This design comes from an exercise in tuning for a short achievable clock period and few clock cycles on the open sky130 flow, not from production work. At most, simulation tests tie the RTL to the original design; equivalence was not proved. The series may have gaps, and a smaller design here may also do less where the tests do not look. No functional check of the RTL was part of runs 3 to 5 and 8.

<file path="flow/config.mk">
export PLATFORM = sky130hd
export DESIGN_NAME = calc_didactic
export DESIGN_NICKNAME = calc_didactic
export VERILOG_FILES = /design/flow/design.v
export SDC_FILE = /design/flow/constraint.sdc
export NUM_CORES = 4
export LEC_CHECK = 0
export ABC_CLOCK_PERIOD_IN_PS = 2000
export CAP_MARGIN = 30
export CORE_MARGIN = 2
export CORE_UTILIZATION = 40
export SETUP_SLACK_MARGIN = 5
export SLEW_MARGIN = 30
</file>
<file path="flow/constraint.sdc">
create_clock -name core_clock -period 10.0 [get_ports {clk}]
set_input_delay 2.0000 -clock core_clock [delete_from_list [all_inputs] [get_ports {clk}]]
set_output_delay 2.0000 -clock core_clock [all_outputs]
set_load 0.01 [all_outputs]
</file>
<file path="flow/design.v">
module alu(
    input      [15:0] in1,
    input      [15:0] in2,
    input      [15:0] dat,
    input             invx,
    input             invy,
    input             ci,
    input      [9:0]  fsel,      
    output     [15:0] out,
    output            c,
    output            o
);
wire [15:0] x = in1 ^ {16{invx}};
wire [15:0] y = in2 ^ {16{invy}};
wire [16:0] sum = {1'b0, x} + {1'b0, y} + {16'b0, ci};
assign out = ({16{fsel[0]}} & sum[15:0]) |
             ({16{fsel[1]}} & (in1 & in2)) |
             ({16{fsel[2]}} & (in1 | in2)) |
             ({16{fsel[3]}} & (in1 ^ in2)) |
             ({16{fsel[4]}} & ~in1) |
             ({16{fsel[5]}} & {in1[14:0], 1'b0}) |
             ({16{fsel[6]}} & {1'b0, in1[15:1]}) |
             ({16{fsel[7]}} & {in1[15], in1[15:1]}) |
             ({16{fsel[8]}} & in2) |
             ({16{fsel[9]}} & dat);
assign c = (fsel[0] & (sum[16] ^ (invx | invy))) |
           (fsel[5] & in1[15]) |
           ((fsel[6] | fsel[7]) & in1[0]);
assign o = (fsel[0] & (x[15] == y[15]) & (x[15] != sum[15])) |
           (fsel[5] & (in1[14] ^ in1[15])) |
           (fsel[6] & in1[15]);
endmodule
module calc_didactic(
        clk,
        rst,
        mem_addr,
        mem_we,
        mem_wdata,
        mem_rdata
    );
input           clk;
input           rst;
output [9:0]    mem_addr;
output          mem_we;
output [15:0]   mem_wdata;
input  [15:0]   mem_rdata;
reg  [9:0]  addr_r;
reg         we_r;
reg  [15:0] wdata_r;
reg         fop;         
reg         arr;         
reg         fdup;        
assign mem_addr  = addr_r;
assign mem_we    = we_r;
assign mem_wdata = wdata_r;
localparam QD = 6;       
reg  [15:0] q [0:QD-1];
reg  [QD-1:0] qv;        
reg  [1:0]  qp [0:QD-1]; 
wire [15:0] q0 = q[0], q1 = q[1], q2 = q[2];
reg  [9:0]  hpc;         
reg  [9:0]  fa;          
reg  [15:0] R [0:7];     
reg         f_lazy;
reg  [15:0] f_raw;
reg  [15:0] f_res;
reg         f_c, f_o;
wire [15:0] F = f_lazy ? {11'b0, ~^f_res, f_res[15], f_res == 16'd0, f_o, f_c} : f_raw;
wire        cf = f_lazy ? f_c : f_raw[0];
localparam S_ID = 2'd0, S_W1 = 2'd1, S_W2 = 2'd2;
reg  [1:0]  st;
reg         xv;          
reg         x_alu;       
reg         x_invx, x_invy;  
reg  [1:0]  x_cis;           
reg  [9:0]  x_fsel;          
reg  [15:0] x_a, x_b;
reg         x_ma;        
reg         x_mb;        
reg         x_fa, x_fb;  
reg  [15:0] lres;        
reg         x_rwe;       
reg  [2:0]  x_reg;
reg         x_fld;       
reg         x_mwe;       
reg  [9:0]  x_addr;
wire        c0 = q0[0], c1 = q0[1], c2 = q0[2], c3 = q0[3], c5 = q0[5], c6 = q0[6];
wire [2:0]  op3 = {q0[4], q0[5], q0[6]};
wire        d = q0[7];
wire        mod11 = q0[8] & q0[9];
wire        mod10 = q0[8] & ~q0[9];
wire [2:0]  rg = {q0[10], q0[11], q0[12]};
wire [2:0]  rm = {q0[13], q0[14], q0[15]};
wire [3:0]  cond = {q0[4], q0[5], q0[6], q0[7]};
wire [7:0]  off = {q0[8], q0[9], q0[10], q0[11], q0[12], q0[13], q0[14], q0[15]};
wire        is2   = c1;                          
wire        is1   = ~c1 & c3 & ~c0;              
wire        isj   = ~c1 & c3 & c0;               
wire        isf   = ~c1 & ~c3 & c0;              
wire        iss   = ~c1 & ~c3 & ~c0 & c5;        
wire        ismv  = ~c1 & ~c3 & ~c0 & ~c5;       
wire        isjmp = ismv & (op3 == 3'b101);
wire        hasdisp = qp[0][0];
wire        hasimm  = qp[0][1];
wire        lg2 = hasdisp | hasimm;                      
wire        lg3 = hasdisp & hasimm;                      
wire        x_dir = x_mb & ~x_alu;
wire        idc = (st == S_ID) | ((st == S_W2) & xv & x_dir);       
wire        avail = idc && qv[0] && (~lg2 | qv[1]) && (~lg3 | qv[2]);
wire [15:0] imm = mod10 ? q2 : q1;
wire [2:0]  ia = is1 ? rm : (mod11 ? (d ? rg : rm) : rg);
wire [2:0]  ib = d ? rm : rg;
wire        x_exec = xv & ((st == S_ID) | ((st == S_W2) & x_dir));
wire        x_wreg = x_exec & x_rwe;
wire [15:0] x_val;
wire        fwd_a = x_wreg && x_reg == ia;
wire        fwd_b = x_wreg && x_reg == ib;
wire [15:0] ra = R[ia];
wire [15:0] rb = R[ib];
wire [15:0] is_val = R[3];
wire [15:0] is_dec = is_val - 16'd1;
wire [15:0] is_inc = is_val + 16'd1;
wire [2:0]  eb = {2'b11, rm[1]};
wire [2:0]  ex = {2'b10, rm[0]};
reg  [9:0]  bsum [0:3];
reg         bsum_old;
always @(posedge clk) begin
    bsum[0] <= R[6][9:0] + R[4][9:0];
    bsum[1] <= R[6][9:0] + R[5][9:0];
    bsum[2] <= R[7][9:0] + R[4][9:0];
    bsum[3] <= R[7][9:0] + R[5][9:0];
    bsum_old <= x_wreg & x_reg[2];
end
wire [9:0]  ea_base = rm[2] ? R[rm][9:0] : bsum[{rm[1], rm[0]}];
wire [9:0]  ea = ea_base + (mod10 ? q1[9:0] : 10'd0);
function jcond;
    input [3:0] cc;
    input [4:0] f;       
    reg         b;
    begin
        case (cc[2:0])
            3'd0: b = f[4] | f[2];
            3'd1: b = cc[3] ? f[0] : f[3];       
            3'd2: b = (f[1] ^ f[3]) | f[2];
            3'd3: b = f[1] ^ f[3];
            3'd4: b = f[2];
            3'd5: b = f[1];
            3'd6: b = f[3];
            default: b = f[4];
        endcase
        jcond = b ^ cc[3];
    end
endfunction
wire        jtaken = jcond(cond, F[4:0]);
wire [9:0]  jtarget = hpc + {{2{off[7]}}, off};
reg         jv;
reg         j_pred;
reg  [3:0]  j_cond;
reg  [9:0]  j_alt;       
wire        j_miss = jv & (jcond(j_cond, F[4:0]) ^ j_pred);
reg         d_invx, d_invy;
reg  [1:0]  d_cis;
reg  [9:0]  d_fsel;
always @(*) begin
    d_invx = 1'b0;
    d_invy = 1'b0;
    d_cis = 2'd0;
    d_fsel = 10'b00_0000_0001;
    if (~(is1 | is2)) begin
        d_fsel = x_mb_n ? 10'b10_0000_0000 : 10'b01_0000_0000;   
    end else if (is1) begin
        case (op3)
            3'd0: d_cis = 2'd1;                                  
            3'd1: d_invy = 1'b1;                                 
            3'd2: begin d_invx = 1'b1; d_cis = 2'd1; end         
            3'd3: d_fsel = 10'b00_0001_0000;                         
            3'd4: d_fsel = 10'b00_0010_0000;                         
            3'd5: d_fsel = 10'b00_0100_0000;                         
            3'd6: d_fsel = 10'b00_1000_0000;                         
            default: ;                                           
        endcase
    end else begin
        case (op3)
            3'd1: d_cis = 2'd2;                                  
            3'd2: begin d_invy = 1'b1; d_cis = 2'd1; end         
            3'd3: begin d_invy = 1'b1; d_cis = 2'd3; end         
            3'd4: d_fsel = 10'b00_0000_0010;                         
            3'd5: d_fsel = 10'b00_0000_0100;                         
            3'd6: d_fsel = 10'b00_0000_1000;                         
            default: ;                                           
        endcase
    end
end
wire [15:0] alu_in1 = x_fa ? lres : x_a;
wire [15:0] alu_in2 = x_fb ? lres : x_b;
wire [15:0] alu_res;
wire        alu_c, alu_o;
wire        alu_ci = x_cis[1] ? (cf ^ x_cis[0]) : x_cis[0];
alu alu(.in1(alu_in1), .in2(alu_in2), .dat(mem_rdata), .invx(x_invx), .invy(x_invy),
        .ci(alu_ci), .fsel(x_fsel), .out(alu_res), .c(alu_c), .o(alu_o));
assign x_val = alu_res;
wire        x_fwe = x_exec & (x_alu | x_fld);        
wire        x_port = x_exec & x_mwe;                 
wire        pushf = isf & ~c6;
wire        popf  = isf & c6;
wire        push  = iss & ~c6;
wire        pop   = iss & c6;
wire        stkreg = mod11 | d;                          
wire        mov   = ismv & ~isjmp;
wire        alu2  = is2 | is1;
wire        mdst  = is1 | ~d | hasimm;                   
wire        id_read  = popf | pop | (push & ~stkreg) | (mov & ~mod11 & ~hasimm & d) | (alu2 & ~mod11);
wire        id_write = pushf | (push & stkreg) | (mov & ~mod11 & (hasimm | ~d));
wire        id_port  = id_read | id_write;
wire [9:0]  id_addr  = (popf | pop) ? is_val[9:0] : (pushf | (push & stkreg)) ? is_dec[9:0] : ea;
wire [15:0] id_wdata = pushf ? F : (mov & hasimm) ? imm : ra;
wire        id_uop   = popf | pop | (push & ~stkreg) | (mov & (mod11 | (~hasimm & d))) | alu2;
wire        id_is    = isf | iss;                        
wire [15:0] id_isv   = (popf | pop) ? is_inc : is_dec;
wire        use_ea = ~mod11 & (alu2 | mov | (iss & ~d));
wire        hz_reg = (use_ea & ~rm[2] & bsum_old) |
                     x_wreg & ((use_ea & (rm[2] ? (x_reg == rm) : (x_reg == eb || x_reg == ex))) |
                               (id_is & (x_reg == 3'd3)) |
                               (isjmp & (x_reg == ia))) |
                     (fwd_a & ((push & stkreg) | (mov & ~mod11 & ~hasimm & ~d)));
wire        hz_flag = x_fwe & pushf;
wire        hz_port = x_port & id_port;
wire        go = avail & ~hz_reg & ~hz_flag & ~hz_port & ~j_miss;
wire        j_defer = go & isj & x_fwe;
wire        x_alu_n = alu2;
wire        x_ma_n  = alu2 & ~mod11 & mdst;
wire        x_mb_n  = popf | pop | (push & ~stkreg) | (mov & ~mod11) | (alu2 & ~mod11 & ~mdst);
wire        x_rwe_n = (pop & stkreg) | mov |
                      (alu2 & (mod11 ? (is1 | c3) : (~mdst & c3)));
wire        x_fld_n = popf;
wire        x_mwe_n = ((pop | push) & ~stkreg) | (alu2 & ~mod11 & mdst & (is1 | c3));
wire [2:0]  x_reg_n = ia;
wire [9:0]  x_addr_n = push ? is_dec[9:0] : ea;
wire [15:0] x_a_n = ra;
wire [15:0] x_b_n = is1 ? 16'd0 : hasimm ? imm : (~mod11 & ~d) ? ra : rb;
wire        x_fb_n = (is2 & ~mod11 & ~hasimm & ~d) ? fwd_a :
                     (((is2 | ismv) & mod11 & ~hasimm) ? fwd_b : 1'b0);
wire        id_exec = (st == S_ID);
wire        e_req   = x_port | (go & id_port);
wire        e_we    = x_port | id_write;
wire [9:0]  e_addr  = x_port ? x_addr : id_addr;
wire [15:0] e_wdata = x_port ? x_val : id_wdata;
wire        is_we   = go & id_is;
wire [15:0] is_nv   = id_isv;
wire        flush   = j_miss | (go & ((isj & ~x_fwe & jtaken) | isjmp));
wire [9:0]  target  = j_miss ? j_alt : isjmp ? R[ia][9:0] : jtarget;
wire [1:0]  st_n    = idc ? ((go & id_read) ? S_W1 : S_ID) : (st == S_W1) ? S_W2 : S_ID;
wire        xv_n    = idc ? (go & id_uop) : xv;
localparam ICB = 5;      
localparam ICN = 1 << ICB;
reg  [15:0] ic_data [0:ICN-1];
reg  [9-ICB:0] ic_tag [0:ICN-1];
reg  [ICN-1:0] ic_v;
reg         fetched;     
reg  [9:0]  fetch_a;
wire [ICB-1:0] fidx = fa[ICB-1:0];
wire        ic_hit = ic_v[fidx] && (ic_tag[fidx] == fa[9:ICB]);
wire [15:0] ic_word = ic_data[fidx];
wire [9:0]  fa1 = fa + 10'd1;
wire [ICB-1:0] fidx1 = fa1[ICB-1:0];
wire        ic_hit1 = ic_v[fidx1] && (ic_tag[fidx1] == fa1[9:ICB]);
wire [15:0] ic_word1 = ic_data[fidx1];
wire        k1 = go & ~lg2, k2 = go & lg2 & ~lg3, k3 = go & lg3, k0 = ~go;
wire        arr_n = fop & ~flush & ~(fdup & hit_ins);
wire        hit_ins = ic_hit & (~fop | fdup) & ~arr & ~qv[QD-1];
wire        pfetch = ~e_req & ~flush & ~ic_hit & space;
wire        hit2 = hit_ins & ic_hit1 & ~qv[QD-2];
wire        space = arr ? (fop ? ~qv[QD-3] : ~qv[QD-2]) : (fop ? ~qv[QD-2] : ~qv[QD-1]);
wire        ins = arr | hit_ins;
wire [15:0] ins_word = arr ? mem_rdata : ic_word;
function [1:0] predec;
    input [15:0] w;
    begin
        predec[0] = w[8] & ~w[9] & ~(~w[1] & w[3] & w[0]);                  
        predec[1] = w[2] & (w[1] | (~w[3] & ~w[0] & ~w[5]));                 
    end
endfunction
wire [1:0]  ins_pd = predec(ins_word);
wire [1:0]  ins_pd1 = predec(ic_word1);
reg  [1:0]  nqp [0:QD-1];
reg  [15:0] nq [0:QD-1];
reg  [QD-1:0] sv, nqv;
integer     qi;
always @(*) begin
    for (qi = 0; qi < QD; qi = qi + 1) begin
        sv[qi] = (k0 & qv[qi]) | (k1 & (qi + 1 < QD ? qv[qi + 1] : 1'b0)) |
                 (k2 & (qi + 2 < QD ? qv[qi + 2] : 1'b0)) | (k3 & (qi + 3 < QD ? qv[qi + 3] : 1'b0));
        nq[qi] = ({16{k0}} & q[qi]) | ({16{k1}} & q[qi + 1 < QD ? qi + 1 : QD - 1]) |
                 ({16{k2}} & q[qi + 2 < QD ? qi + 2 : QD - 1]) | ({16{k3}} & q[qi + 3 < QD ? qi + 3 : QD - 1]);
        nqp[qi] = ({2{k0}} & qp[qi]) | ({2{k1}} & qp[qi + 1 < QD ? qi + 1 : QD - 1]) |
                  ({2{k2}} & qp[qi + 2 < QD ? qi + 2 : QD - 1]) | ({2{k3}} & qp[qi + 3 < QD ? qi + 3 : QD - 1]);
    end
    for (qi = 0; qi < QD; qi = qi + 1) begin
        nqv[qi] = sv[qi];
        if (ins && !sv[qi] && (qi == 0 || sv[qi == 0 ? 0 : qi - 1])) begin
            nq[qi] = ins_word;
            nqp[qi] = ins_pd;
            nqv[qi] = 1'b1;
        end
        if (hit2 && qi >= 1 && !sv[qi] && !sv[qi == 0 ? 0 : qi - 1] && (qi == 1 || sv[qi < 2 ? 0 : qi - 2])) begin
            nq[qi] = ic_word1;
            nqp[qi] = ins_pd1;
            nqv[qi] = 1'b1;
        end
    end
    if (flush)
        nqv = {QD{1'b0}};
end
wire [ICB-1:0] widx = addr_r[ICB-1:0];
wire        fill = fetched;
wire [ICB-1:0] fl_idx = fetch_a[ICB-1:0];
wire        w_kill = we_r && ((fill && fl_idx == widx) ? (fetch_a[9:ICB] == addr_r[9:ICB])
                                                       : (ic_tag[widx] == addr_r[9:ICB]));
always @(posedge clk) begin
    if (fill) begin
        ic_data[fl_idx] <= mem_rdata;
        ic_tag[fl_idx] <= fetch_a[9:ICB];
    end
    fetch_a <= addr_r;
    if (rst) begin
        ic_v <= {ICN{1'b0}};
        fetched <= 1'b0;
    end else begin
        fetched <= fop;
        if (fill)
            ic_v[fl_idx] <= 1'b1;
        if (w_kill)
            ic_v[widx] <= 1'b0;
    end
end
always @(posedge clk) begin
    for (qi = 0; qi < QD; qi = qi + 1) begin
        q[qi] <= nq[qi];
        qp[qi] <= nqp[qi];
    end
    if (x_wreg && !(is_we && x_reg == 3'd3))
        R[x_reg] <= x_val;
    if (x_wreg)
        lres <= x_val;
    if (is_we)
        R[3] <= is_nv;
    if (st == S_W2 && !x_dir) begin
        if (x_ma)
            x_a <= mem_rdata;
        if (x_mb)
            x_b <= mem_rdata;
    end
    if (idc) begin
        x_alu <= x_alu_n;
        x_invx <= d_invx;
        x_invy <= d_invy;
        x_cis <= d_cis;
        x_fsel <= d_fsel;
        x_a <= x_a_n;
        x_b <= x_b_n;
        x_fa <= fwd_a & ~x_ma_n;
        x_fb <= x_fb_n;
        x_ma <= x_ma_n;
        x_mb <= x_mb_n;
        x_rwe <= x_rwe_n;
        x_reg <= x_reg_n;
        x_fld <= x_fld_n;
        x_mwe <= x_mwe_n;
        x_addr <= x_addr_n;
    end
    if (rst) begin
        qv <= {QD{1'b0}};
        hpc <= 10'd0;
        fa <= 10'd1;
        addr_r <= 10'd0;
        we_r <= 1'b0;
        fop <= 1'b1;
        fdup <= 1'b0;
        arr <= 1'b0;
        st <= S_ID;
        xv <= 1'b0;
        jv <= 1'b0;
        f_lazy <= 1'b0;
        f_raw <= 16'd0;
    end else begin
        qv <= nqv;
        hpc <= flush ? target : k1 ? hpc + 10'd1 : k2 ? hpc + 10'd2 : k3 ? hpc + 10'd3 : hpc;
        arr <= arr_n;
        st <= st_n;
        xv <= xv_n;
        jv <= j_defer;
        if (j_defer) begin
            j_pred <= 1'b0;
            j_cond <= cond;
            j_alt <= jtarget;
        end
        if (x_exec && x_fld)
        begin
            f_lazy <= 1'b0;
            f_raw <= mem_rdata;
        end else if (x_exec && x_alu) begin
            f_lazy <= 1'b1;
            f_res <= alu_res;
            f_c <= alu_c;
            f_o <= alu_o;
        end
        wdata_r <= e_wdata;
        fdup <= ~e_req & flush;
        if (e_req) begin
            addr_r <= e_addr;
            we_r <= e_we;
            fop <= 1'b0;
        end else if (flush) begin
            addr_r <= target;
            we_r <= 1'b0;
            fop <= 1'b1;
        end else if (pfetch) begin
            addr_r <= fdup ? fa1 : fa;
            we_r <= 1'b0;
            fop <= 1'b1;
        end else begin
            we_r <= 1'b0;
            fop <= 1'b0;
        end
        if (flush)
            fa <= target;
        else if (hit2)
            fa <= fa + 10'd2;
        else if (hit_ins)
            fa <= fa + 10'd1;
        else if (fdup)
            fa <= pfetch ? fa + 10'd2 : fa + 10'd1;
        else if (pfetch)
            fa <= fa + 10'd1;
    end
end
endmodule
</file>
<file path="flow/flow/run.sh">
#!/bin/bash
set -euo pipefail
MARGIN=${MARGIN:-7}
sed -E "s/SETUP_SLACK_MARGIN=[-0-9.]+/SETUP_SLACK_MARGIN=${MARGIN}/" standard.sh > standard_margin.sh
grep -c "SETUP_SLACK_MARGIN=${MARGIN}" standard_margin.sh > margin.txt
bash standard_margin.sh > standard.log 2>&1
</file>
<file path="flow/standard.sh">
#!/bin/bash
# synth_recipe.tcl (not shown) runs the flow's synth.tcl, then flattens the netlist and writes it again
# the make line also repeats each setting of config.mk as NAME=value (left out here)
make -C /OpenROAD-flow-scripts/flow DESIGN_CONFIG=/design/flow/config.mk WORK_HOME=/design/flow/orfs CLKGATE_MAP_FILE= SYNTH_SCRIPT=/design/flow/synth_recipe.tcl "${@:-finish}"
</file>
Figure 1. Clock distribution (run 1).
(1.5 px per um)
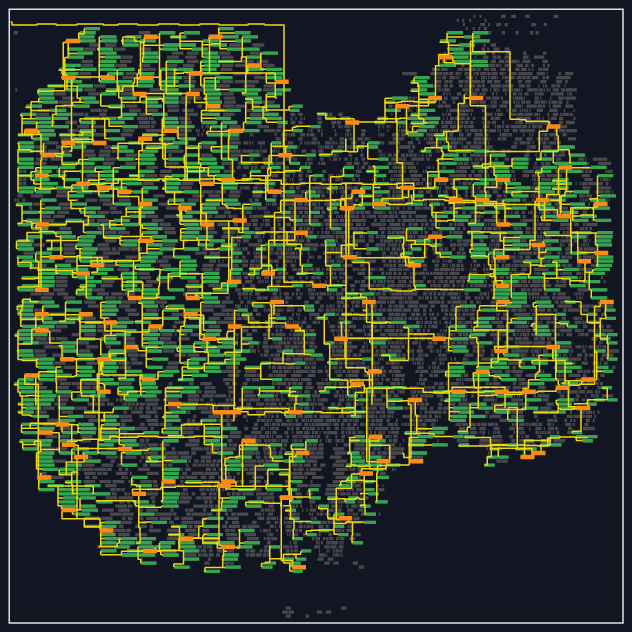
[orange] cells driving clock nets | count: 134
[green] flip-flops | count: 1193
[yellow] clock wires | length: 16100 um
routed clock nets: 135
clock skew: 52.6 ps
Worst-Skew Late Latency: 830 ps

Figure 2. Signal routing as the flow saved it (run 1).
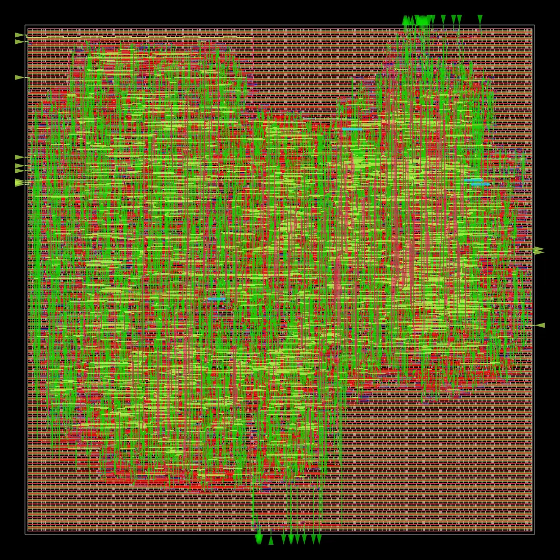
wl on met1: 86800 um
Routed met2 length: 112000 um
Overall Global Routing Usage: 0.273
wire per inst: 30.3 um

Figure 3. Wiring by layer (run 1).
(1 px per um) Two of the layers only.
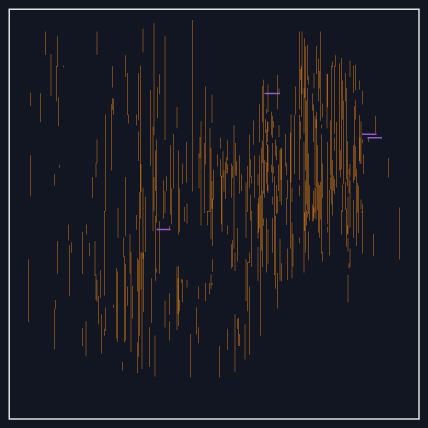
| color | layer | wire length |
|---|---|---|
| orange | met4 | 13300 um |
| purple | met5 | 51.5 um |

[run 1: cells in the mapped netlist (69+ instances only)]
cell type,n
a211oi_1,85
dfxtp_1,262
ha_1,124
buf_1,69
mux2i_1,351
mux4_2,491
a21oi_1,275
edfxtp_1,931
nand3_1,123
nor2_1,268
nand2_1,510
o21ai_0,196
clkbuf_1,242
inv_1,167
xnor2_1,123
[run 1: layout by cell type, fill, tap and decap left out, types with 22 or more instances in the layout]
master | Yosys | routed
xor2_1 | 53 | 44
nor2b_1 | 32 | 22
clkinv_2 | 0 | 23
mux2i_1 | 351 | 297
nor3_1 | 51 | 39
a21oi_1 | 275 | 183
buf_12 | 0 | 68
a211oi_2 | 0 | 57
nand3_1 | 123 | 74
nand2_1 | 510 | 444
nor2_1 | 268 | 174
nand3_2 | 1 | 47
nand2_2 | 0 | 43
dfxtp_4 | 0 | 30
dfxtp_1 | 262 | 221
buf_4 | 14 | 307
nor2_4 | 0 | 85
clkbuf_16 | 0 | 146
o21ai_0 | 196 | 106
inv_1 | 167 | 147
o21ai_2 | 1 | 52
ha_1 | 124 | 117
edfxtp_1 | 931 | 931
buf_6 | 0 | 150
mux2_2 | 66 | 58
mux2i_2 | 1 | 25
buf_8 | 0 | 26
buf_16 | 0 | 38
mux2i_4 | 0 | 30
and3_1 | 24 | 22
o21ai_1 | 18 | 44
a21o_1 | 24 | 23
a22oi_1 | 66 | 65
a221oi_1 | 44 | 32
a21oi_4 | 0 | 22
a21oi_2 | 0 | 70
o211ai_1 | 43 | 43
mux4_2 | 491 | 491
xnor2_1 | 123 | 107
clkbuf_1 | 242 | 23
[run 1: cells by family after synthesis]
logic type / share of synthesized area
AOI/OAI and AO/OA: 0.0925
xor gates and xnor gates: 0.0238
adders and majority gates: 0.0262
buffers and inverters: 0.0329
DFF: 0.508
muxes: 0.235
and+or+nand+nor: 0.0817
[run 1: layer usage]
layer / vias to the layer above / routed length [um] / track usage
met1: 25347 / 86800 / 0.357
met2: 3316 / 112000 / 0.439
li1: 20676 / - / -
met3: 741 / 24000 / 0.0495
met5: - / 51 / 0
met4: 8 / 13300 / 0.133
==> impl_metrics.json, run 1 <==
{
  "status": "finished clean",
  "maxCapViolCount": 0,
  "cp-endpoint": "fa[9]",
  "hold_class": "flip-flop to flip-flop",
  "cts_setup_buffers": 311,
  "buffers": 643,
  "fin_setup_tns_ps": 0,
  "multi_input_gates": 3356,
  "flops_and_latches": 1193,
  "die_w_um": 408,
  "rr_endpoint": "fa[9]",
  "seqCellArea_um2": 33300,
  "max_freq_mhz": 235,
  "largest_reg_flops": 512,
  "regMostFlops": "ic_data",
  "crit_start": "fa[0]",
  "drc": 0,
  "worstRegToRegCells": 16,
  "routabilityCongestion": 0.915,
  "post-route-period-util": 0.426,
  "cp.buffers_inverters": 4,
  "buffer_area_frac": 0.0912,
  "cp_slowest_stage_delay_ps": 530,
  "end_kind": "flip-flop",
  "via_per_inst": 6.43,
  "ys_seq_elements": 1193,
  "antenna_left": 0,
  "grt_pass1_vias": 48440,
  "grt_max_degree": 125,
  "rows": 148,
  "antenna_found_initial": 7,
  "htreeDepth": 4,
  "final_max_slew_viol_count": 0,
  "cts_tree": "yes",
  "die-area_um2": 167000,
  "path_max_fanout": 5,
  "cts.clk_slew.worst_paths_ps": 70,
  "io_buffers": 44,
  "synthesis.nets": 5223,
  "slew_headroom": 0.202,
  "largestClassByArea": "multi-input combinational cells",
  "syn_inst": 5073,
  "synth_edf_count": 931,
  "cts_buffer_depth": 3,
  "slowest_stage": "mux4_2",
  "num_antenna_cells": 2,
  "multi_input_area_um2": 34700,
  "r2r_setup_slack_ps": 5740,
  "hold_buffers": 0,
  "reg_top3": "ic_data (512), ic_tag (160), R (128)",
  "worst_pin_slew_ps": 1180,
  "fin_cells": 7787,
  "holdPathEnd": "fetch_a[7]",
  "r2r_start": "fa[0]",
  "placed_area_um2": 69100,
  "dp_slack_ps": 4160,
  "fillers": 13405,
  "rsz0062_at_grt": "true",
  "pin_count": 45,
  "synthFlopType": "edfxtp_1",
  "drtPass1Iterations": 10,
  "core_um2": 163000,
  "synth_area_leaders": "edfxtp_1, mux4_2, dfxtp_1",
  "cpLargestDelayFamily": "simple AND/OR/NAND/NOR gates",
  "start_util": 0.402,
  "synth_seq_area_share": 0.508,
  "hold_viol": 0,
  "tapCellCount": 2175,
  "drive_gt1_frac": 0.386,
  "setup_ws_ps": 5740,
  "final_area_um2": 83600,
  "numCtsBuffers": 134,
  "sh_seq_area": 0.399,
  "worst_path_most_repeated_cell": "mux4_2",
  "worstPathRequired_ps": 10710,
  "clockNetworkAreaShare": 0.0524,
  "fin_crit_ps": 4260,
  "grt_first_pass_wirelength_um": 337000,
  "setup.worst_path.start_class": "flip-flop",
  "die_h_um": 408,
  "worstPathCellList": "ha_4, buf_12, buf_16, mux4_2, mux4_2, xnor2_2, o31ai_2, and4b_1, nor2b_4, nand4b_1, buf_4, o31ai_4, buf_6, nor2_4, or4_4, a41oi_2",
  "wirelength_um": 236000,
  "synth.top_cell.area_share": 0.428,
  "cts.sinks": 1193,
  "num_vias": 50088,
  "whs_ps": 407,
  "min-delay-start": "addr_r[7]",
  "n_clock_buffer": 166,
  "drtIter0Drc": 6691,
  "grt_overflow_total": 0,
  "cp_num_cells": 16,
  "fin_util": 0.514,
  "setup_viol": 0,
  "post_cts_resized": 850,
  "place_inst": 7053,
  "synthArstFlopShare": 0,
  "crit_arrival_ps": 4970,
  "n_all_inverters": 177,
  "dp_hpwl_um": 133000,
  "critPathKind": "flip-flop to flip-flop",
  "ys_types": 94
}
Testbench counts for the RTL of run 1, summed over its fixed seeds: cycles 19,075.
Figure 4. Power grid (run 1).
(1 px per um) Pins as bars on the die edge. Tap cells in gray.
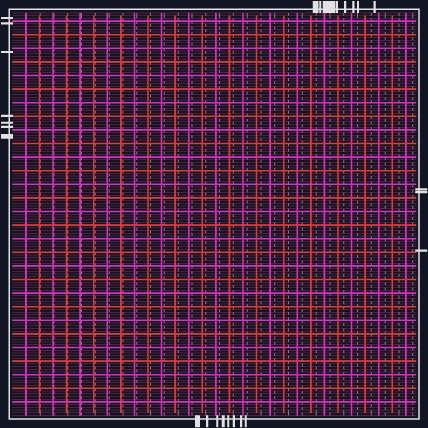

==> run 2, diff against run 1 <==
--- a/flow/config.mk
+++ b/flow/config.mk
@@ -9,5 +9,5 @@
 export CAP_MARGIN = 30
 export CORE_MARGIN = 2
-export CORE_UTILIZATION = 40
+export CORE_UTILIZATION = 55
 export SETUP_SLACK_MARGIN = 5
 export SLEW_MARGIN = 30
Figure 5. Power grid (run 2).
(1.5 px per um) Pins as bars on the die edge. Tap cells in gray.
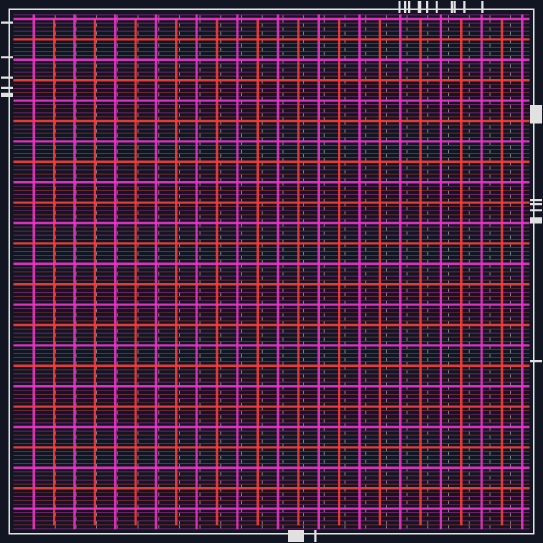
| color | net |
|---|---|
| red | VDD |
| magenta | VSS |
signal pins: 45
met5 straps: 25
met1 rails: 127
Core Box Area: 118000 um2

==> impl_metrics.json, run 2 <==
{
  "grt_pass1_vias": 47657,
  "die_w_um": 349,
  "status": "finished clean",
  "multi_input_area_um2": 33900,
  "hold_class": "flip-flop to flip-flop",
  "synthArstFlopShare": 0,
  "ys_seq_elements": 1193,
  "placed_area_um2": 68400,
  "synthesis.nets": 5223,
  "layout_commonest_cell": "edfxtp_1",
  "io_buffers": 44,
  "dp_hpwl_um": 133000,
  "synth_seq_area_share": 0.508,
  "worst_pin_slew_ps": 982,
  "fin_crit_ps": 4180,
  "worstHoldPathCells": 0,
  "fin_skew_ps": 28.3,
  "grt_max_degree": 60,
  "whs_ps": 440,
  "synth.most_common_cell": "edfxtp_1",
  "path_max_fanout": 6,
  "drtPass1Iterations": 8,
  "seqCellArea_um2": 33300,
  "worstRegToRegCells": 16,
  "layout_common_cells": "edfxtp_1, mux4_2, nand2_1",
  "dp_slack_ps": 3720,
  "worstPathCellList": "ha_4, buf_12, buf_12, mux4_2, mux4_2, mux2i_4, xnor2_1, and4b_1, nor2b_2, nand4b_1, buf_6, o31ai_4, buf_6, nor2_2, or4_4, a41oi_2",
  "regMostFlops": "ic_data",
  "hold_buffers": 0,
  "cts.sinks": 1193,
  "setup_viol": 0,
  "antenna_found_initial": 9,
  "synth_area_um2": 65400,
  "setup_ws_ps": 5820,
  "max_freq_mhz": 239,
  "fillers": 7965,
  "start_util": 0.554,
  "critPathKind": "flip-flop to flip-flop",
  "slowest_stage": "mux4_2",
  "setup.worst_path.start_class": "flip-flop",
  "routedWlPerCell_um": 33.0,
  "via_per_inst": 6.95,
  "cp_slowest_stage_delay_ps": 530,
  "place_inst": 6423,
  "grt_overflow_total": 0,
  "numCtsBuffers": 136,
  "worstPathRequired_ps": 10720,
  "maxCapViolCount": 0,
  "die_h_um": 349,
  "largest_reg_flops": 512,
  "synth_warnings": 6,
  "cp.buffers_inverters": 4,
  "clock_latency_ps": 810,
  "crit_arrival_ps": 4900,
  "drive_gt1_frac": 0.365,
  "post-route-period-util": 0.418,
  "reg_top3": "ic_data (512), ic_tag (160), R (128)",
  "htreeDepth": 4,
  "hold_viol": 0,
  "rows": 126,
  "syn_inst": 5073,
  "drtIter0Drc": 6954,
  "fin_nets": 5660,
  "end_kind": "flip-flop",
  "synthFlopType": "edfxtp_1",
  "antenna_left": 0,
  "ys_types": 94,
  "syn_to_final_growth_pct": 26.1,
  "synth_edf_count": 931,
  "rsz0062_at_grt": "true",
  "cts_tree": "yes",
  "cpLargestDelayFamily": "multiplexers",
  "final_max_slew_viol_count": 0,
  "fin_setup_tns_ps": 0,
  "fin_util": 0.699,
  "drc": 0,
  "grt_first_pass_wirelength_um": 333000,
  "cts_buffer_depth": 3,
  "cp_num_cells": 16,
  "synth_common_cells": "edfxtp_1, nand2_1, mux4_2",
  "routabilityCongestion": 0.928,
  "synth_area_leaders": "edfxtp_1, mux4_2, dfxtp_1",
  "synth.top_cell.area_share": 0.428,
  "pin_count": 45,
  "die-area_um2": 122000,
  "syn_avg_cell_area_um2": 12.9,
  "final_area_um2": 82400,
  "clockRootBuffer": "clkbuf_16",
  "cts.clk_slew.worst_paths_ps": 60,
  "fin_cells": 7158,
  "synth_area_leader_cell": "edfxtp_1",
  "slew_headroom": 0.327
}
Figure 6. Signal routing as the flow saved it (run 2).
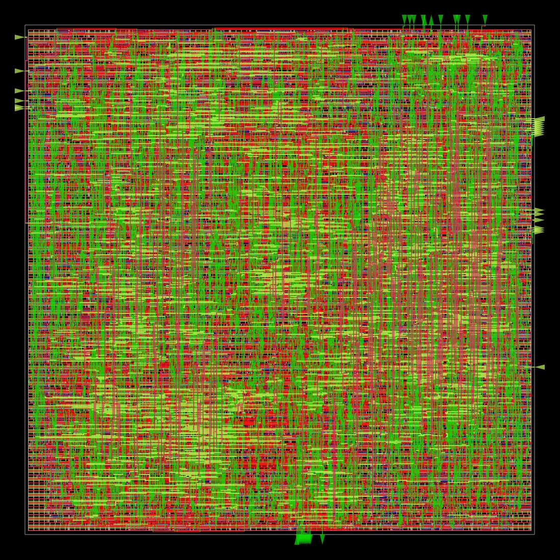
Overall Global Routing Usage: 0.379
max layer used: met4
via count: 49763
wl on met1: 87500 um
Post-Route WL: 236000 um

-- run 2: cell counts after synthesis --
Identical to the previous run, type by type.
-- run 2: repair_timing --
| item | in CTS | in global routing |
|---|---|---|
| buffers inserted | 279 | 125 |
| gates cloned | 64 | 16 |
| setup endpoints to repair | 524 | 464 |
| resized for setup | 762 | 356 |
| pin swaps | 117 | 150 |
-- run 2: final timing paths --
check	start	to	slack [ps]
max	fa[0]	fa[9]	5820
min	addr_r[8]	fetch_a[8]	440
max reg2reg	fa[0]	fa[9]	5820
min reg2reg	addr_r[8]	fetch_a[8]	440
-- run 2: layout make-up --
class | instances | share of cell area
Antenna cell | 1 | 0.0000304
Clock buffer | 164 | 0.0436
Clock inverter | 85 | 0.0108
Inverter | 169 | 0.00928
Multi-Input combinational cell | 3346 | 0.411
Sequential cell | 1193 | 0.404
Tap cell | 1536 | 0.0233
Timing Repair Buffer | 652 | 0.0961
Timing Repair inverter | 12 | 0.00184
-- run 2: cell families after synthesis --
family,count (synthesis),share of synthesized area
compound gates,938,0.0925
xor+xnor,177,0.0238
fa+ha+maj,132,0.0262
buf+inv,542,0.0329
flops,1193,0.508
mux,911,0.235
simple gates,1180,0.0817
-- run 2: routing by layer --
metal / track usage / vias up / part of all wire
li1: - / 20677 / -
met1: 0.506 / 24982 / 0.37
met2: 0.595 / 3325 / 0.46
met3: 0.0712 / 779 / 0.10
met4: 0.201 / 0 / 0.066
met5: 0 / - / 0
Figure 7. Placement by cell class (run 2).
(1.5 px per um)
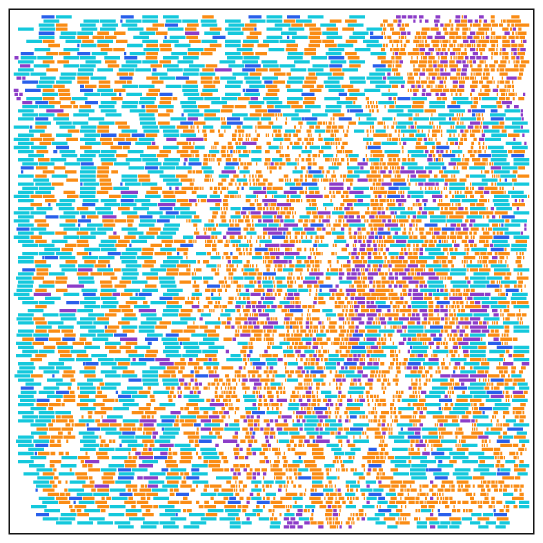

==> run 3, diff against run 2 <==
--- a/flow/design.v
+++ b/flow/design.v
@@ -11,6 +11,6 @@
     output            o
 );
-wire [15:0] x = in1 ^ {16{invx}};
-wire [15:0] y = in2 ^ {16{invy}};
+wire [15:0] x = in1;
+wire [15:0] y = in2;
 wire [16:0] sum = {1'b0, x} + {1'b0, y} + {16'b0, ci};
 assign out = ({16{fsel[0]}} & sum[15:0]) |
@@ -78,6 +78,4 @@
 reg         x_ma;        
 reg         x_mb;        
-reg         x_fa, x_fb;  
-reg  [15:0] lres;        
 reg         x_rwe;       
 reg  [2:0]  x_reg;
@@ -105,11 +103,11 @@
 wire        lg2 = hasdisp | hasimm;                      
 wire        lg3 = hasdisp & hasimm;                      
-wire        x_dir = x_mb & ~x_alu;
-wire        idc = (st == S_ID) | ((st == S_W2) & xv & x_dir);       
+wire        w2 = (st == S_W2);
+wire        idc = (st == S_ID) | w2;                                  
 wire        avail = idc && qv[0] && (~lg2 | qv[1]) && (~lg3 | qv[2]);
 wire [15:0] imm = mod10 ? q2 : q1;
 wire [2:0]  ia = is1 ? rm : (mod11 ? (d ? rg : rm) : rg);
 wire [2:0]  ib = d ? rm : rg;
-wire        x_exec = xv & ((st == S_ID) | ((st == S_W2) & x_dir));
+wire        x_exec = xv & idc;
 wire        x_wreg = x_exec & x_rwe;
 wire [15:0] x_val;
@@ -154,8 +152,10 @@
 wire        jtaken = jcond(cond, F[4:0]);
 wire [9:0]  jtarget = hpc + {{2{off[7]}}, off};
+wire [9:0]  jtarget1 = hpc + {{2{off[7]}}, off} + 10'd1;
 reg         jv;
 reg         j_pred;
 reg  [3:0]  j_cond;
 reg  [9:0]  j_alt;       
+reg  [9:0]  j_alt1;      
 wire        j_miss = jv & (jcond(j_cond, F[4:0]) ^ j_pred);
 reg         d_invx, d_invy;
@@ -192,6 +192,6 @@
     end
 end
-wire [15:0] alu_in1 = x_fa ? lres : x_a;
-wire [15:0] alu_in2 = x_fb ? lres : x_b;
+wire [15:0] alu_in1 = (w2 & x_ma) ? mem_rdata ^ {16{x_invx}} : x_a;
+wire [15:0] alu_in2 = (w2 & x_mb) ? mem_rdata ^ {16{x_invy}} : x_b;
 wire [15:0] alu_res;
 wire        alu_c, alu_o;
@@ -226,5 +226,6 @@
 wire        hz_flag = x_fwe & pushf;
 wire        hz_port = x_port & id_port;
-wire        go = avail & ~hz_reg & ~hz_flag & ~hz_port & ~j_miss;
+wire        go_q = avail & ~hz_reg & ~hz_flag & ~hz_port;
+wire        go = go_q & ~j_miss;
 wire        j_defer = go & isj & x_fwe;
 wire        x_alu_n = alu2;
@@ -266,5 +267,11 @@
 wire        ic_hit1 = ic_v[fidx1] && (ic_tag[fidx1] == fa1[9:ICB]);
 wire [15:0] ic_word1 = ic_data[fidx1];
-wire        k1 = go & ~lg2, k2 = go & lg2 & ~lg3, k3 = go & lg3, k0 = ~go;
+wire [ICB-1:0] jidx0 = j_alt[ICB-1:0];
+wire [ICB-1:0] jidx1 = j_alt1[ICB-1:0];
+wire        jl_hit0 = ic_v[jidx0] && (ic_tag[jidx0] == j_alt[9:ICB]);
+wire        jl_hit1 = jl_hit0 && ic_v[jidx1] && (ic_tag[jidx1] == j_alt1[9:ICB]);
+wire        jl_ins0 = j_miss & jl_hit0;
+wire        jl_ins1 = j_miss & jl_hit1;
+wire        k1 = go_q & ~lg2, k2 = go_q & lg2 & ~lg3, k3 = go_q & lg3, k0 = ~go_q;
 wire        arr_n = fop & ~flush & ~(fdup & hit_ins);
 wire        hit_ins = ic_hit & (~fop | fdup) & ~arr & ~qv[QD-1];
@@ -309,6 +316,17 @@
         end
     end
-    if (flush)
+    if (flush) begin
         nqv = {QD{1'b0}};
+        if (jl_ins0) begin
+            nq[0] = ic_data[jidx0];
+            nqp[0] = predec(ic_data[jidx0]);
+            nqv[0] = 1'b1;
+        end
+        if (jl_ins1) begin
+            nq[1] = ic_data[jidx1];
+            nqp[1] = predec(ic_data[jidx1]);
+            nqv[1] = 1'b1;
+        end
+    end
 end
 wire [ICB-1:0] widx = addr_r[ICB-1:0];
@@ -341,14 +359,6 @@
     if (x_wreg && !(is_we && x_reg == 3'd3))
         R[x_reg] <= x_val;
-    if (x_wreg)
-        lres <= x_val;
     if (is_we)
         R[3] <= is_nv;
-    if (st == S_W2 && !x_dir) begin
-        if (x_ma)
-            x_a <= mem_rdata;
-        if (x_mb)
-            x_b <= mem_rdata;
-    end
     if (idc) begin
         x_alu <= x_alu_n;
@@ -357,8 +367,6 @@
         x_cis <= d_cis;
         x_fsel <= d_fsel;
-        x_a <= x_a_n;
-        x_b <= x_b_n;
-        x_fa <= fwd_a & ~x_ma_n;
-        x_fb <= x_fb_n;
+        x_a <= (fwd_a ? x_val : x_a_n) ^ {16{d_invx}};
+        x_b <= (x_fb_n ? x_val : x_b_n) ^ {16{d_invy}};
         x_ma <= x_ma_n;
         x_mb <= x_mb_n;
@@ -394,4 +402,5 @@
             j_cond <= cond;
             j_alt <= jtarget;
+            j_alt1 <= jtarget1;
         end
         if (x_exec && x_fld)
@@ -406,10 +415,10 @@
         end
         wdata_r <= e_wdata;
-        fdup <= ~e_req & flush;
+        fdup <= ~e_req & flush & ~jl_ins0;
         if (e_req) begin
             addr_r <= e_addr;
             we_r <= e_we;
             fop <= 1'b0;
-        end else if (flush) begin
+        end else if (flush && !jl_ins0) begin
             addr_r <= target;
             we_r <= 1'b0;
@@ -423,5 +432,9 @@
             fop <= 1'b0;
         end
-        if (flush)
+        if (jl_ins1)
+            fa <= j_alt + 10'd2;
+        else if (jl_ins0)
+            fa <= j_alt1;
+        else if (flush)
             fa <= target;
         else if (hit2)
--- a/flow/config.mk
+++ b/flow/config.mk
@@ -9,5 +9,5 @@
 export CAP_MARGIN = 30
 export CORE_MARGIN = 2
-export CORE_UTILIZATION = 55
+export CORE_UTILIZATION = 40
 export SETUP_SLACK_MARGIN = 5
 export SLEW_MARGIN = 30
Figure 8. Placement by cell class (run 3).
(1 px per um)
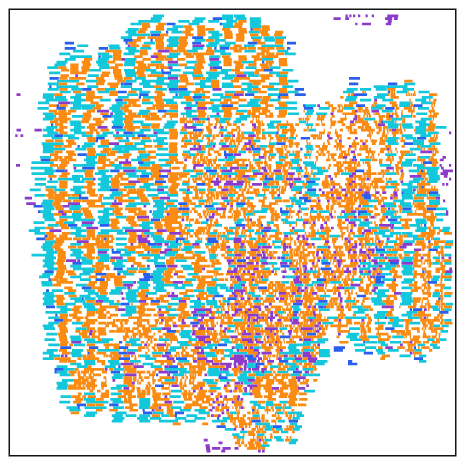
| color | class | cells | share of their area |
|---|---|---|---|
| orange | all other logic | 4297 | 50% |
| cyan | flip-flops | 1195 | 36% |
| blue | clock drivers and dummy loads | 262 | 5.0% |
| purple | other buffers and delay cells | 685 | 9.1% |
fin util: 0.500
Core Box Area: 193000 um2
Finished Cell Area: 96500 um2

==> impl_metrics.json, run 3 <==
{
  "setup.worst_path.start_class": "primary input",
  "synth.most_common_cell": "edfxtp_1",
  "synth.top_cell.area_share": 0.356,
  "rsz0062_at_grt": "true",
  "synth_area_leader_cell": "edfxtp_1",
  "largest_reg_flops": 512,
  "clockRootBuffer": "clkbuf_16",
  "cts.sinks": 1195,
  "hold_buffers": 0,
  "hold_class": "flip-flop to flip-flop",
  "worst_path_most_repeated_cell": "o21ai_2",
  "cts.clk_slew.worst_paths_ps": 60,
  "cp_slowest_stage_delay_ps": 390,
  "synthArstFlopShare": 0,
  "drtPass1Iterations": 8,
  "synth_edf_count": 923,
  "drive_gt1_frac": 0.403,
  "cts_setup_buffers": 356,
  "grt_overflow_total": 0,
  "routedWlPerCell_um": 34.9,
  "die_w_um": 445,
  "cts_buffer_depth": 3,
  "slew_headroom": 0.300,
  "grt_pass1_vias": 58672,
  "numCtsBuffers": 142,
  "routabilityCongestion": 0.940,
  "slowest_stage": "fa_2",
  "ys_types": 107,
  "fillers": 16025,
  "antenna_found_initial": 8,
  "via_per_inst": 6.88,
  "crit_arrival_ps": 5200,
  "synthesis.nets": 6099,
  "synthFlopType": "edfxtp_1",
  "dp_hpwl_um": 177000,
  "die_h_um": 445,
  "post-route-period-util": 0.469,
  "fin_nets": 6458,
  "max_freq_mhz": 213,
  "critPathKind": "primary input to flip-flop",
  "whs_ps": 420,
  "fin_skew_ps": 65.3,
  "htreeDepth": 4,
  "antenna_left": 0,
  "path_max_fanout": 4,
  "maxCapViolCount": 0,
  "final_max_slew_viol_count": 0,
  "synth_common_cells": "edfxtp_1, mux4_2, nand2_1",
  "end_kind": "flip-flop",
  "layout_common_cells": "edfxtp_1, mux4_2, nand2_1",
  "hold_viol": 0,
  "pin_count": 45,
  "worst_pin_slew_ps": 1050,
  "drc": 0,
  "syn_inst": 5962,
  "worstPathCellList": "buf_12, buf_12, xnor2_4, o21ai_2, inv_2, fa_2, fa_2, nor2b_1, o21ai_1, a21boi_2, o21ai_2, a21boi_2, o21bai_1, and3b_2, o21ai_2, xor2_2, a211oi_4, o22ai_2, xor2_1",
  "status": "finished clean",
  "cts_tree": "yes",
  "drtIter0Drc": 9439,
  "syn_to_final_growth_pct": 24.0,
  "fin_crit_ps": 4690,
  "rows": 161,
  "num_vias": 61692,
  "fin_setup_tns_ps": 0,
  "io_buffers": 44,
  "worstPathRequired_ps": 10510,
  "synth_seq_area_share": 0.426,
  "clock_latency_ps": 840,
  "synth_area_leaders": "edfxtp_1, mux4_2, dfxtp_1",
  "syn_avg_cell_area_um2": 13.1,
  "post_cts_resized": 774,
  "setup_viol": 0,
  "grt_first_pass_wirelength_um": 439000,
  "ys_seq_elements": 1195,
  "synth_warnings": 6,
  "grt_max_degree": 83,
  "synth_area_um2": 77800,
  "track_usage": 0.307,
  "regMostFlops": "ic_data",
  "layout_commonest_cell": "edfxtp_1",
  "start_util": 0.403,
  "die-area_um2": 198000,
  "reg_top3": "ic_data (512), ic_tag (160), R (128)"
}
Figure 9. Signal routing as the flow saved it (run 3).
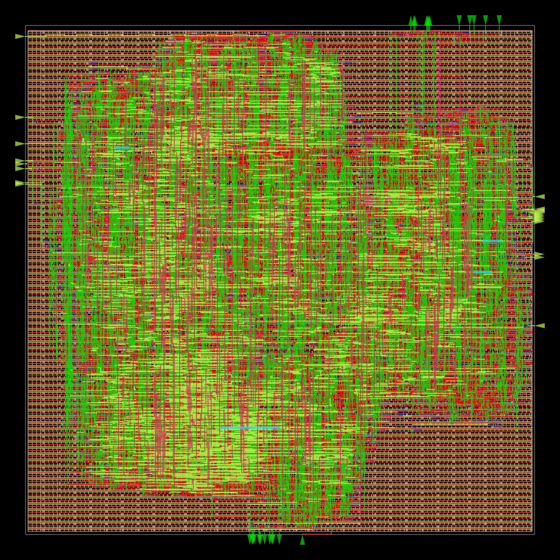
Post-Route WL: 313000 um
met3 WL: 41200 um

## run 3: changes by cell type after synthesis, moves of 34 or more
cell,change
mux4_2,+420
buf_2,+86
a211oi_1,+74
o21ai_0,+59
nor2_1,+53
mux2i_1,+51
nand2_1,-51
nor3_1,+49
a21oi_1,+44
a31oi_1,+35
a22oi_1,-34
## run 3: final cells by class
cell class	count	area, um2	area share
multi-input combinational	4142	46100	0.478
sequential	1195	33300	0.345
timing repair buffer	685	8520	0.0883
clock buffer	182	3770	0.0391
tap	2526	3160	0.0328
clock inverter	80	931	0.00965
inverter	152	622	0.00645
timing repair inverter	3	25.0	0.000259
antenna	4	10.0	0.000104
## run 3: worst paths after layout
path	startpoint	end	slack [ps]	cells after the start
setup / recovery	mem_rdata[0]	x_b[12]	5310	19
hold / removal	st[1]	st[1]	420	1
setup reg to reg	st[0]	x_b[12]	5790	20
hold reg to reg	st[1]	st[1]	420	1
## run 3: critical path, delay by kind of cell
kind                       cells  cell delay (ps)
xor gates and xnor gates       3              380
buffers and inverters          3              300
and+or+nand+nor                2              360
AOI/OAI and AO/OA              9             1400
adders and majority gates      2              750
## run 3: cell families after synthesis
kind of cell,count (synthesis),synth area share
DFF,1195,0.426
adders and majority gates,119,0.0199
AOI/OAI and AO/OA,1087,0.0887
buffers and inverters,643,0.0356
xor gates and xnor gates,237,0.0270
muxes,1373,0.324
and+or+nand+nor,1308,0.0787
## run 3: per-stage QoR
step | instance area [um2] | worst slack (ps) | utilization | std cells
2_1_floorplan | 79600 | 4790 | - | 5962
3_3_place_gp | 81800 | 3150 | 0.424 | 8193
3_5_place_dp | 82000 | 3100 | 0.425 | 8199
4_1_cts | 94400 | 5290 | 0.489 | 8887
5_1_grt | 96500 | 5130 | 0.500 | 8966
6_report | 96500 | 5310 | 0.500 | 8969
## run 3: routing by layer
layer | part of all wire | up-vias | global-route usage
met5 | 0.00028 | - | 0
met4 | 0.062 | 8 | 0.159
met2 | 0.45 | 4648 | 0.465
met1 | 0.36 | 31426 | 0.397
li1 | - | 24601 | -
met3 | 0.13 | 1009 | 0.0948
Figure 10. Wiring by layer (run 3).
(1 px per um) Two of the layers only.
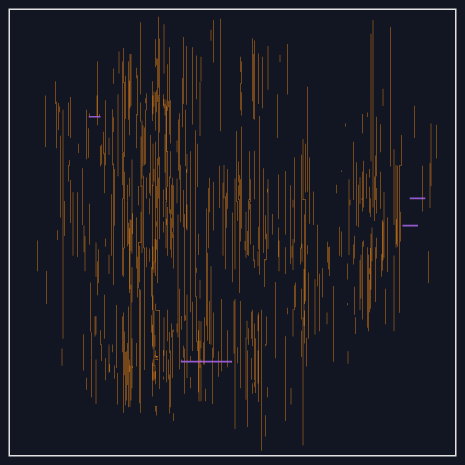

==> run 4, diff against run 3 <==
--- a/flow/design.v
+++ b/flow/design.v
@@ -61,4 +61,5 @@
 reg  [9:0]  hpc;         
 reg  [9:0]  fa;          
+reg  [9:0]  fa1;         
 reg  [15:0] R [0:7];     
 reg         f_lazy;
@@ -103,11 +104,11 @@
 wire        lg2 = hasdisp | hasimm;                      
 wire        lg3 = hasdisp & hasimm;                      
-wire        w2 = (st == S_W2);
-wire        idc = (st == S_ID) | w2;                                  
+wire        x_dir = x_mb & ~x_alu;
+wire        idc = (st == S_ID) | ((st == S_W2) & xv & x_dir);       
 wire        avail = idc && qv[0] && (~lg2 | qv[1]) && (~lg3 | qv[2]);
 wire [15:0] imm = mod10 ? q2 : q1;
 wire [2:0]  ia = is1 ? rm : (mod11 ? (d ? rg : rm) : rg);
 wire [2:0]  ib = d ? rm : rg;
-wire        x_exec = xv & idc;
+wire        x_exec = xv & ((st == S_ID) | ((st == S_W2) & x_dir));
 wire        x_wreg = x_exec & x_rwe;
 wire [15:0] x_val;
@@ -192,6 +193,6 @@
     end
 end
-wire [15:0] alu_in1 = (w2 & x_ma) ? mem_rdata ^ {16{x_invx}} : x_a;
-wire [15:0] alu_in2 = (w2 & x_mb) ? mem_rdata ^ {16{x_invy}} : x_b;
+wire [15:0] alu_in1 = x_a;      
+wire [15:0] alu_in2 = x_b;      
 wire [15:0] alu_res;
 wire        alu_c, alu_o;
@@ -251,4 +252,5 @@
 wire        flush   = j_miss | (go & ((isj & ~x_fwe & jtaken) | isjmp));
 wire [9:0]  target  = j_miss ? j_alt : isjmp ? R[ia][9:0] : jtarget;
+wire [9:0]  target1 = j_miss ? j_alt1 : isjmp ? R[ia][9:0] + 10'd1 : jtarget1;
 wire [1:0]  st_n    = idc ? ((go & id_read) ? S_W1 : S_ID) : (st == S_W1) ? S_W2 : S_ID;
 wire        xv_n    = idc ? (go & id_uop) : xv;
@@ -263,5 +265,4 @@
 wire        ic_hit = ic_v[fidx] && (ic_tag[fidx] == fa[9:ICB]);
 wire [15:0] ic_word = ic_data[fidx];
-wire [9:0]  fa1 = fa + 10'd1;
 wire [ICB-1:0] fidx1 = fa1[ICB-1:0];
 wire        ic_hit1 = ic_v[fidx1] && (ic_tag[fidx1] == fa1[9:ICB]);
@@ -361,4 +362,10 @@
     if (is_we)
         R[3] <= is_nv;
+    if (st == S_W2 && !x_dir) begin
+        if (x_ma)
+            x_a <= mem_rdata ^ {16{x_invx}};
+        if (x_mb)
+            x_b <= mem_rdata ^ {16{x_invy}};
+    end
     if (idc) begin
         x_alu <= x_alu_n;
@@ -381,4 +388,5 @@
         hpc <= 10'd0;
         fa <= 10'd1;
+        fa1 <= 10'd2;
         addr_r <= 10'd0;
         we_r <= 1'b0;
@@ -432,18 +440,20 @@
             fop <= 1'b0;
         end
-        if (jl_ins1)
-            fa <= j_alt + 10'd2;
-        else if (jl_ins0)
+        if (jl_ins1) begin
+            fa <= j_alt1 + 10'd1;
+            fa1 <= j_alt1 + 10'd2;
+        end else if (jl_ins0) begin
             fa <= j_alt1;
-        else if (flush)
+            fa1 <= j_alt1 + 10'd1;
+        end else if (flush) begin
             fa <= target;
-        else if (hit2)
-            fa <= fa + 10'd2;
-        else if (hit_ins)
-            fa <= fa + 10'd1;
-        else if (fdup)
-            fa <= pfetch ? fa + 10'd2 : fa + 10'd1;
-        else if (pfetch)
-            fa <= fa + 10'd1;
+            fa1 <= target1;
+        end else if (hit2 || (fdup && pfetch)) begin
+            fa <= fa1 + 10'd1;
+            fa1 <= fa1 + 10'd2;
+        end else if (hit_ins || fdup || pfetch) begin
+            fa <= fa1;
+            fa1 <= fa1 + 10'd1;
+        end
     end
 end
--- a/flow/config.mk
+++ b/flow/config.mk
@@ -9,5 +9,5 @@
 export CAP_MARGIN = 30
 export CORE_MARGIN = 2
-export CORE_UTILIZATION = 40
+export CORE_UTILIZATION = 55
 export SETUP_SLACK_MARGIN = 5
 export SLEW_MARGIN = 30
Figure 11. Wiring by layer (run 4).
(1 px per um) Two of the layers only.
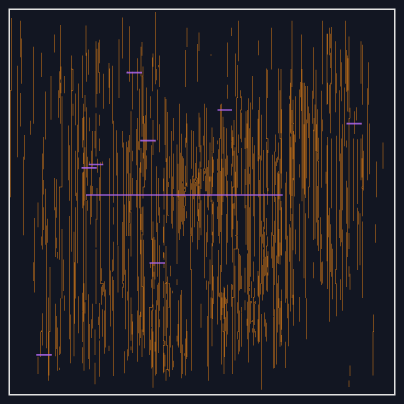
| color | layer | wire length |
|---|---|---|
| purple | met5 | 304 um |
| orange | met4 | 29.5 mm |
wire per inst: 38.4 um
Post-Route WL: 337000 um
via count: 66389
Overall Global Routing Usage: 0.448

==> impl_metrics.json, run 4 <==
{
  "synth_area_um2": 79400,
  "synth.top_cell.area_share": 0.349,
  "worstPathRequired_ps": 10680,
  "setup_viol": 0,
  "die-area_um2": 147000,
  "cts.sinks": 1210,
  "drtIter0Drc": 10289,
  "ys_seq_elements": 1210,
  "drc": 0,
  "drtPass1Iterations": 12,
  "antenna_found_initial": 15,
  "worstHoldPathCells": 0,
  "pin_count": 45,
  "numCtsBuffers": 143,
  "grt_pass1_vias": 63093,
  "synth_area_leader_cell": "edfxtp_1",
  "synth_warnings": 6,
  "clockRootBuffer": "clkbuf_16",
  "fin_setup_tns_ps": 0,
  "synth_area_leaders": "edfxtp_1, mux4_2, dfxtp_1",
  "synth_common_cells": "edfxtp_1, mux4_2, nand2_1",
  "grt_first_pass_wirelength_um": 468000,
  "slowest_stage": "or4b_4",
  "yosys.area_share.adder": 0.0198,
  "synthFlopType": "edfxtp_1",
  "clock_latency_ps": 840,
  "post-route-period-util": 0.416,
  "grt_overflow_total": 0,
  "worstPathCellList": "inv_1, ha_1, xor2_1, xnor2_1, xnor2_2, o21a_2, and4_4, or4b_4, a31oi_4, buf_12, buf_12, nand4_4, nand2_8, buf_12, mux2i_4, a31oi_1, o221a_1",
  "die_w_um": 384,
  "status": "finished clean",
  "cp_slowest_stage_delay_ps": 580,
  "maxCapViolCount": 0,
  "largest_reg_flops": 512,
  "io_buffers": 44,
  "syn_to_final_growth_pct": 25.1,
  "grt_max_degree": 112,
  "htreeDepth": 4,
  "hold_viol": 0,
  "fin_crit_ps": 4160,
  "start_util": 0.553,
  "syn_avg_cell_area_um2": 12.5,
  "synth_xor_area_frac": 0.0261,
  "via_per_inst": 7.56,
  "synthArstFlopShare": 0,
  "fin_skew_ps": 50.2,
  "routabilityCongestion": 0.977,
  "dp_hpwl_um": 192000,
  "slew_headroom": 0.252,
  "layout_commonest_cell": "edfxtp_1",
  "syn_inst": 6352,
  "drive_gt1_frac": 0.404,
  "seqCellArea_um2": 33600,
  "synthMuxAreaShare": 0.298,
  "reg_top3": "ic_data (512), ic_tag (160), R (128)",
  "synth_edf_count": 923,
  "synth_seq_area_share": 0.421,
  "fin_nets": 6890,
  "synth.most_common_cell": "edfxtp_1"
}
Figure 12. Placement by cell class (run 4).
(1.5 px per um)
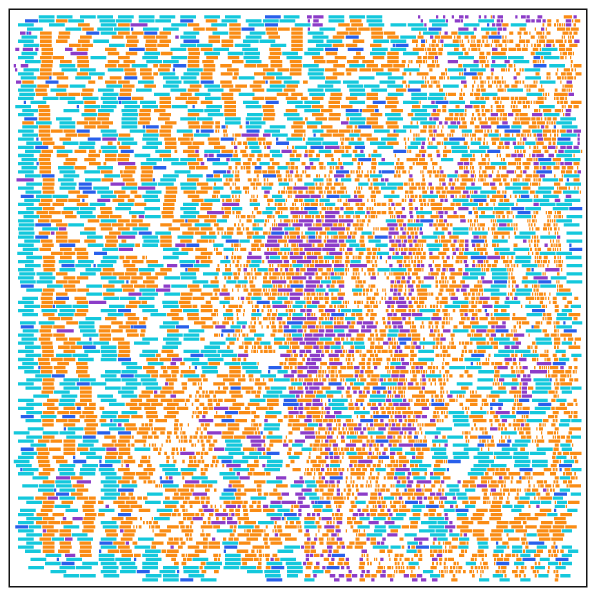
| color | class | cells | share of their area |
|---|---|---|---|
| blue | clock drivers and dummy loads | 260 | 4.9% |
| orange | all other logic | 4622 | 50% |
| purple | other buffers and delay cells | 774 | 10% |
| cyan | flip-flops | 1210 | 35% |
# rows: 139
sequential share of cell area: 0.339
fin util: 0.692
Core Box Area: 143000 um2

run 4: cells by family (layout without fill, tap and decap cells):
logic type | count (synthesis) | in the layout
compound gates | 1290 | 1296
xor+xnor | 237 | 237
fa+ha+maj | 121 | 121
buf+inv | 698 | 1189
flops | 1210 | 1210
mux | 1265 | 1265
other cells | 0 | 12
simple gates | 1531 | 1548
run 4: stage by stage:
stage               hold slack (ps)  cells  area [um2]
floorplan                       392   6352       81500
global placement                442   7913       82600
detailed placement              447   7921       82800
CTS                             455   8654       96800
global route                    460   8769       99300
finish                          446   8781       99300
run 4: worst paths after layout:
path / from / endpoint / slack, ps
worst max-delay path: f_res[15] / fa1[6] / 5840
worst min-delay path: addr_r[5] / fetch_a[5] / 450
worst max register to register: f_res[15] / fa1[6] / 5840
worst min register to register: addr_r[5] / fetch_a[5] / 450
run 4: cell type report:
type | instances | share of cell area
multi-input combinational | 4467 | 0.484
sequential | 1210 | 0.339
timing repair buffer | 774 | 0.0982
clock buffer | 192 | 0.0391
tap | 1903 | 0.0240
clock inverter | 68 | 0.00872
inverter | 152 | 0.00687
timing repair inverter | 3 | 0.000365
antenna | 12 | 0.000302
run 4: critical path: cells and delay by family (launching register included):
kind                       cells  cell delay [ps]
AOI/OAI and AO/OA              4              850
xor gates and xnor gates       3              580
adders and majority gates      1              230
buffers and inverters          4              490
DFF                            1              460
muxes                          1              280
and+or+nand+nor                4             1120
run 4: routing by layer:
layer	wire length (um)	global-route usage	vias to the layer above
met2	146000	0.653	5520
met3	46600	0.150	1504
met1	115000	0.567	33181
li1	-	-	26166
met4	29500	0.310	18
met5	303	0	-
run 4: repair_timing:
item,4_1_cts,5_1_grt
gates cloned,79,12
pin swaps,274,184
endpoints found under the setup margin,482,465
resized for setup,1042,300
setup buffers,394,102
Figure 13. Power grid (run 4).
(1 px per um) Pins as bars on the die edge. Tap cells in gray.
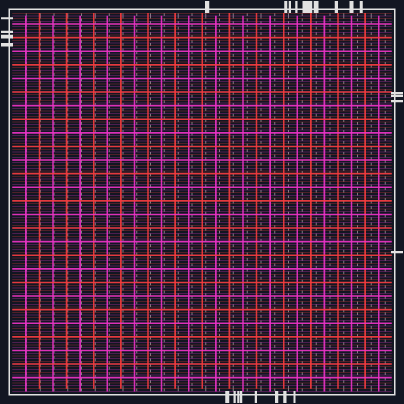

==> run 5, diff against run 4 <==
--- a/flow/design.v
+++ b/flow/design.v
@@ -2,4 +2,6 @@
     input      [15:0] in1,
     input      [15:0] in2,
+    input      [15:0] lin1,
+    input      [15:0] lin2,
     input      [15:0] dat,
     input             invx,
@@ -15,19 +17,19 @@
 wire [16:0] sum = {1'b0, x} + {1'b0, y} + {16'b0, ci};
 assign out = ({16{fsel[0]}} & sum[15:0]) |
-             ({16{fsel[1]}} & (in1 & in2)) |
-             ({16{fsel[2]}} & (in1 | in2)) |
-             ({16{fsel[3]}} & (in1 ^ in2)) |
-             ({16{fsel[4]}} & ~in1) |
-             ({16{fsel[5]}} & {in1[14:0], 1'b0}) |
-             ({16{fsel[6]}} & {1'b0, in1[15:1]}) |
-             ({16{fsel[7]}} & {in1[15], in1[15:1]}) |
-             ({16{fsel[8]}} & in2) |
+             ({16{fsel[1]}} & (lin1 & lin2)) |
+             ({16{fsel[2]}} & (lin1 | lin2)) |
+             ({16{fsel[3]}} & (lin1 ^ lin2)) |
+             ({16{fsel[4]}} & ~lin1) |
+             ({16{fsel[5]}} & {lin1[14:0], 1'b0}) |
+             ({16{fsel[6]}} & {1'b0, lin1[15:1]}) |
+             ({16{fsel[7]}} & {lin1[15], lin1[15:1]}) |
+             ({16{fsel[8]}} & lin2) |
              ({16{fsel[9]}} & dat);
 assign c = (fsel[0] & (sum[16] ^ (invx | invy))) |
-           (fsel[5] & in1[15]) |
-           ((fsel[6] | fsel[7]) & in1[0]);
+           (fsel[5] & lin1[15]) |
+           ((fsel[6] | fsel[7]) & lin1[0]);
 assign o = (fsel[0] & (x[15] == y[15]) & (x[15] != sum[15])) |
-           (fsel[5] & (in1[14] ^ in1[15])) |
-           (fsel[6] & in1[15]);
+           (fsel[5] & (lin1[14] ^ lin1[15])) |
+           (fsel[6] & lin1[15]);
 endmodule
 module calc_didactic(
@@ -57,5 +59,5 @@
 reg  [15:0] q [0:QD-1];
 reg  [QD-1:0] qv;        
-reg  [1:0]  qp [0:QD-1]; 
+reg  [4:0]  qp [0:QD-1]; 
 wire [15:0] q0 = q[0], q1 = q[1], q2 = q[2];
 reg  [9:0]  hpc;         
@@ -68,5 +70,5 @@
 reg         f_c, f_o;
 wire [15:0] F = f_lazy ? {11'b0, ~^f_res, f_res[15], f_res == 16'd0, f_o, f_c} : f_raw;
-wire        cf = f_lazy ? f_c : f_raw[0];
+wire        cf = f_c;    
 localparam S_ID = 2'd0, S_W1 = 2'd1, S_W2 = 2'd2;
 reg  [1:0]  st;
@@ -102,7 +104,7 @@
 wire        hasdisp = qp[0][0];
 wire        hasimm  = qp[0][1];
-wire        lg2 = hasdisp | hasimm;                      
-wire        lg3 = hasdisp & hasimm;                      
-wire        x_dir = x_mb & ~x_alu;
+wire        lg2 = ~qp[0][2];                             
+wire        lg3 = qp[0][4];                              
+wire        x_dir = ~x_fsel[0];
 wire        idc = (st == S_ID) | ((st == S_W2) & xv & x_dir);       
 wire        avail = idc && qv[0] && (~lg2 | qv[1]) && (~lg3 | qv[2]);
@@ -198,5 +200,7 @@
 wire        alu_c, alu_o;
 wire        alu_ci = x_cis[1] ? (cf ^ x_cis[0]) : x_cis[0];
-alu alu(.in1(alu_in1), .in2(alu_in2), .dat(mem_rdata), .invx(x_invx), .invy(x_invy),
+wire [15:0] alu_lin1 = (st == S_W2 && x_ma) ? mem_rdata : x_a;
+wire [15:0] alu_lin2 = (st == S_W2 && x_mb) ? mem_rdata : x_b;
+alu alu(.in1(alu_in1), .in2(alu_in2), .lin1(alu_lin1), .lin2(alu_lin2), .dat(mem_rdata), .invx(x_invx), .invy(x_invy),
         .ci(alu_ci), .fsel(x_fsel), .out(alu_res), .c(alu_c), .o(alu_o));
 assign x_val = alu_res;
@@ -255,5 +259,5 @@
 wire [1:0]  st_n    = idc ? ((go & id_read) ? S_W1 : S_ID) : (st == S_W1) ? S_W2 : S_ID;
 wire        xv_n    = idc ? (go & id_uop) : xv;
-localparam ICB = 5;      
+localparam ICB = 4;      
 localparam ICN = 1 << ICB;
 reg  [15:0] ic_data [0:ICN-1];
@@ -274,5 +278,4 @@
 wire        jl_ins0 = j_miss & jl_hit0;
 wire        jl_ins1 = j_miss & jl_hit1;
-wire        k1 = go_q & ~lg2, k2 = go_q & lg2 & ~lg3, k3 = go_q & lg3, k0 = ~go_q;
 wire        arr_n = fop & ~flush & ~(fdup & hit_ins);
 wire        hit_ins = ic_hit & (~fop | fdup) & ~arr & ~qv[QD-1];
@@ -282,39 +285,62 @@
 wire        ins = arr | hit_ins;
 wire [15:0] ins_word = arr ? mem_rdata : ic_word;
-function [1:0] predec;
+function [4:0] predec;
     input [15:0] w;
     begin
         predec[0] = w[8] & ~w[9] & ~(~w[1] & w[3] & w[0]);                  
         predec[1] = w[2] & (w[1] | (~w[3] & ~w[0] & ~w[5]));                 
+        predec[2] = ~predec[0] & ~predec[1];                                 
+        predec[3] = predec[0] ^ predec[1];
+        predec[4] = predec[0] & predec[1];
     end
 endfunction
-wire [1:0]  ins_pd = predec(ins_word);
-wire [1:0]  ins_pd1 = predec(ic_word1);
-reg  [1:0]  nqp [0:QD-1];
-reg  [15:0] nq [0:QD-1];
-reg  [QD-1:0] sv, nqv;
+wire [4:0]  ins_pd = predec(ins_word);
+wire [4:0]  ins_pd1 = predec(ic_word1);
+reg  [4:0]  nqp [0:QD-1], qps [0:QD-1], qpm [0:QD-1];
+reg  [15:0] nq [0:QD-1], qs [0:QD-1], qm [0:QD-1];
+reg  [QD-1:0] svs, svm, qvs, qvm, nqv;
+wire        m1 = qp[0][2], m2 = qp[0][3], m3 = qp[0][4];
 integer     qi;
 always @(*) begin
     for (qi = 0; qi < QD; qi = qi + 1) begin
-        sv[qi] = (k0 & qv[qi]) | (k1 & (qi + 1 < QD ? qv[qi + 1] : 1'b0)) |
-                 (k2 & (qi + 2 < QD ? qv[qi + 2] : 1'b0)) | (k3 & (qi + 3 < QD ? qv[qi + 3] : 1'b0));
-        nq[qi] = ({16{k0}} & q[qi]) | ({16{k1}} & q[qi + 1 < QD ? qi + 1 : QD - 1]) |
-                 ({16{k2}} & q[qi + 2 < QD ? qi + 2 : QD - 1]) | ({16{k3}} & q[qi + 3 < QD ? qi + 3 : QD - 1]);
-        nqp[qi] = ({2{k0}} & qp[qi]) | ({2{k1}} & qp[qi + 1 < QD ? qi + 1 : QD - 1]) |
-                  ({2{k2}} & qp[qi + 2 < QD ? qi + 2 : QD - 1]) | ({2{k3}} & qp[qi + 3 < QD ? qi + 3 : QD - 1]);
+        svs[qi] = qv[qi];
+        qs[qi] = q[qi];
+        qps[qi] = qp[qi];
+        svm[qi] = (m1 & (qi + 1 < QD ? qv[qi + 1] : 1'b0)) |
+                  (m2 & (qi + 2 < QD ? qv[qi + 2] : 1'b0)) | (m3 & (qi + 3 < QD ? qv[qi + 3] : 1'b0));
+        qm[qi] = ({16{m1}} & q[qi + 1 < QD ? qi + 1 : QD - 1]) |
+                 ({16{m2}} & q[qi + 2 < QD ? qi + 2 : QD - 1]) | ({16{m3}} & q[qi + 3 < QD ? qi + 3 : QD - 1]);
+        qpm[qi] = ({5{m1}} & qp[qi + 1 < QD ? qi + 1 : QD - 1]) |
+                  ({5{m2}} & qp[qi + 2 < QD ? qi + 2 : QD - 1]) | ({5{m3}} & qp[qi + 3 < QD ? qi + 3 : QD - 1]);
     end
     for (qi = 0; qi < QD; qi = qi + 1) begin
-        nqv[qi] = sv[qi];
-        if (ins && !sv[qi] && (qi == 0 || sv[qi == 0 ? 0 : qi - 1])) begin
-            nq[qi] = ins_word;
-            nqp[qi] = ins_pd;
-            nqv[qi] = 1'b1;
+        qvs[qi] = svs[qi];
+        qvm[qi] = svm[qi];
+        if (ins && !svs[qi] && (qi == 0 || svs[qi == 0 ? 0 : qi - 1])) begin
+            qs[qi] = ins_word;
+            qps[qi] = ins_pd;
+            qvs[qi] = 1'b1;
         end
-        if (hit2 && qi >= 1 && !sv[qi] && !sv[qi == 0 ? 0 : qi - 1] && (qi == 1 || sv[qi < 2 ? 0 : qi - 2])) begin
-            nq[qi] = ic_word1;
-            nqp[qi] = ins_pd1;
-            nqv[qi] = 1'b1;
+        if (hit2 && qi >= 1 && !svs[qi] && !svs[qi == 0 ? 0 : qi - 1] && (qi == 1 || svs[qi < 2 ? 0 : qi - 2])) begin
+            qs[qi] = ic_word1;
+            qps[qi] = ins_pd1;
+            qvs[qi] = 1'b1;
         end
+        if (ins && !svm[qi] && (qi == 0 || svm[qi == 0 ? 0 : qi - 1])) begin
+            qm[qi] = ins_word;
+            qpm[qi] = ins_pd;
+            qvm[qi] = 1'b1;
+        end
+        if (hit2 && qi >= 1 && !svm[qi] && !svm[qi == 0 ? 0 : qi - 1] && (qi == 1 || svm[qi < 2 ? 0 : qi - 2])) begin
+            qm[qi] = ic_word1;
+            qpm[qi] = ins_pd1;
+            qvm[qi] = 1'b1;
+        end
+    end
+    for (qi = 0; qi < QD; qi = qi + 1) begin
+        nq[qi] = go_q ? qm[qi] : qs[qi];
+        nqp[qi] = go_q ? qpm[qi] : qps[qi];
     end
+    nqv = go_q ? qvm : qvs;
     if (flush) begin
         nqv = {QD{1'b0}};
@@ -384,4 +410,5 @@
         x_addr <= x_addr_n;
     end
+    wdata_r <= e_wdata;          
     if (rst) begin
         qv <= {QD{1'b0}};
@@ -399,7 +426,8 @@
         f_lazy <= 1'b0;
         f_raw <= 16'd0;
+        f_c <= 1'b0;
     end else begin
         qv <= nqv;
-        hpc <= flush ? target : k1 ? hpc + 10'd1 : k2 ? hpc + 10'd2 : k3 ? hpc + 10'd3 : hpc;
+        hpc <= flush ? target : go_q ? (m1 ? hpc + 10'd1 : m2 ? hpc + 10'd2 : hpc + 10'd3) : hpc;
         arr <= arr_n;
         st <= st_n;
@@ -416,4 +444,5 @@
             f_lazy <= 1'b0;
             f_raw <= mem_rdata;
+            f_c <= mem_rdata[0];
         end else if (x_exec && x_alu) begin
             f_lazy <= 1'b1;
@@ -422,5 +451,4 @@
             f_o <= alu_o;
         end
-        wdata_r <= e_wdata;
         fdup <= ~e_req & flush & ~jl_ins0;
         if (e_req) begin
@@ -437,4 +465,5 @@
             fop <= 1'b1;
         end else begin
+            addr_r <= fa;        
             we_r <= 1'b0;
             fop <= 1'b0;
--- a/flow/config.mk
+++ b/flow/config.mk
@@ -9,5 +9,5 @@
 export CAP_MARGIN = 30
 export CORE_MARGIN = 2
-export CORE_UTILIZATION = 55
+export CORE_UTILIZATION = 45
 export SETUP_SLACK_MARGIN = 5
 export SLEW_MARGIN = 30
Figure 14. Power grid (run 5).
(1 px per um) Pins as bars on the die edge. Tap cells in gray.
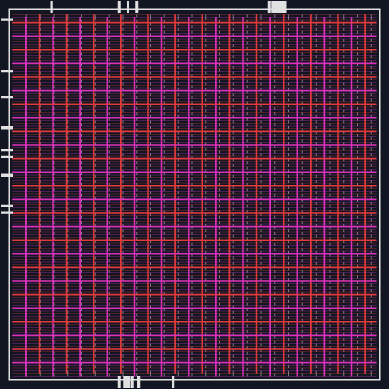
| color | net |
|---|---|
| magenta | VSS |
| red | VDD |
tap cells: 1755
met5 straps: 26
rows: 133
signal pins: 45
met4 straps: 26

Figure 15. Signal routing as the flow saved it (run 5).
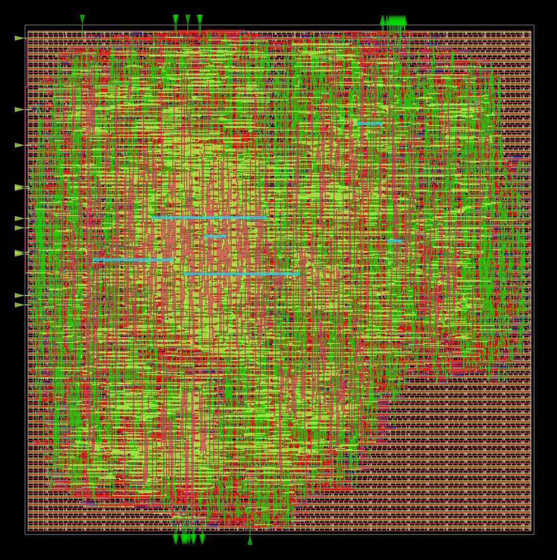
Routed met2 length: 113000 um
wire per inst: 35.1 um
max layer used: met5
met3 WL: 39800 um
via count: 55761

==> impl_metrics.json, run 5 <==
{
  "layout_common_cells": "edfxtp_1, mux4_2, nand2_1",
  "syn_inst": 5302,
  "synth_xor_area_frac": 0.0362,
  "synth_seq_area_share": 0.404,
  "start_util": 0.455,
  "pin_count": 45,
  "synthesis.nets": 5466,
  "fin_setup_tns_ps": 0,
  "hold_viol": 0,
  "track_usage": 0.372,
  "m1WireLength_um": 92600,
  "synth_common_cells": "edfxtp_1, nand2_1, mux4_2",
  "max_freq_mhz": 238,
  "synth_edf_count": 666,
  "synth_area_um2": 59900,
  "post-route-period-util": 0.420,
  "worst_pin_slew_ps": 1050,
  "fin_crit_ps": 4200,
  "wirelength_um": 268000,
  "rows": 133,
  "cpLargestDelayFamily": "multiplexers",
  "synthFlopType": "edfxtp_1",
  "slowest_stage": "mux4_2",
  "antenna_found_initial": 12,
  "clock_latency_ps": 780,
  "grtUsageMet1": 0.466,
  "drtPass1Iterations": 12,
  "fillers": 9856,
  "synth_compound_area_frac": 0.153,
  "syn_avg_cell_area_um2": 11.3,
  "status": "finished clean",
  "routabilityCongestion": 0.953,
  "fin_skew_ps": 74.2,
  "ys_types": 110,
  "antenna_left": 0,
  "setup.worst_path.start_class": "flip-flop",
  "grt_max_degree": 71,
  "slew_headroom": 0.303,
  "cp.buffers_inverters": 7,
  "htreeDepth": 3,
  "die_w_um": 369,
  "ys_seq_elements": 877,
  "cts.sinks": 877,
  "synth_top_family_by_area": "multiplexers",
  "grt_pass1_vias": 51927,
  "synthMuxAreaShare": 0.232,
  "hold_class": "flip-flop to flip-flop",
  "syn_to_final_growth_pct": 34.6,
  "cp_slowest_stage_delay_ps": 610,
  "path_max_fanout": 5,
  "drive_gt1_frac": 0.421,
  "grt_util_met2": 0.550,
  "synth_warnings": 10,
  "io_buffers": 44,
  "final_max_slew_viol_count": 0,
  "via_per_inst": 7.29,
  "cts.clk_slew.worst_paths_ps": 60,
  "placed_area_um2": 63200,
  "die_h_um": 369,
  "worstPathCellList": "buf_12, mux4_2, mux4_2, xnor2_2, nand2_1, a21o_4, nor4_4, buf_6, buf_6, buf_12, buf_16, o211ai_1, buf_4, buf_16, o211ai_1, o21ai_1, mux2i_1",
  "cts_buffer_depth": 3,
  "top_usage_layer": "met2",
  "yosys.area_share.adder": 0.0315,
  "final_area_um2": 80700
}
==> run 5: cell count changes after synthesis, sizes merged, moves of 45 or more <==
cell and delta:
mux4 -371, nand2 -61, nor2 -116, mux2i -117
buf -121, a222oi +65, a21oi -85, o211ai +45
dfxtp -76, clkbuf +66, edfxtp -257
==> run 5: cell type report <==
cell class / count / area [um2] / share of cell area
multi-input cells: 3797 / 38700 / 0.480
flip-flops and latches: 877 / 24400 / 0.302
repair buffers: 862 / 11100 / 0.137
clock buffers: 126 / 2750 / 0.0340
well taps: 1755 / 2200 / 0.0272
clock inverters: 62 / 802 / 0.00994
inverters: 163 / 699 / 0.00867
repair inverters: 6 / 61.3 / 0.000760
diodes: 3 / 7.51 / 0.0000931
==> run 5: stage by stage <==
step / hold slack [ps] / util / cells / setup slack [ps]
finish: 452 / 0.612 / 7651 / 5800
global route: 457 / 0.612 / 7648 / 5740
CTS: 446 / 0.584 / 7499 / 6100
detailed placement: 444 / 0.480 / 6742 / 4360
global placement: 443 / 0.479 / 6737 / 4390
floorplan: 392 / - / 5302 / 5880
==> run 5: cell families (layout without fill, tap and decap cells) <==
| family | Yosys count | in the layout |
|---|---|---|
| simple gates | 1288 | 1308 |
| mux | 760 | 762 |
| other cells | 0 | 3 |
| fa+ha+maj | 146 | 146 |
| xor+xnor | 247 | 247 |
| compound gates | 1330 | 1334 |
| buf+inv | 654 | 1219 |
| flops | 877 | 877 |
==> run 5: final timing paths <==
kind                 to  slack [ps]  cells after the start
max             q[4][4]        5800                     17
min          fetch_a[6]         450                      0
max reg2reg     q[4][4]        5800                     17
min reg2reg  fetch_a[6]         450                      0
==> run 5: repair_timing <==
item | 4_1_cts | 5_1_grt
pin swaps | 264 | 250
hold buffers | 0 | 0
endpoints found under the hold margin | 0 | 0
setup buffers | 467 | 133
resized for setup | 1101 | 477
cloned | 102 | 13
setup endpoints to repair | 576 | 567
Figure 16. Clock distribution (run 5).
(2 px per um)
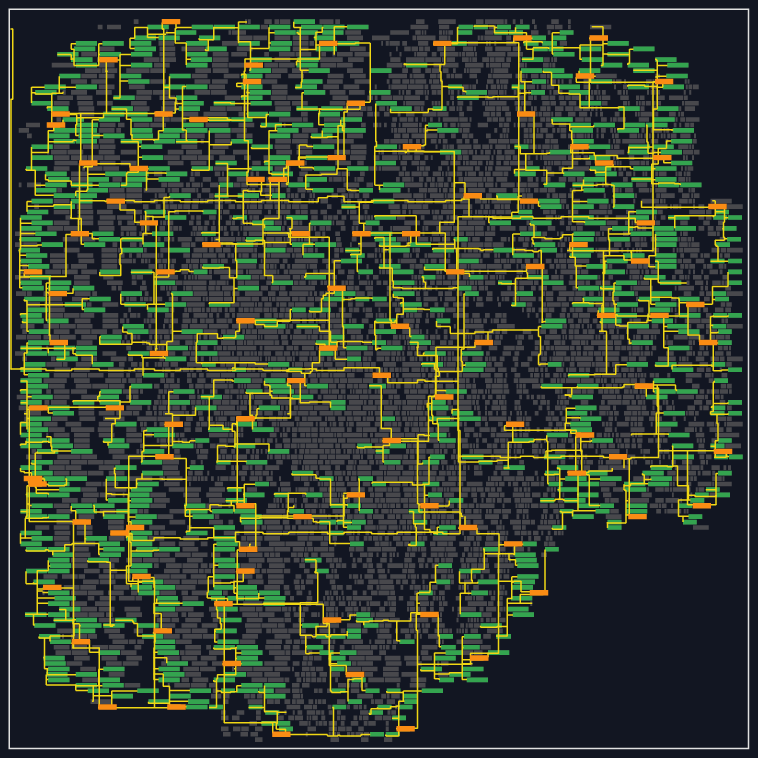

==> run 6, diff against run 5 <==
--- a/flow/design.v
+++ b/flow/design.v
@@ -15,5 +15,7 @@
 wire [15:0] x = in1;
 wire [15:0] y = in2;
-wire [16:0] sum = {1'b0, x} + {1'b0, y} + {16'b0, ci};
+wire [16:0] sum0 = {1'b0, x} + {1'b0, y};
+wire [16:0] sum1 = {1'b0, x} + {1'b0, y} + 17'd1;
+wire [16:0] sum = ci ? sum1 : sum0;
 assign out = ({16{fsel[0]}} & sum[15:0]) |
              ({16{fsel[1]}} & (lin1 & lin2)) |
Figure 17. Clock distribution (run 6).
(2 px per um)
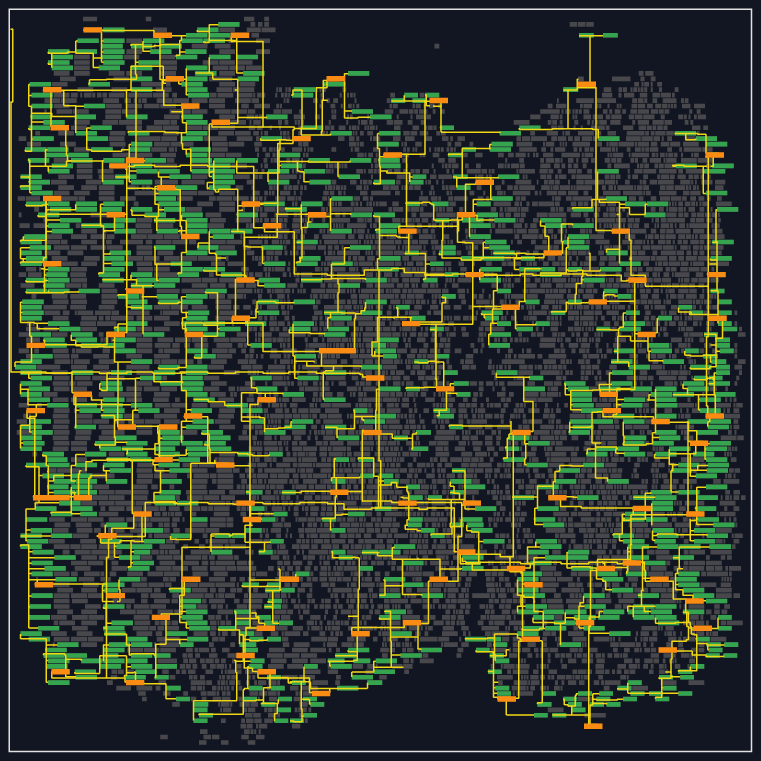
[orange] cells driving clock nets | count: 102
[yellow] clock wires | length: 13000 um
[green] flip-flops | count: 877
flops lie: widely spread
routed clock nets: 103
clock skew: 30.4 ps

Figure 18. Signal routing as the flow saved it (run 6).
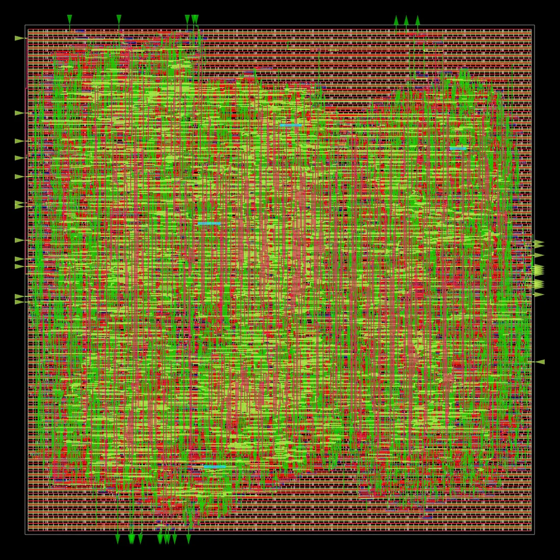
wire per inst: 33.4 um
Routed met2 length: 114000 um
via count: 54523
Post-Route WL: 260000 um
met3 WL: 34400 um

==> impl_metrics.json, run 6 <==
{
  "whs_ps": 460,
  "m1WireLength_um": 89500,
  "rr_endpoint": "qp[3][1]",
  "worstPathRequired_ps": 10590,
  "via_per_inst": 6.99,
  "slew_headroom": 0.227,
  "fin_crit_ps": 4110,
  "grt_max_degree": 98,
  "path_max_fanout": 8,
  "die-area_um2": 137000,
  "grt_pass1_vias": 52043,
  "synth.most_common_cell": "edfxtp_1",
  "status": "finished clean",
  "io_buffers": 44,
  "fin_util": 0.604,
  "drtIter0Drc": 8928,
  "synthArstFlopShare": 0,
  "routabilityCongestion": 0.949,
  "setup.worst_path.start_class": "flip-flop",
  "grt_first_pass_wirelength_um": 369000,
  "r2r_setup_slack_ps": 5890,
  "reg_top3": "ic_data (256), R (128), ic_tag (96)",
  "end_kind": "flip-flop",
  "synth.top_cell.area_share": 0.331,
  "synthFlopType": "edfxtp_1",
  "worstRegToRegCells": 16,
  "layout_common_cells": "edfxtp_1, mux4_2, nand2_1",
  "max_freq_mhz": 243,
  "cts_tree": "yes",
  "cts.sinks": 877,
  "syn_to_final_growth_pct": 33.3,
  "ys_seq_elements": 877,
  "start_util": 0.453,
  "synth_common_cells": "edfxtp_1, mux4_2, nand2_1",
  "drive_gt1_frac": 0.407,
  "hold_viol": 0,
  "synth_area_um2": 60400,
  "layout_commonest_cell": "edfxtp_1",
  "grt_overflow_total": 0,
  "crit_arrival_ps": 4700,
  "dp_slack_ps": 4200,
  "cp-endpoint": "qp[3][1]",
  "drc": 0,
  "synth_seq_area_share": 0.401,
  "die_w_um": 370,
  "fin_cells": 7802,
  "syn_inst": 5417,
  "critPathKind": "flip-flop to flip-flop",
  "fillers": 10131,
  "die_h_um": 370,
  "clock_latency_ps": 760,
  "setup_viol": 0,
  "hold_buffers": 0,
  "rows": 134,
  "htreeDepth": 3,
  "post-route-period-util": 0.411,
  "syn_avg_cell_area_um2": 11.1,
  "place_inst": 6885,
  "numCtsBuffers": 102,
  "pin_count": 45,
  "dp_hpwl_um": 147000,
  "drtPass1Iterations": 13,
  "synthesis.nets": 5582,
  "synth_area_leader_cell": "edfxtp_1",
  "synth_area_leaders": "edfxtp_1, mux4_2, dfxtp_1",
  "largest_reg_flops": 256,
  "final_max_slew_viol_count": 0,
  "fin_nets": 6106
}
Testbench counts for the RTL of run 6, summed over its fixed seeds: cycles 18,030.
run 6: cell types whose count changed after synthesis, sizes merged, moves of 19 or more:
cell,delta
nor2,+182
a211oi,-68
a21oi,+51
nand2,-49
and3,-37
a31oi,+31
a311oi,-26
o22ai,+24
o31ai,-24
nand3,-23
mux2,+22
mux4,+22
nand4,+22
mux2i,-19
run 6: area by class of cell:
cell class              count  area (um2)  area share
multi-input cells        3928       38900       0.483
flip-flops and latches    877       24300       0.302
repair buffers            857       10900       0.135
clock buffers             127        2700      0.0335
well taps                1768        2210      0.0275
inverters                 174         793     0.00985
clock inverters            66         638     0.00793
diodes                      4        10.0    0.000124
repair inverters            1        6.26   0.0000777
run 6: kinds of logic (layout without fill, tap and decap cells):
group,Yosys count,in the layout,synth area share
adders and majority gates,147,147,0.0313
buffers and inverters,646,1225,0.0423
other,0,4,0
xor gates and xnor gates,253,253,0.0367
AOI/OAI and AO/OA,1301,1308,0.142
and+or+nand+nor,1408,1435,0.107
DFF,877,877,0.401
muxes,785,785,0.239
run 6: worst min-delay path by stage:
stage | to | cells after the start | from
6_report | f_raw[14] | 2 | f_raw[14]
5_1_grt | f_raw[14] | 2 | f_raw[14]
4_1_cts | fetch_a[4] | 0 | addr_r[4]
3_5_place_dp | fetch_a[4] | 0 | addr_r[4]
3_3_place_gp | fetch_a[4] | 0 | addr_r[4]
2_1_floorplan | fetch_a[3] | 0 | addr_r[3]
run 6: per-layer routing:
metal  up-vias  GRT usage
met2      4385      0.555
met5         -          0
met4         8      0.247
li1      22236          -
met3      1146      0.114
met1     26748      0.457
run 6: timing repair:
action | CTS | global route
setup buffers | 485 | 120
pin swaps | 362 | 170
resized for setup | 1189 | 301
cloned | 105 | 8
endpoints found under the setup margin | 557 | 551
run 6: critical path: stages (launching register included):
cell and delay [ps]:
dfxtp_4 430, buf_6 130, mux4_2 500, mux4_2 530, xnor2_2 220, o21ai_4 110
a2111oi_4 400, nand4bb_4 190, buf_12 180, nor4b_4 210, buf_6 140, buf_4 110
buf_12 130, bufbuf_16 280, buf_4 110, a211oi_2 50, a21oi_1 190
Figure 19. Power grid (run 6).
(1 px per um) Pins as bars on the die edge. Tap cells in gray.
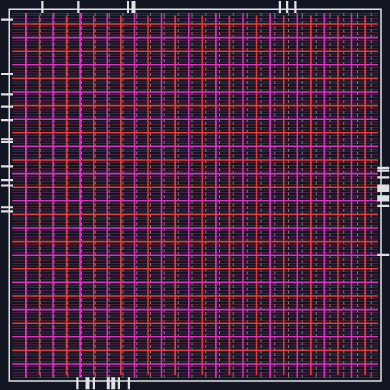

==> run 7, diff against run 6 <==
==> flow/flow/run.sh (replaced) <==
#!/bin/bash
set -euo pipefail
MARGIN=${MARGIN:-9}
sed -E "s/SETUP_SLACK_MARGIN=[-0-9.]+/SETUP_SLACK_MARGIN=${MARGIN}/" standard.sh > standard_margin.sh
grep -c "SETUP_SLACK_MARGIN=${MARGIN}" standard_margin.sh > margin.txt
bash standard_margin.sh > standard.log 2>&1
--- a/flow/config.mk
+++ b/flow/config.mk
@@ -9,5 +9,5 @@
 export CAP_MARGIN = 30
 export CORE_MARGIN = 2
-export CORE_UTILIZATION = 45
+export CORE_UTILIZATION = 40
 export SETUP_SLACK_MARGIN = 5
 export SLEW_MARGIN = 30
Figure 20. Power grid (run 7).
(1 px per um) Pins as bars on the die edge. Tap cells in gray.
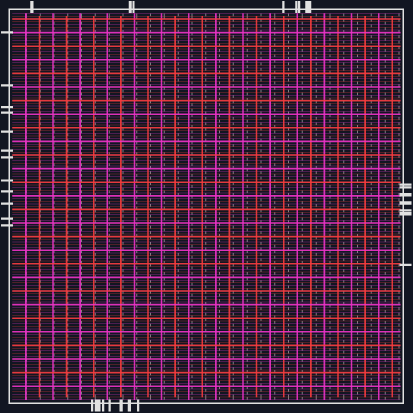
Die Span Y: 393 um
die width: 393 um

==> impl_metrics.json, run 7 <==
{
  "max_freq_mhz": 244,
  "status": "finished clean",
  "ys_seq_elements": 877,
  "synth_area_leader_cell": "edfxtp_1",
  "final_max_slew_viol_count": 0,
  "drtPass1Iterations": 13,
  "clock_latency_ps": 770,
  "hold_class": "flip-flop to flip-flop",
  "numCtsBuffers": 103,
  "dp_slack_ps": 4100,
  "syn_inst": 5417,
  "dp_hpwl_um": 147000,
  "regMostFlops": "ic_data",
  "post-route-period-util": 0.410,
  "syn_avg_cell_area_um2": 11.1,
  "via_per_inst": 6.89,
  "drtIter0Drc": 10005,
  "grt_overflow_total": 0,
  "whs_ps": 435,
  "synth_area_leaders": "edfxtp_1, mux4_2, dfxtp_1",
  "cts.sinks": 877,
  "start_util": 0.403,
  "layout_commonest_cell": "edfxtp_1",
  "maxCapViolCount": 0,
  "yosys.area_share.adder": 0.0313,
  "slew_headroom": 0.0505,
  "drc": 0,
  "routabilityCongestion": 0.922,
  "grt_max_degree": 101,
  "worstPathRequired_ps": 10580,
  "setup_viol": 0,
  "fin_nets": 6365,
  "synth_area_um2": 60400,
  "fin_util": 0.581,
  "fillers": 11277,
  "synthMuxAreaShare": 0.239,
  "fin_crit_ps": 4100,
  "synth_edf_count": 666,
  "io_buffers": 44,
  "fin_skew_ps": 52.8,
  "synth_common_cells": "edfxtp_1, mux4_2, nand2_1",
  "worst_pin_slew_ps": 1420,
  "place_inst": 7113,
  "routedWlPerCell_um": 34.0,
  "wirelength_um": 283000,
  "grtUsageMet1": 0.431,
  "rsz0062_at_grt": "true",
  "antenna_left": 0,
  "largest_reg_flops": 256,
  "rows": 142,
  "grt_first_pass_wirelength_um": 387000,
  "synth_top_family_by_area": "multiplexers",
  "pin_count": 45,
  "setup.worst_path.start_class": "flip-flop",
  "synth_seq_area_share": 0.401,
  "fin_cells": 8317,
  "cts_buffer_depth": 3,
  "synthFlopType": "edfxtp_1",
  "grtUsageMet3": 0.0960,
  "setup_ws_ps": 5900,
  "top_usage_layer": "met2",
  "end_kind": "flip-flop",
  "reg_top3": "ic_data (256), R (128), ic_tag (96)"
}
Figure 21. Placement by cell class (run 7).
(1.5 px per um)
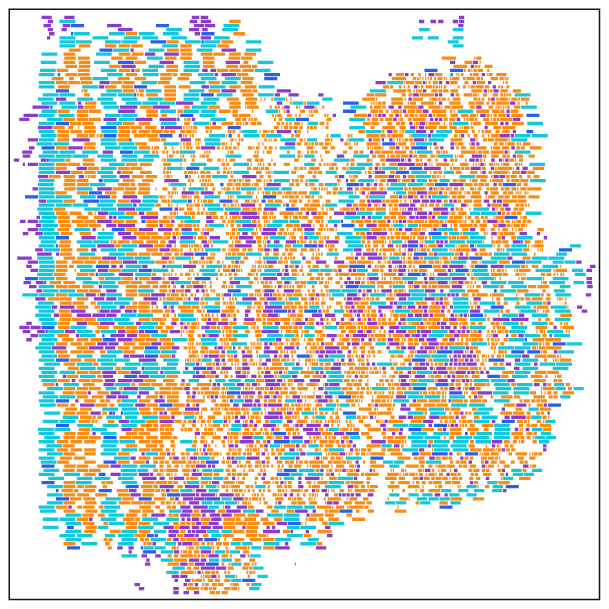
| color | class | cells | share of their area |
|---|---|---|---|
| cyan | flip-flops | 877 | 29% |
| orange | all other logic | 4113 | 49% |
| blue | clock drivers and dummy loads | 195 | 4.3% |
| purple | other buffers and delay cells | 1105 | 18% |
Core Box Area: 150000 um2
Finished Cell Area: 87100 um2

==> run 7: final timing paths <==
check / slack [ps] / endpoint / cells past startpoint / startpoint
worst max-delay path: 5900 / q[3][8] / 19 / flip-flop
worst min-delay path: 440 / fetch_a[7] / 0 / addr_r[7]
worst min register to register: 440 / fetch_a[7] / 0 / addr_r[7]
worst max register to register: 5900 / q[3][8] / 19 / flip-flop
==> run 7: area by class of cell <==
class	count	area [um2]	share of cell area
Timing Repair inverter	2	36.3	0.000417
Timing Repair Buffer	1105	14900	0.171
Tap cell	2016	2520	0.0290
Inverter	174	846	0.00971
Multi-Input combinational cell	3937	40700	0.467
Clock inverter	62	699	0.00803
Clock buffer	133	2940	0.0337
Antenna cell	11	27.5	0.000316
Sequential cell	877	24400	0.280
==> run 7: critical path, stage by stage, from the launching register on <==
cell	delay, ps
dfxtp_4	390
buf_12	130
buf_16	150
buf_16	150
mux4_2	500
mux2i_1	180
xnor2_1	140
o211ai_1	170
a2111oi_4	440
buf_4	180
nand4bb_4	150
buf_12	180
nor4b_4	260
buf_4	170
buf_12	140
buf_12	160
nor2_4	40
a21oi_2	100
nor2_1	50
a31oi_1	210
==> run 7: through the flow <==
stage	area, um2
6_report	87100
5_1_grt	87100
4_1_cts	82600
3_5_place_dp	64900
3_3_place_gp	64700
2_1_floorplan	64300
==> run 7: kinds of logic (layout without fill, tap and decap cells) <==
logic type | after synthesis | in the layout
adders and majority gates | 147 | 147
buffers and inverters | 646 | 1476
AOI/OAI and AO/OA | 1301 | 1307
xor gates and xnor gates | 253 | 253
DFF | 877 | 877
and+or+nand+nor | 1408 | 1445
muxes | 785 | 785
other | 0 | 11
==> run 7: what timing repair did <==
item                                     CTS  global route
endpoints found under the setup margin  1457          1505
cloned                                   140            17
resized for setup                       1376           567
endpoints found under the hold margin      0             0
buffers inserted                         649           190
pin swaps                                336           311
==> run 7: per-layer routing <==
layer | up-vias | wire length, um
li1 | 22808 | -
met1 | 28132 | 94200
met2 | 4903 | 121000
met3 | 1454 | 39300
met4 | 12 | 28500
met5 | - | 160
Figure 22. Clock distribution (run 7).
(1.5 px per um)
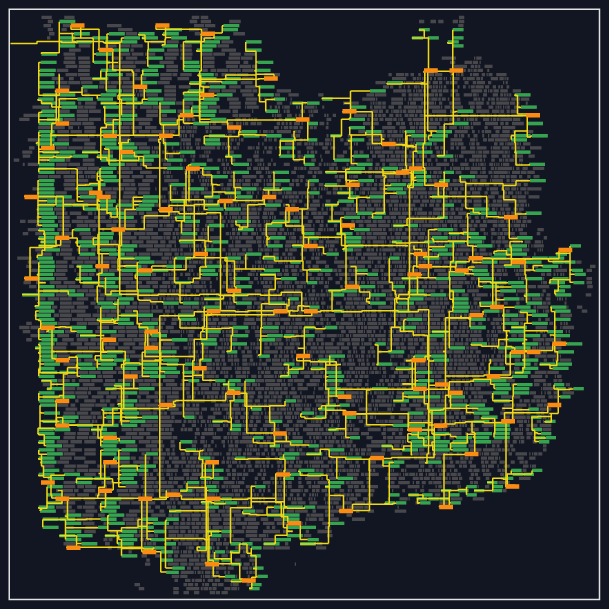

--- run 8 (changed files replaced; the others as in run 7) ---
removed: flow/flow/run.sh
removed: flow/standard.sh
==> flow/design.v <==
module alu(
    input             op1,
    input      [2:0]  op3,
    input             cf,
    input      [15:0] in1,
    input      [15:0] in2,
    output reg [15:0] out,
    output     [4:0]  flags      
);
reg        c, o;
reg [16:0] sum;
reg [15:0] x, y;
reg        ci, sub, arith;
always @(*) begin
    x = in1;
    y = in2;
    ci = 1'b0;
    sub = 1'b0;
    arith = 1'b0;
    if (op1) begin
        case (op3)
            3'd0: begin arith = 1; ci = 1'b1; end                                
            3'd1: begin arith = 1; sub = 1; y = ~in2; ci = 1'b0; end             
            3'd2: begin arith = 1; sub = 1; x = in2; y = ~in1; ci = 1'b1; end    
            3'd7: begin arith = 1; end                                          
            default: ;
        endcase
    end else begin
        case (op3)
            3'd0: begin arith = 1; end                                          
            3'd1: begin arith = 1; ci = cf; end                                 
            3'd2: begin arith = 1; sub = 1; y = ~in2; ci = 1'b1; end            
            3'd3: begin arith = 1; sub = 1; y = ~in2; ci = ~cf; end             
            3'd7: begin arith = 1; end
            default: ;
        endcase
    end
    sum = {1'b0, x} + {1'b0, y} + {16'b0, ci};
    out = sum[15:0];
    c = sum[16] ^ sub;
    o = (x[15] == y[15]) && (x[15] != sum[15]);
    if (!arith) begin
        c = 1'b0;
        o = 1'b0;
        if (op1) begin
            case (op3)
                3'd3: out = ~(in1 | in2);
                3'd4: begin out = {in1[14:0], 1'b0} | {in2[14:0], 1'b0}; c = in1[15] | in2[15]; o = out[15] != c; end
                3'd5: begin out = {1'b0, in1[15:1]} | {1'b0, in2[15:1]}; c = in1[0] | in2[0]; o = in1[15] | in2[15]; end
                default: begin out = {in1[15], in1[15:1]} | {in2[15], in2[15:1]}; c = in1[0] | in2[0]; end
            endcase
        end else begin
            case (op3)
                3'd4: out = in1 & in2;
                3'd5: out = in1 | in2;
                default: out = in1 ^ in2;
            endcase
        end
    end
end
assign flags = {~^out, out[15], out == 16'd0, o, c};
endmodule
module calc_didactic(
        clk,
        rst,
        mem_addr,
        mem_we,
        mem_wdata,
        mem_rdata
    );
input           clk;
input           rst;
output [9:0]    mem_addr;
output          mem_we;
output [15:0]   mem_wdata;
input  [15:0]   mem_rdata;
reg  [9:0]  addr_r;
reg         we_r;
reg  [15:0] wdata_r;
reg         fop;         
reg         arr;         
assign mem_addr  = addr_r;
assign mem_we    = we_r;
assign mem_wdata = wdata_r;
reg  [15:0] q0, q1, q2, q3;
reg  [2:0]  cnt;         
reg  [9:0]  hpc;         
reg  [9:0]  fa;          
reg  [15:0] R [0:7];     
reg  [15:0] F;           
localparam S_EX = 2'd0, S_RD1 = 2'd1, S_RD2 = 2'd2;
localparam K_MOVRM = 3'd0,   
           K_POPF  = 3'd1,   
           K_WR    = 3'd2,   
           K_ALU   = 3'd3;   
reg  [1:0]  st;
reg  [2:0]  kind;
reg  [2:0]  kreg;
reg  [9:0]  kaddr;
reg  [15:0] opa;
reg         k_op1;
reg  [2:0]  k_op3;
reg         k_save;
reg         k_dmem;
wire        c0 = q0[0], c1 = q0[1], c2 = q0[2], c3 = q0[3], c5 = q0[5], c6 = q0[6];
wire [2:0]  op3 = {q0[4], q0[5], q0[6]};
wire        d = q0[7];
wire        mod11 = q0[8] & q0[9];
wire        mod10 = q0[8] & ~q0[9];
wire [2:0]  rg = {q0[10], q0[11], q0[12]};
wire [2:0]  rm = {q0[13], q0[14], q0[15]};
wire [3:0]  cond = {q0[4], q0[5], q0[6], q0[7]};
wire [7:0]  off = {q0[8], q0[9], q0[10], q0[11], q0[12], q0[13], q0[14], q0[15]};
wire        is2   = c1;                          
wire        is1   = ~c1 & c3 & ~c0;              
wire        isj   = ~c1 & c3 & c0;               
wire        isf   = ~c1 & ~c3 & c0;              
wire        iss   = ~c1 & ~c3 & ~c0 & c5;        
wire        ismv  = ~c1 & ~c3 & ~c0 & ~c5;       
wire        isjmp = ismv & (op3 == 3'b101);
wire        hasdisp = mod10 & ~isj;
wire        hasimm  = c2 & (is2 | ismv);
wire [2:0]  len = 3'd1 + {2'b0, hasdisp} + {2'b0, hasimm};
wire        ready = (st == S_EX) && (cnt >= len);
wire [15:0] imm = mod10 ? q2 : q1;
wire [2:0]  ia = is1 ? rm : (mod11 ? (d ? rg : rm) : rg);
wire [2:0]  ib = d ? rm : rg;
wire [15:0] ra = R[ia];
wire [15:0] rb = R[ib];
wire [15:0] is_val = R[3];
wire [15:0] is_dec = is_val - 16'd1;
wire [15:0] is_inc = is_val + 16'd1;
wire [9:0]  ea_base = rm[2] ? R[rm][9:0] : R[{2'b11, rm[1]}][9:0] + R[{2'b10, rm[0]}][9:0];
wire [9:0]  ea = ea_base + (mod10 ? q1[9:0] : 10'd0);
reg         cbase;
always @(*) begin
    case (cond[2:0])
        3'd0: cbase = F[4] | F[2];
        3'd1: cbase = cond[3] ? F[0] : F[3];      
        3'd2: cbase = (F[1] ^ F[3]) | F[2];
        3'd3: cbase = F[1] ^ F[3];
        3'd4: cbase = F[2];
        3'd5: cbase = F[1];
        3'd6: cbase = F[3];
        default: cbase = F[4];
    endcase
end
wire        jtaken = cbase ^ cond[3];
wire [9:0]  jtarget = hpc + {{2{off[7]}}, off};
reg         alu_op1;
reg  [2:0]  alu_op3;
reg  [15:0] alu_in1, alu_in2;
wire [15:0] alu_res;
wire [4:0]  alu_flags;
alu alu(.op1(alu_op1), .op3(alu_op3), .cf(F[0]), .in1(alu_in1), .in2(alu_in2),
        .out(alu_res), .flags(alu_flags));
always @(*) begin
    if (st == S_EX) begin
        alu_op1 = is1;
        alu_op3 = op3;
        alu_in1 = ra;
        alu_in2 = is1 ? 16'd0 : (hasimm ? imm : rb);
    end else begin
        alu_op1 = k_op1;
        alu_op3 = k_op3;
        alu_in1 = k_dmem ? mem_rdata : opa;
        alu_in2 = k_dmem ? opa : mem_rdata;
    end
end
reg  [1:0]  st_n;
reg  [2:0]  kind_n;
reg  [2:0]  kreg_n;
reg  [9:0]  kaddr_n;
reg  [15:0] opa_n;
reg         k_op1_n, k_save_n, k_dmem_n;
reg  [2:0]  k_op3_n;
reg         e_req, e_we;
reg  [9:0]  e_addr;
reg  [15:0] e_wdata;
reg         rf_we;
reg  [2:0]  rf_idx;
reg  [15:0] rf_val;
reg         f_we;
reg  [15:0] f_val;
reg         flush;
reg  [9:0]  target;
always @(*) begin
    st_n = st;
    kind_n = kind;
    kreg_n = kreg;
    kaddr_n = kaddr;
    opa_n = opa;
    k_op1_n = k_op1;
    k_op3_n = k_op3;
    k_save_n = k_save;
    k_dmem_n = k_dmem;
    e_req = 1'b0;
    e_we = 1'b0;
    e_addr = ea;
    e_wdata = ra;
    rf_we = 1'b0;
    rf_idx = ia;
    rf_val = alu_res;
    f_we = 1'b0;
    f_val = {11'b0, alu_flags};
    flush = 1'b0;
    target = jtarget;
    case (st)
        S_EX: if (ready) begin
            if (isj) begin
                flush = jtaken;
            end else if (isjmp) begin
                flush = 1'b1;
                target = ra[9:0];
            end else if (isf) begin
                if (c6) begin                                    
                    rf_we = 1'b1; rf_idx = 3'd3; rf_val = is_inc;
                    e_req = 1'b1; e_addr = is_val[9:0];
                    kind_n = K_POPF; st_n = S_RD1;
                end else begin                                   
                    rf_we = 1'b1; rf_idx = 3'd3; rf_val = is_dec;
                    e_req = 1'b1; e_we = 1'b1; e_addr = is_dec[9:0]; e_wdata = F;
                end
            end else if (iss) begin
                if (c6) begin                                    
                    rf_we = 1'b1; rf_idx = 3'd3; rf_val = is_inc;
                    e_req = 1'b1; e_addr = is_val[9:0];
                    st_n = S_RD1;
                    if (mod11 | d) begin
                        kind_n = K_MOVRM; kreg_n = ia;
                    end else begin
                        kind_n = K_WR; kaddr_n = ea;
                    end
                end else begin                                   
                    rf_we = 1'b1; rf_idx = 3'd3; rf_val = is_dec;
                    if (mod11 | d) begin
                        e_req = 1'b1; e_we = 1'b1; e_addr = is_dec[9:0]; e_wdata = ra;
                    end else begin
                        e_req = 1'b1; e_addr = ea;
                        kind_n = K_WR; kaddr_n = is_dec[9:0]; st_n = S_RD1;
                    end
                end
            end else if (ismv) begin
                if (mod11) begin
                    rf_we = 1'b1; rf_val = hasimm ? imm : rb;
                end else if (hasimm) begin
                    e_req = 1'b1; e_we = 1'b1; e_wdata = imm;
                end else if (d) begin
                    e_req = 1'b1;
                    kind_n = K_MOVRM; kreg_n = ia; st_n = S_RD1;
                end else begin
                    e_req = 1'b1; e_we = 1'b1; e_wdata = ra;
                end
            end else if (is2 | is1) begin
                if (mod11) begin
                    f_we = 1'b1;
                    rf_we = is1 | c3;
                end else begin
                    e_req = 1'b1;
                    kind_n = K_ALU; st_n = S_RD1;
                    kreg_n = ia; kaddr_n = ea;
                    k_op1_n = is1; k_op3_n = op3;
                    k_save_n = is1 | c3;
                    k_dmem_n = is1 | ~d | hasimm;
                    opa_n = is1 ? 16'd0 : (hasimm ? imm : ra);
                end
            end
        end
        S_RD1: st_n = S_RD2;
        default: begin                                           
            st_n = S_EX;
            case (kind)
                K_MOVRM: begin
                    rf_we = 1'b1; rf_idx = kreg; rf_val = mem_rdata;
                end
                K_POPF: begin
                    f_we = 1'b1; f_val = mem_rdata;
                end
                K_WR: begin
                    e_req = 1'b1; e_we = 1'b1; e_addr = kaddr; e_wdata = mem_rdata;
                end
                default: begin                                   
                    f_we = 1'b1;
                    if (k_save) begin
                        if (k_dmem) begin
                            e_req = 1'b1; e_we = 1'b1; e_addr = kaddr; e_wdata = alu_res;
                        end else begin
                            rf_we = 1'b1; rf_idx = kreg;
                        end
                    end
                end
            endcase
        end
    endcase
end
wire [2:0]  k = ready ? len : 3'd0;
reg  [15:0] s0, s1, s2, s3;
reg  [15:0] n0, n1, n2, n3;
reg  [2:0]  cnt_n;
wire [2:0]  cnt_k = cnt - k;
wire        arr_n = fop & ~flush;
wire        space = ({1'b0, cnt_n} + {3'b0, arr_n}) < 4'd4;
always @(*) begin
    case (k)
        3'd0: begin s0 = q0; s1 = q1; s2 = q2; s3 = q3; end
        3'd1: begin s0 = q1; s1 = q2; s2 = q3; s3 = q3; end
        3'd2: begin s0 = q2; s1 = q3; s2 = q3; s3 = q3; end
        default: begin s0 = q3; s1 = q3; s2 = q3; s3 = q3; end
    endcase
    n0 = s0; n1 = s1; n2 = s2; n3 = s3;
    if (arr) begin
        case (cnt_k[1:0])
            2'd0: n0 = mem_rdata;
            2'd1: n1 = mem_rdata;
            2'd2: n2 = mem_rdata;
            default: n3 = mem_rdata;
        endcase
    end
    cnt_n = flush ? 3'd0 : cnt_k + {2'b0, arr};
end
always @(posedge clk) begin
    q0 <= n0;
    q1 <= n1;
    q2 <= n2;
    q3 <= n3;
    if (rf_we)
        R[rf_idx] <= rf_val;
    if (st != S_EX) begin
        kind <= kind;
    end
    kind <= kind_n;
    kreg <= kreg_n;
    kaddr <= kaddr_n;
    opa <= opa_n;
    k_op1 <= k_op1_n;
    k_op3 <= k_op3_n;
    k_save <= k_save_n;
    k_dmem <= k_dmem_n;
    if (rst) begin
        cnt <= 3'd0;
        hpc <= 10'd0;
        fa <= 10'd1;
        addr_r <= 10'd0;
        we_r <= 1'b0;
        fop <= 1'b1;
        arr <= 1'b0;
        st <= S_EX;
        F <= 16'd0;
    end else begin
        cnt <= cnt_n;
        hpc <= flush ? target : hpc + {7'b0, k};
        arr <= arr_n;
        st <= st_n;
        if (f_we)
            F <= f_val;
        if (e_req) begin
            addr_r <= e_addr;
            we_r <= e_we;
            wdata_r <= e_wdata;
            fop <= 1'b0;
        end else if (flush) begin
            addr_r <= target;
            we_r <= 1'b0;
            fop <= 1'b1;
            fa <= target + 10'd1;
        end else if (space) begin
            addr_r <= fa;
            we_r <= 1'b0;
            fop <= 1'b1;
            fa <= fa + 10'd1;
        end else begin
            we_r <= 1'b0;
            fop <= 1'b0;
        end
    end
end
endmodule
==> flow/run.sh <==
#!/bin/bash
# synth_recipe.tcl (not shown) runs the flow's synth.tcl, then flattens the netlist and writes it again
# the make line also repeats each setting of config.mk as NAME=value (left out here)
make -C /OpenROAD-flow-scripts/flow DESIGN_CONFIG=/design/flow/config.mk WORK_HOME=/design/flow/orfs CLKGATE_MAP_FILE= SYNTH_SCRIPT=/design/flow/synth_recipe.tcl finish
==> flow/config.mk <==
export PLATFORM = sky130hd
export DESIGN_NAME = calc_didactic
export DESIGN_NICKNAME = calc_didactic
export VERILOG_FILES = /design/flow/design.v
export SDC_FILE = /design/flow/constraint.sdc
export NUM_CORES = 4
export LEC_CHECK = 0
export CAP_MARGIN = 20
export CORE_MARGIN = 2
export CORE_UTILIZATION = 40
export SLEW_MARGIN = 20
Figure 23. Clock distribution (run 8).
(3 px per um)
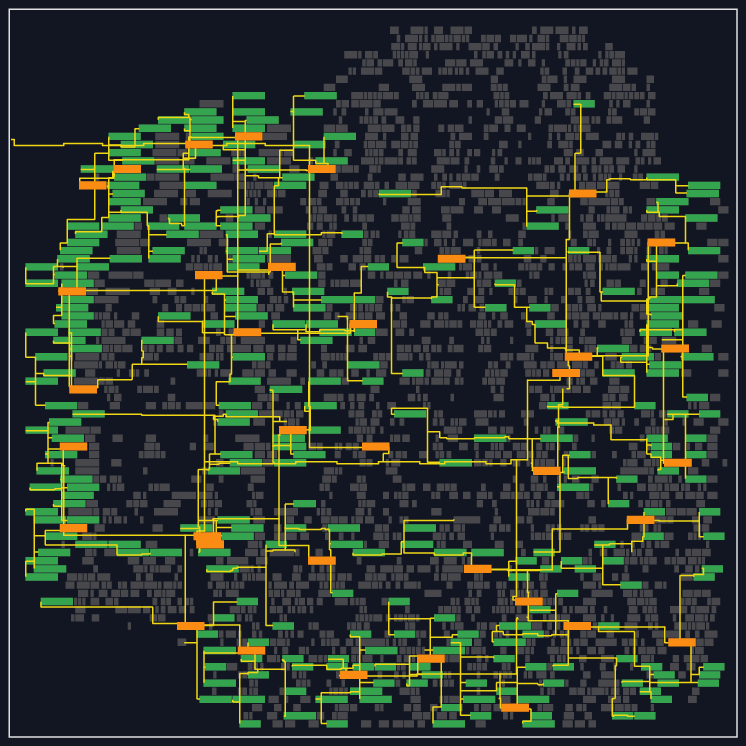
[green] flip-flops | count: 299
[orange] cells driving clock nets | count: 36
[yellow] clock wires | length: 4910 um
routed clock nets: 37
flops lie: widely spread
Worst-Skew Late Latency: 580 ps
clock skew: 26.3 ps

Figure 24. Placement by cell class (run 8).
(2 px per um)
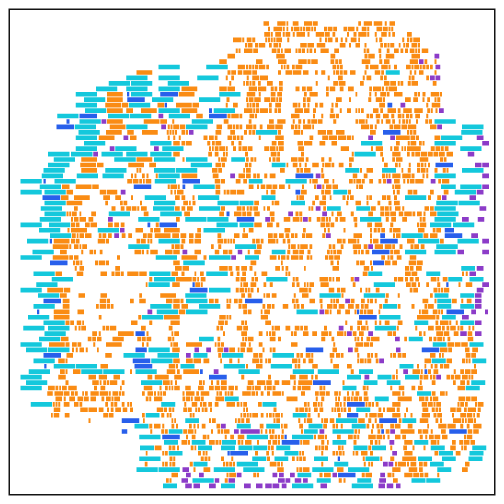
| color | class | cells | share of their area |
|---|---|---|---|
| purple | other buffers and delay cells | 124 | 4.4% |
| blue | clock drivers and dummy loads | 66 | 4.6% |
| orange | all other logic | 2089 | 58% |
| cyan | flip-flops | 299 | 33% |
Finished Cell Area: 25100 um2
# rows: 87
fin util: 0.447
sequential share of cell area: 0.317
Core Box Area: 56200 um2

==> impl_metrics.json, run 8 <==
{
  "status": "finished clean",
  "hold_viol": 0,
  "worst_path_most_repeated_cell": "a21oi_1",
  "start_util": 0.404,
  "antenna_found_initial": 3,
  "synth_area_leader_cell": "edfxtp_1",
  "critPathKind": "flip-flop to flip-flop",
  "via_per_inst": 6.50,
  "track_usage": 0.309,
  "max_freq_mhz": 124,
  "cts_buffer_depth": 3,
  "grt_overflow_total": 0,
  "synth_area_um2": 22700,
  "dp_hpwl_um": 68000,
  "numCtsBuffers": 36,
  "routedWlPerCell_um": 27.9,
  "r2r_setup_slack_ps": 1970,
  "synth.top_cell.area_share": 0.261,
  "wirelength_um": 92900,
  "drive_gt1_frac": 0.105,
  "maxCapViolCount": 0,
  "drtPass1Iterations": 9,
  "cts_tree": "yes",
  "cp_slowest_stage_delay_ps": 680,
  "synth_seq_area_share": 0.351,
  "antenna_left": 0,
  "post-route-period-util": 0.803,
  "cts.clk_slew.worst_paths_ps": 70,
  "synth_warnings": 2,
  "cts_setup_buffers": 0,
  "slowest_stage": "inv_2",
  "fin_nets": 2674,
  "path_max_fanout": 32,
  "crit_arrival_ps": 8460,
  "syn_avg_cell_area_um2": 8.78,
  "ys_seq_elements": 299,
  "setup.worst_path.start_class": "flip-flop",
  "grt_first_pass_wirelength_um": 137000,
  "r2r_start": "q0[3]",
  "die-area_um2": 58600,
  "layout_commonest_cell": "nand2_1",
  "drtIter0Drc": 3279,
  "grt_max_degree": 51,
  "clockRootBuffer": "clkbuf_16",
  "hold_class": "flip-flop to flip-flop",
  "fin_setup_tns_ps": 0,
  "htreeDepth": 2,
  "num_vias": 21666,
  "synthesis.nets": 2706,
  "end_kind": "flip-flop",
  "worstPathRequired_ps": 10430,
  "synth.most_common_cell": "nand2_1",
  "die_h_um": 242,
  "rr_endpoint": "F[4]",
  "rsz0062_at_grt": "false",
  "io_buffers": 44,
  "setup_viol": 0,
  "worstHoldPathCells": 2,
  "syn_inst": 2582,
  "synthFlopType": "edfxtp_1",
  "synth_common_cells": "nand2_1, a21oi_1, nor2_1",
  "worst_pin_slew_ps": 1110,
  "worstRegToRegCells": 26,
  "fin_crit_ps": 8030,
  "post_cts_resized": 0,
  "synthArstFlopShare": 0,
  "pin_count": 45,
  "largest_reg_flops": 128,
  "synth_edf_count": 197,
  "grt_pass1_vias": 20509,
  "regMostFlops": "R",
  "drc": 0,
  "cp-endpoint": "F[4]",
  "slew_headroom": 0.255,
  "synth_area_leaders": "edfxtp_1, dfxtp_1, ha_1",
  "ys_types": 90,
  "crit_start": "q0[3]"
}
## run 8: changes by cell type after synthesis, moves of 77 or more
cell	change
mux4_2	-478
edfxtp_1	-469
nor2_1	-225
clkbuf_1	-199
nand2_1	-178
a21oi_1	-144
dfxtp_1	-109
xnor2_1	-94
inv_1	-88
mux2i_1	-83
xor2_1	-77
## run 8: cells by family after synthesis
group                    share of synthesized area
XOR/XNOR                                    0.0317
adder cells (fa/ha/maj)                     0.0608
multiplexers                                 0.101
AND/OR/NAND/NOR                              0.164
AO/OA/AOI/OAI                                0.244
buffers and inverters                       0.0476
flip-flops                                   0.351
## run 8: per-layer routing
| layer | up-vias | global-route usage | part of all wire | routed length, um |
|---|---|---|---|---|
| li1 | 9618 | - | - | - |
| met1 | 10423 | 0.418 | 0.40 | 37600 |
| met2 | 1355 | 0.474 | 0.43 | 40300 |
| met3 | 270 | 0.0553 | 0.10 | 9640 |
| met4 | 0 | 0.155 | 0.057 | 5340 |
| met5 | - | 0 | 0 | 0 |
## run 8: worst max-delay path, delay by kind of cell, from the launching register on
family                     cells  cell delay [ps]
xor gates and xnor gates       4              610
adders and majority gates      2              650
AOI/OAI and AO/OA             12             2830
and+or+nand+nor                5             1930
buffers and inverters          3             1170
DFF                            1              620
## run 8: worst min-delay path by stage
stage | start | end | slack (ps)
after CTS | addr_r[0] | addr_r[0] | 440
final | addr_r[0] | addr_r[0] | 430
after floorplan | q0[5] | k_op3[1] | 410
after detailed placement | addr_r[0] | addr_r[0] | 430
after global routing | F[15] | F[15] | 470
after global placement | addr_r[0] | addr_r[0] | 430
## run 8: layout make-up
cell class,count,area [um2]
Inverter,88,330
Antenna cell,1,2.50
Clock inverter,18,131
Tap cell,756,946
Multi-Input combinational cell,2001,13700
Timing Repair Buffer,124,1060
Clock buffer,48,987
Sequential cell,299,7960
Fill cell,5458,31100
## run 8: metrics by stage
stage | hold slack [ps] | setup WS (ps) | std cells | instance area [um2]
2_1_floorplan | 406 | 3940 | 2582 | 22700
3_3_place_gp | 432 | 2390 | 3267 | 24000
3_5_place_dp | 429 | 2200 | 3267 | 24000
4_1_cts | 438 | 2200 | 3333 | 25100
5_1_grt | 472 | 1470 | 3334 | 25100
6_report | 434 | 1970 | 3335 | 25100

## Gallery

Signal routing as the flow saved it.
(a)
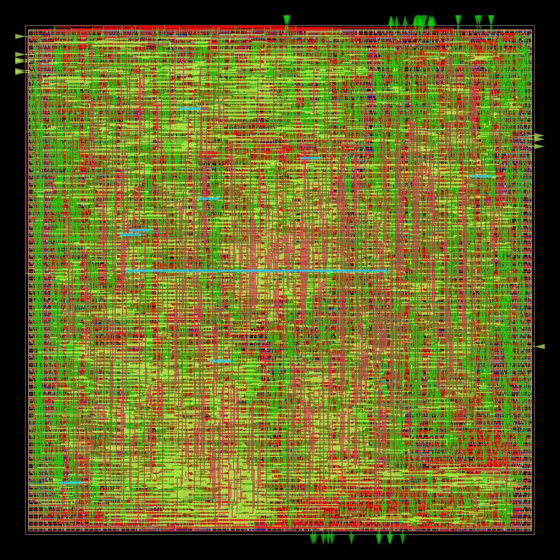
(b)
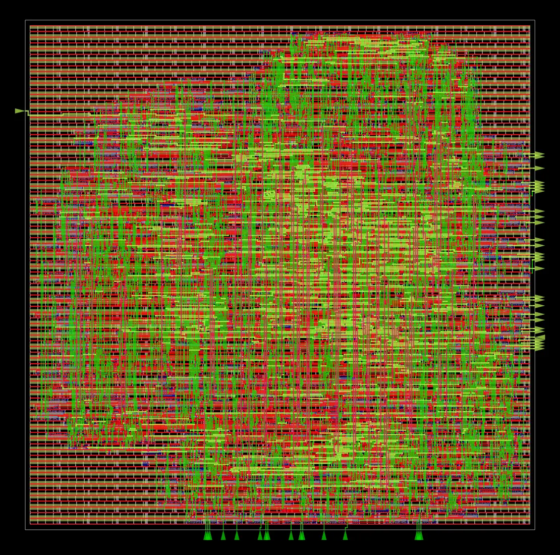
(c)
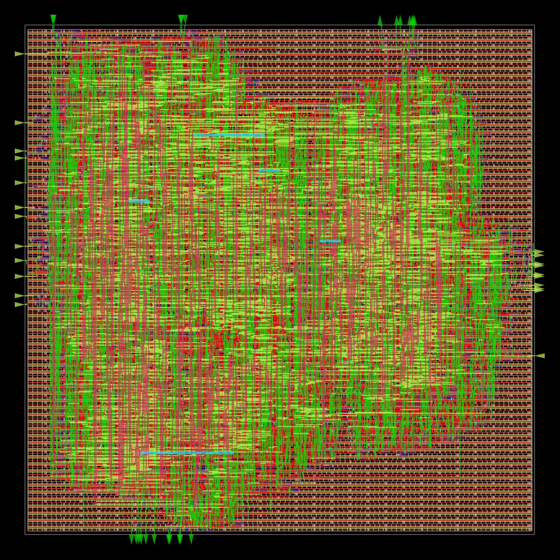
The one with the least wire is (b).
(a) comes from run 4.
(c) comes from run 7.
(b) comes from run 8.


## Gallery

Placement by cell class.
(1.5 px per um)
panel A
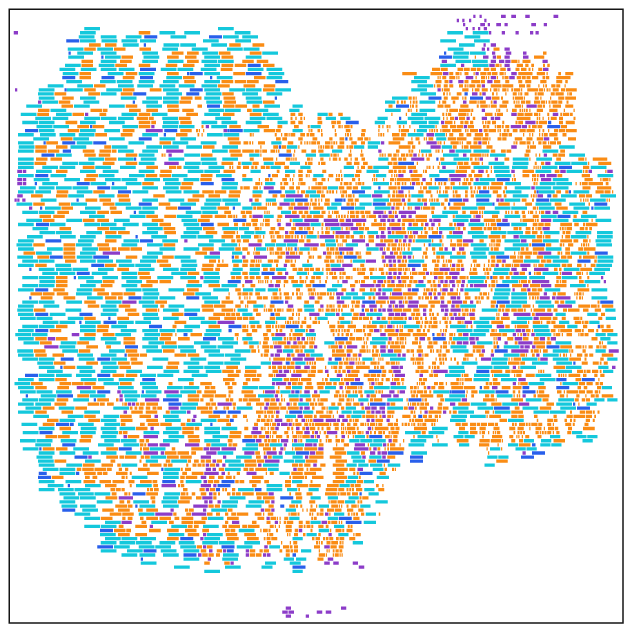
panel B
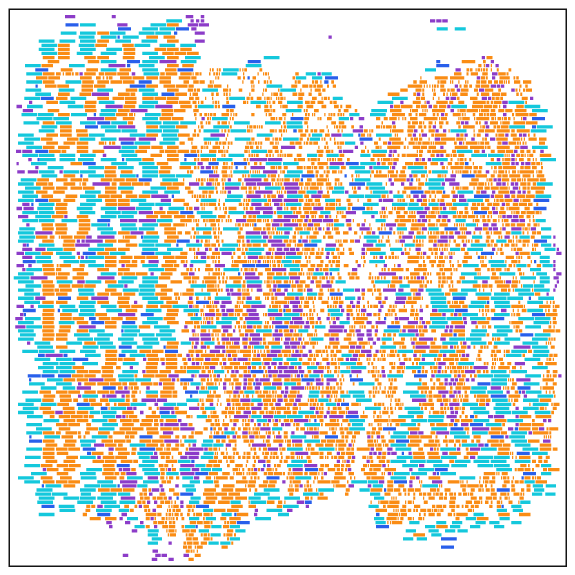
panel C
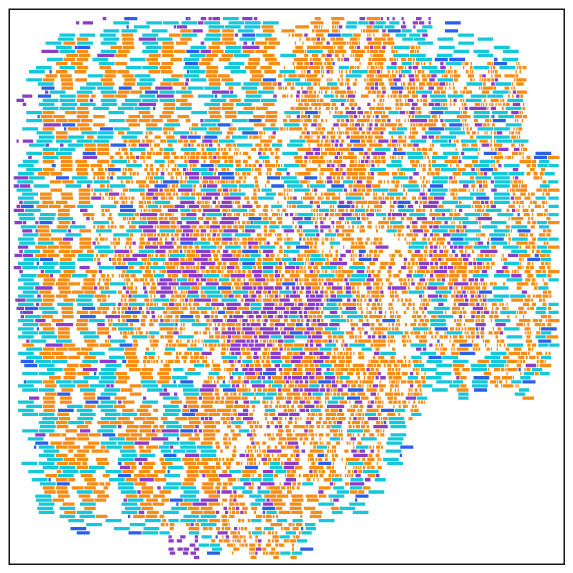
Of these, largest die: panel A
Of these, most sequential cells: panel A
| picture | from |
|---|---|
| panel A | run 1 |
| panel B | run 6 |
| panel C | run 5 |

Key to panel A:
| color | class | cells | share of their area |
|---|---|---|---|
| purple | other buffers and delay cells | 643 | 9.4% |
| cyan | flip-flops | 1193 | 41% |
| orange | all other logic | 3533 | 44% |
| blue | clock drivers and dummy loads | 241 | 5.4% |

-- static timing again, ports no longer ideal --
How much do the figures lean on ideal ports? The routed layouts below were timed once more, with nothing changed but the port constraints. Step 1: set_driving_cell puts a clkbuf_16 on clk and a buf_2 on each other input, an assumption about the parent block. Step 2 also shifts input and output timing later by t, the mid clock arrival at the registers, as if the neighbouring blocks saw the same clock. Slacks: no drivers / after step 1 / after step 2; pairs: no drivers / after step 1.
| run | t (ns) | setup WS [ns] | worst hold slack (ns) | worst slew at a driven data input, ns |
|---|---|---|---|---|
| run 1 | 0.881 | 5.740 / 5.740 / 5.659 | 0.407 / 0.407 / 0.407 | 0.03 |
| run 2 | 0.865 | 5.818 / 5.818 / 5.533 | 0.440 / 0.440 / 0.440 | 0.05 |
| run 3 | 0.897 | 5.306 / 5.348 / 4.450 | 0.420 / 0.420 / 0.420 | 0.15 |
| run 4 | 0.891 | 5.840 / 5.840 / 5.446 | 0.446 / 0.446 / 0.446 | 0.04 |
| run 5 | 0.816 | 5.802 / 5.802 / 5.611 | 0.452 / 0.452 / 0.452 | 0.08 |
| run 6 | 0.821 | 5.887 / 5.887 / 5.398 | 0.460 / 0.460 / 0.460 | 0.08 |
| run 7 | 0.839 | 5.900 / 5.900 / 5.162 | 0.435 / 0.435 / 0.435 | 0.32 |
| run 8 | 0.625 | 1.968 / 1.968 / 1.968 | 0.434 / 0.434 / 0.434 | 0.03 |
After both steps setup and hold are still met in every run listed. For run 3, which loses most, drivers alone change the setup slack by +0.042 ns; drivers and shift together by -0.856 ns.
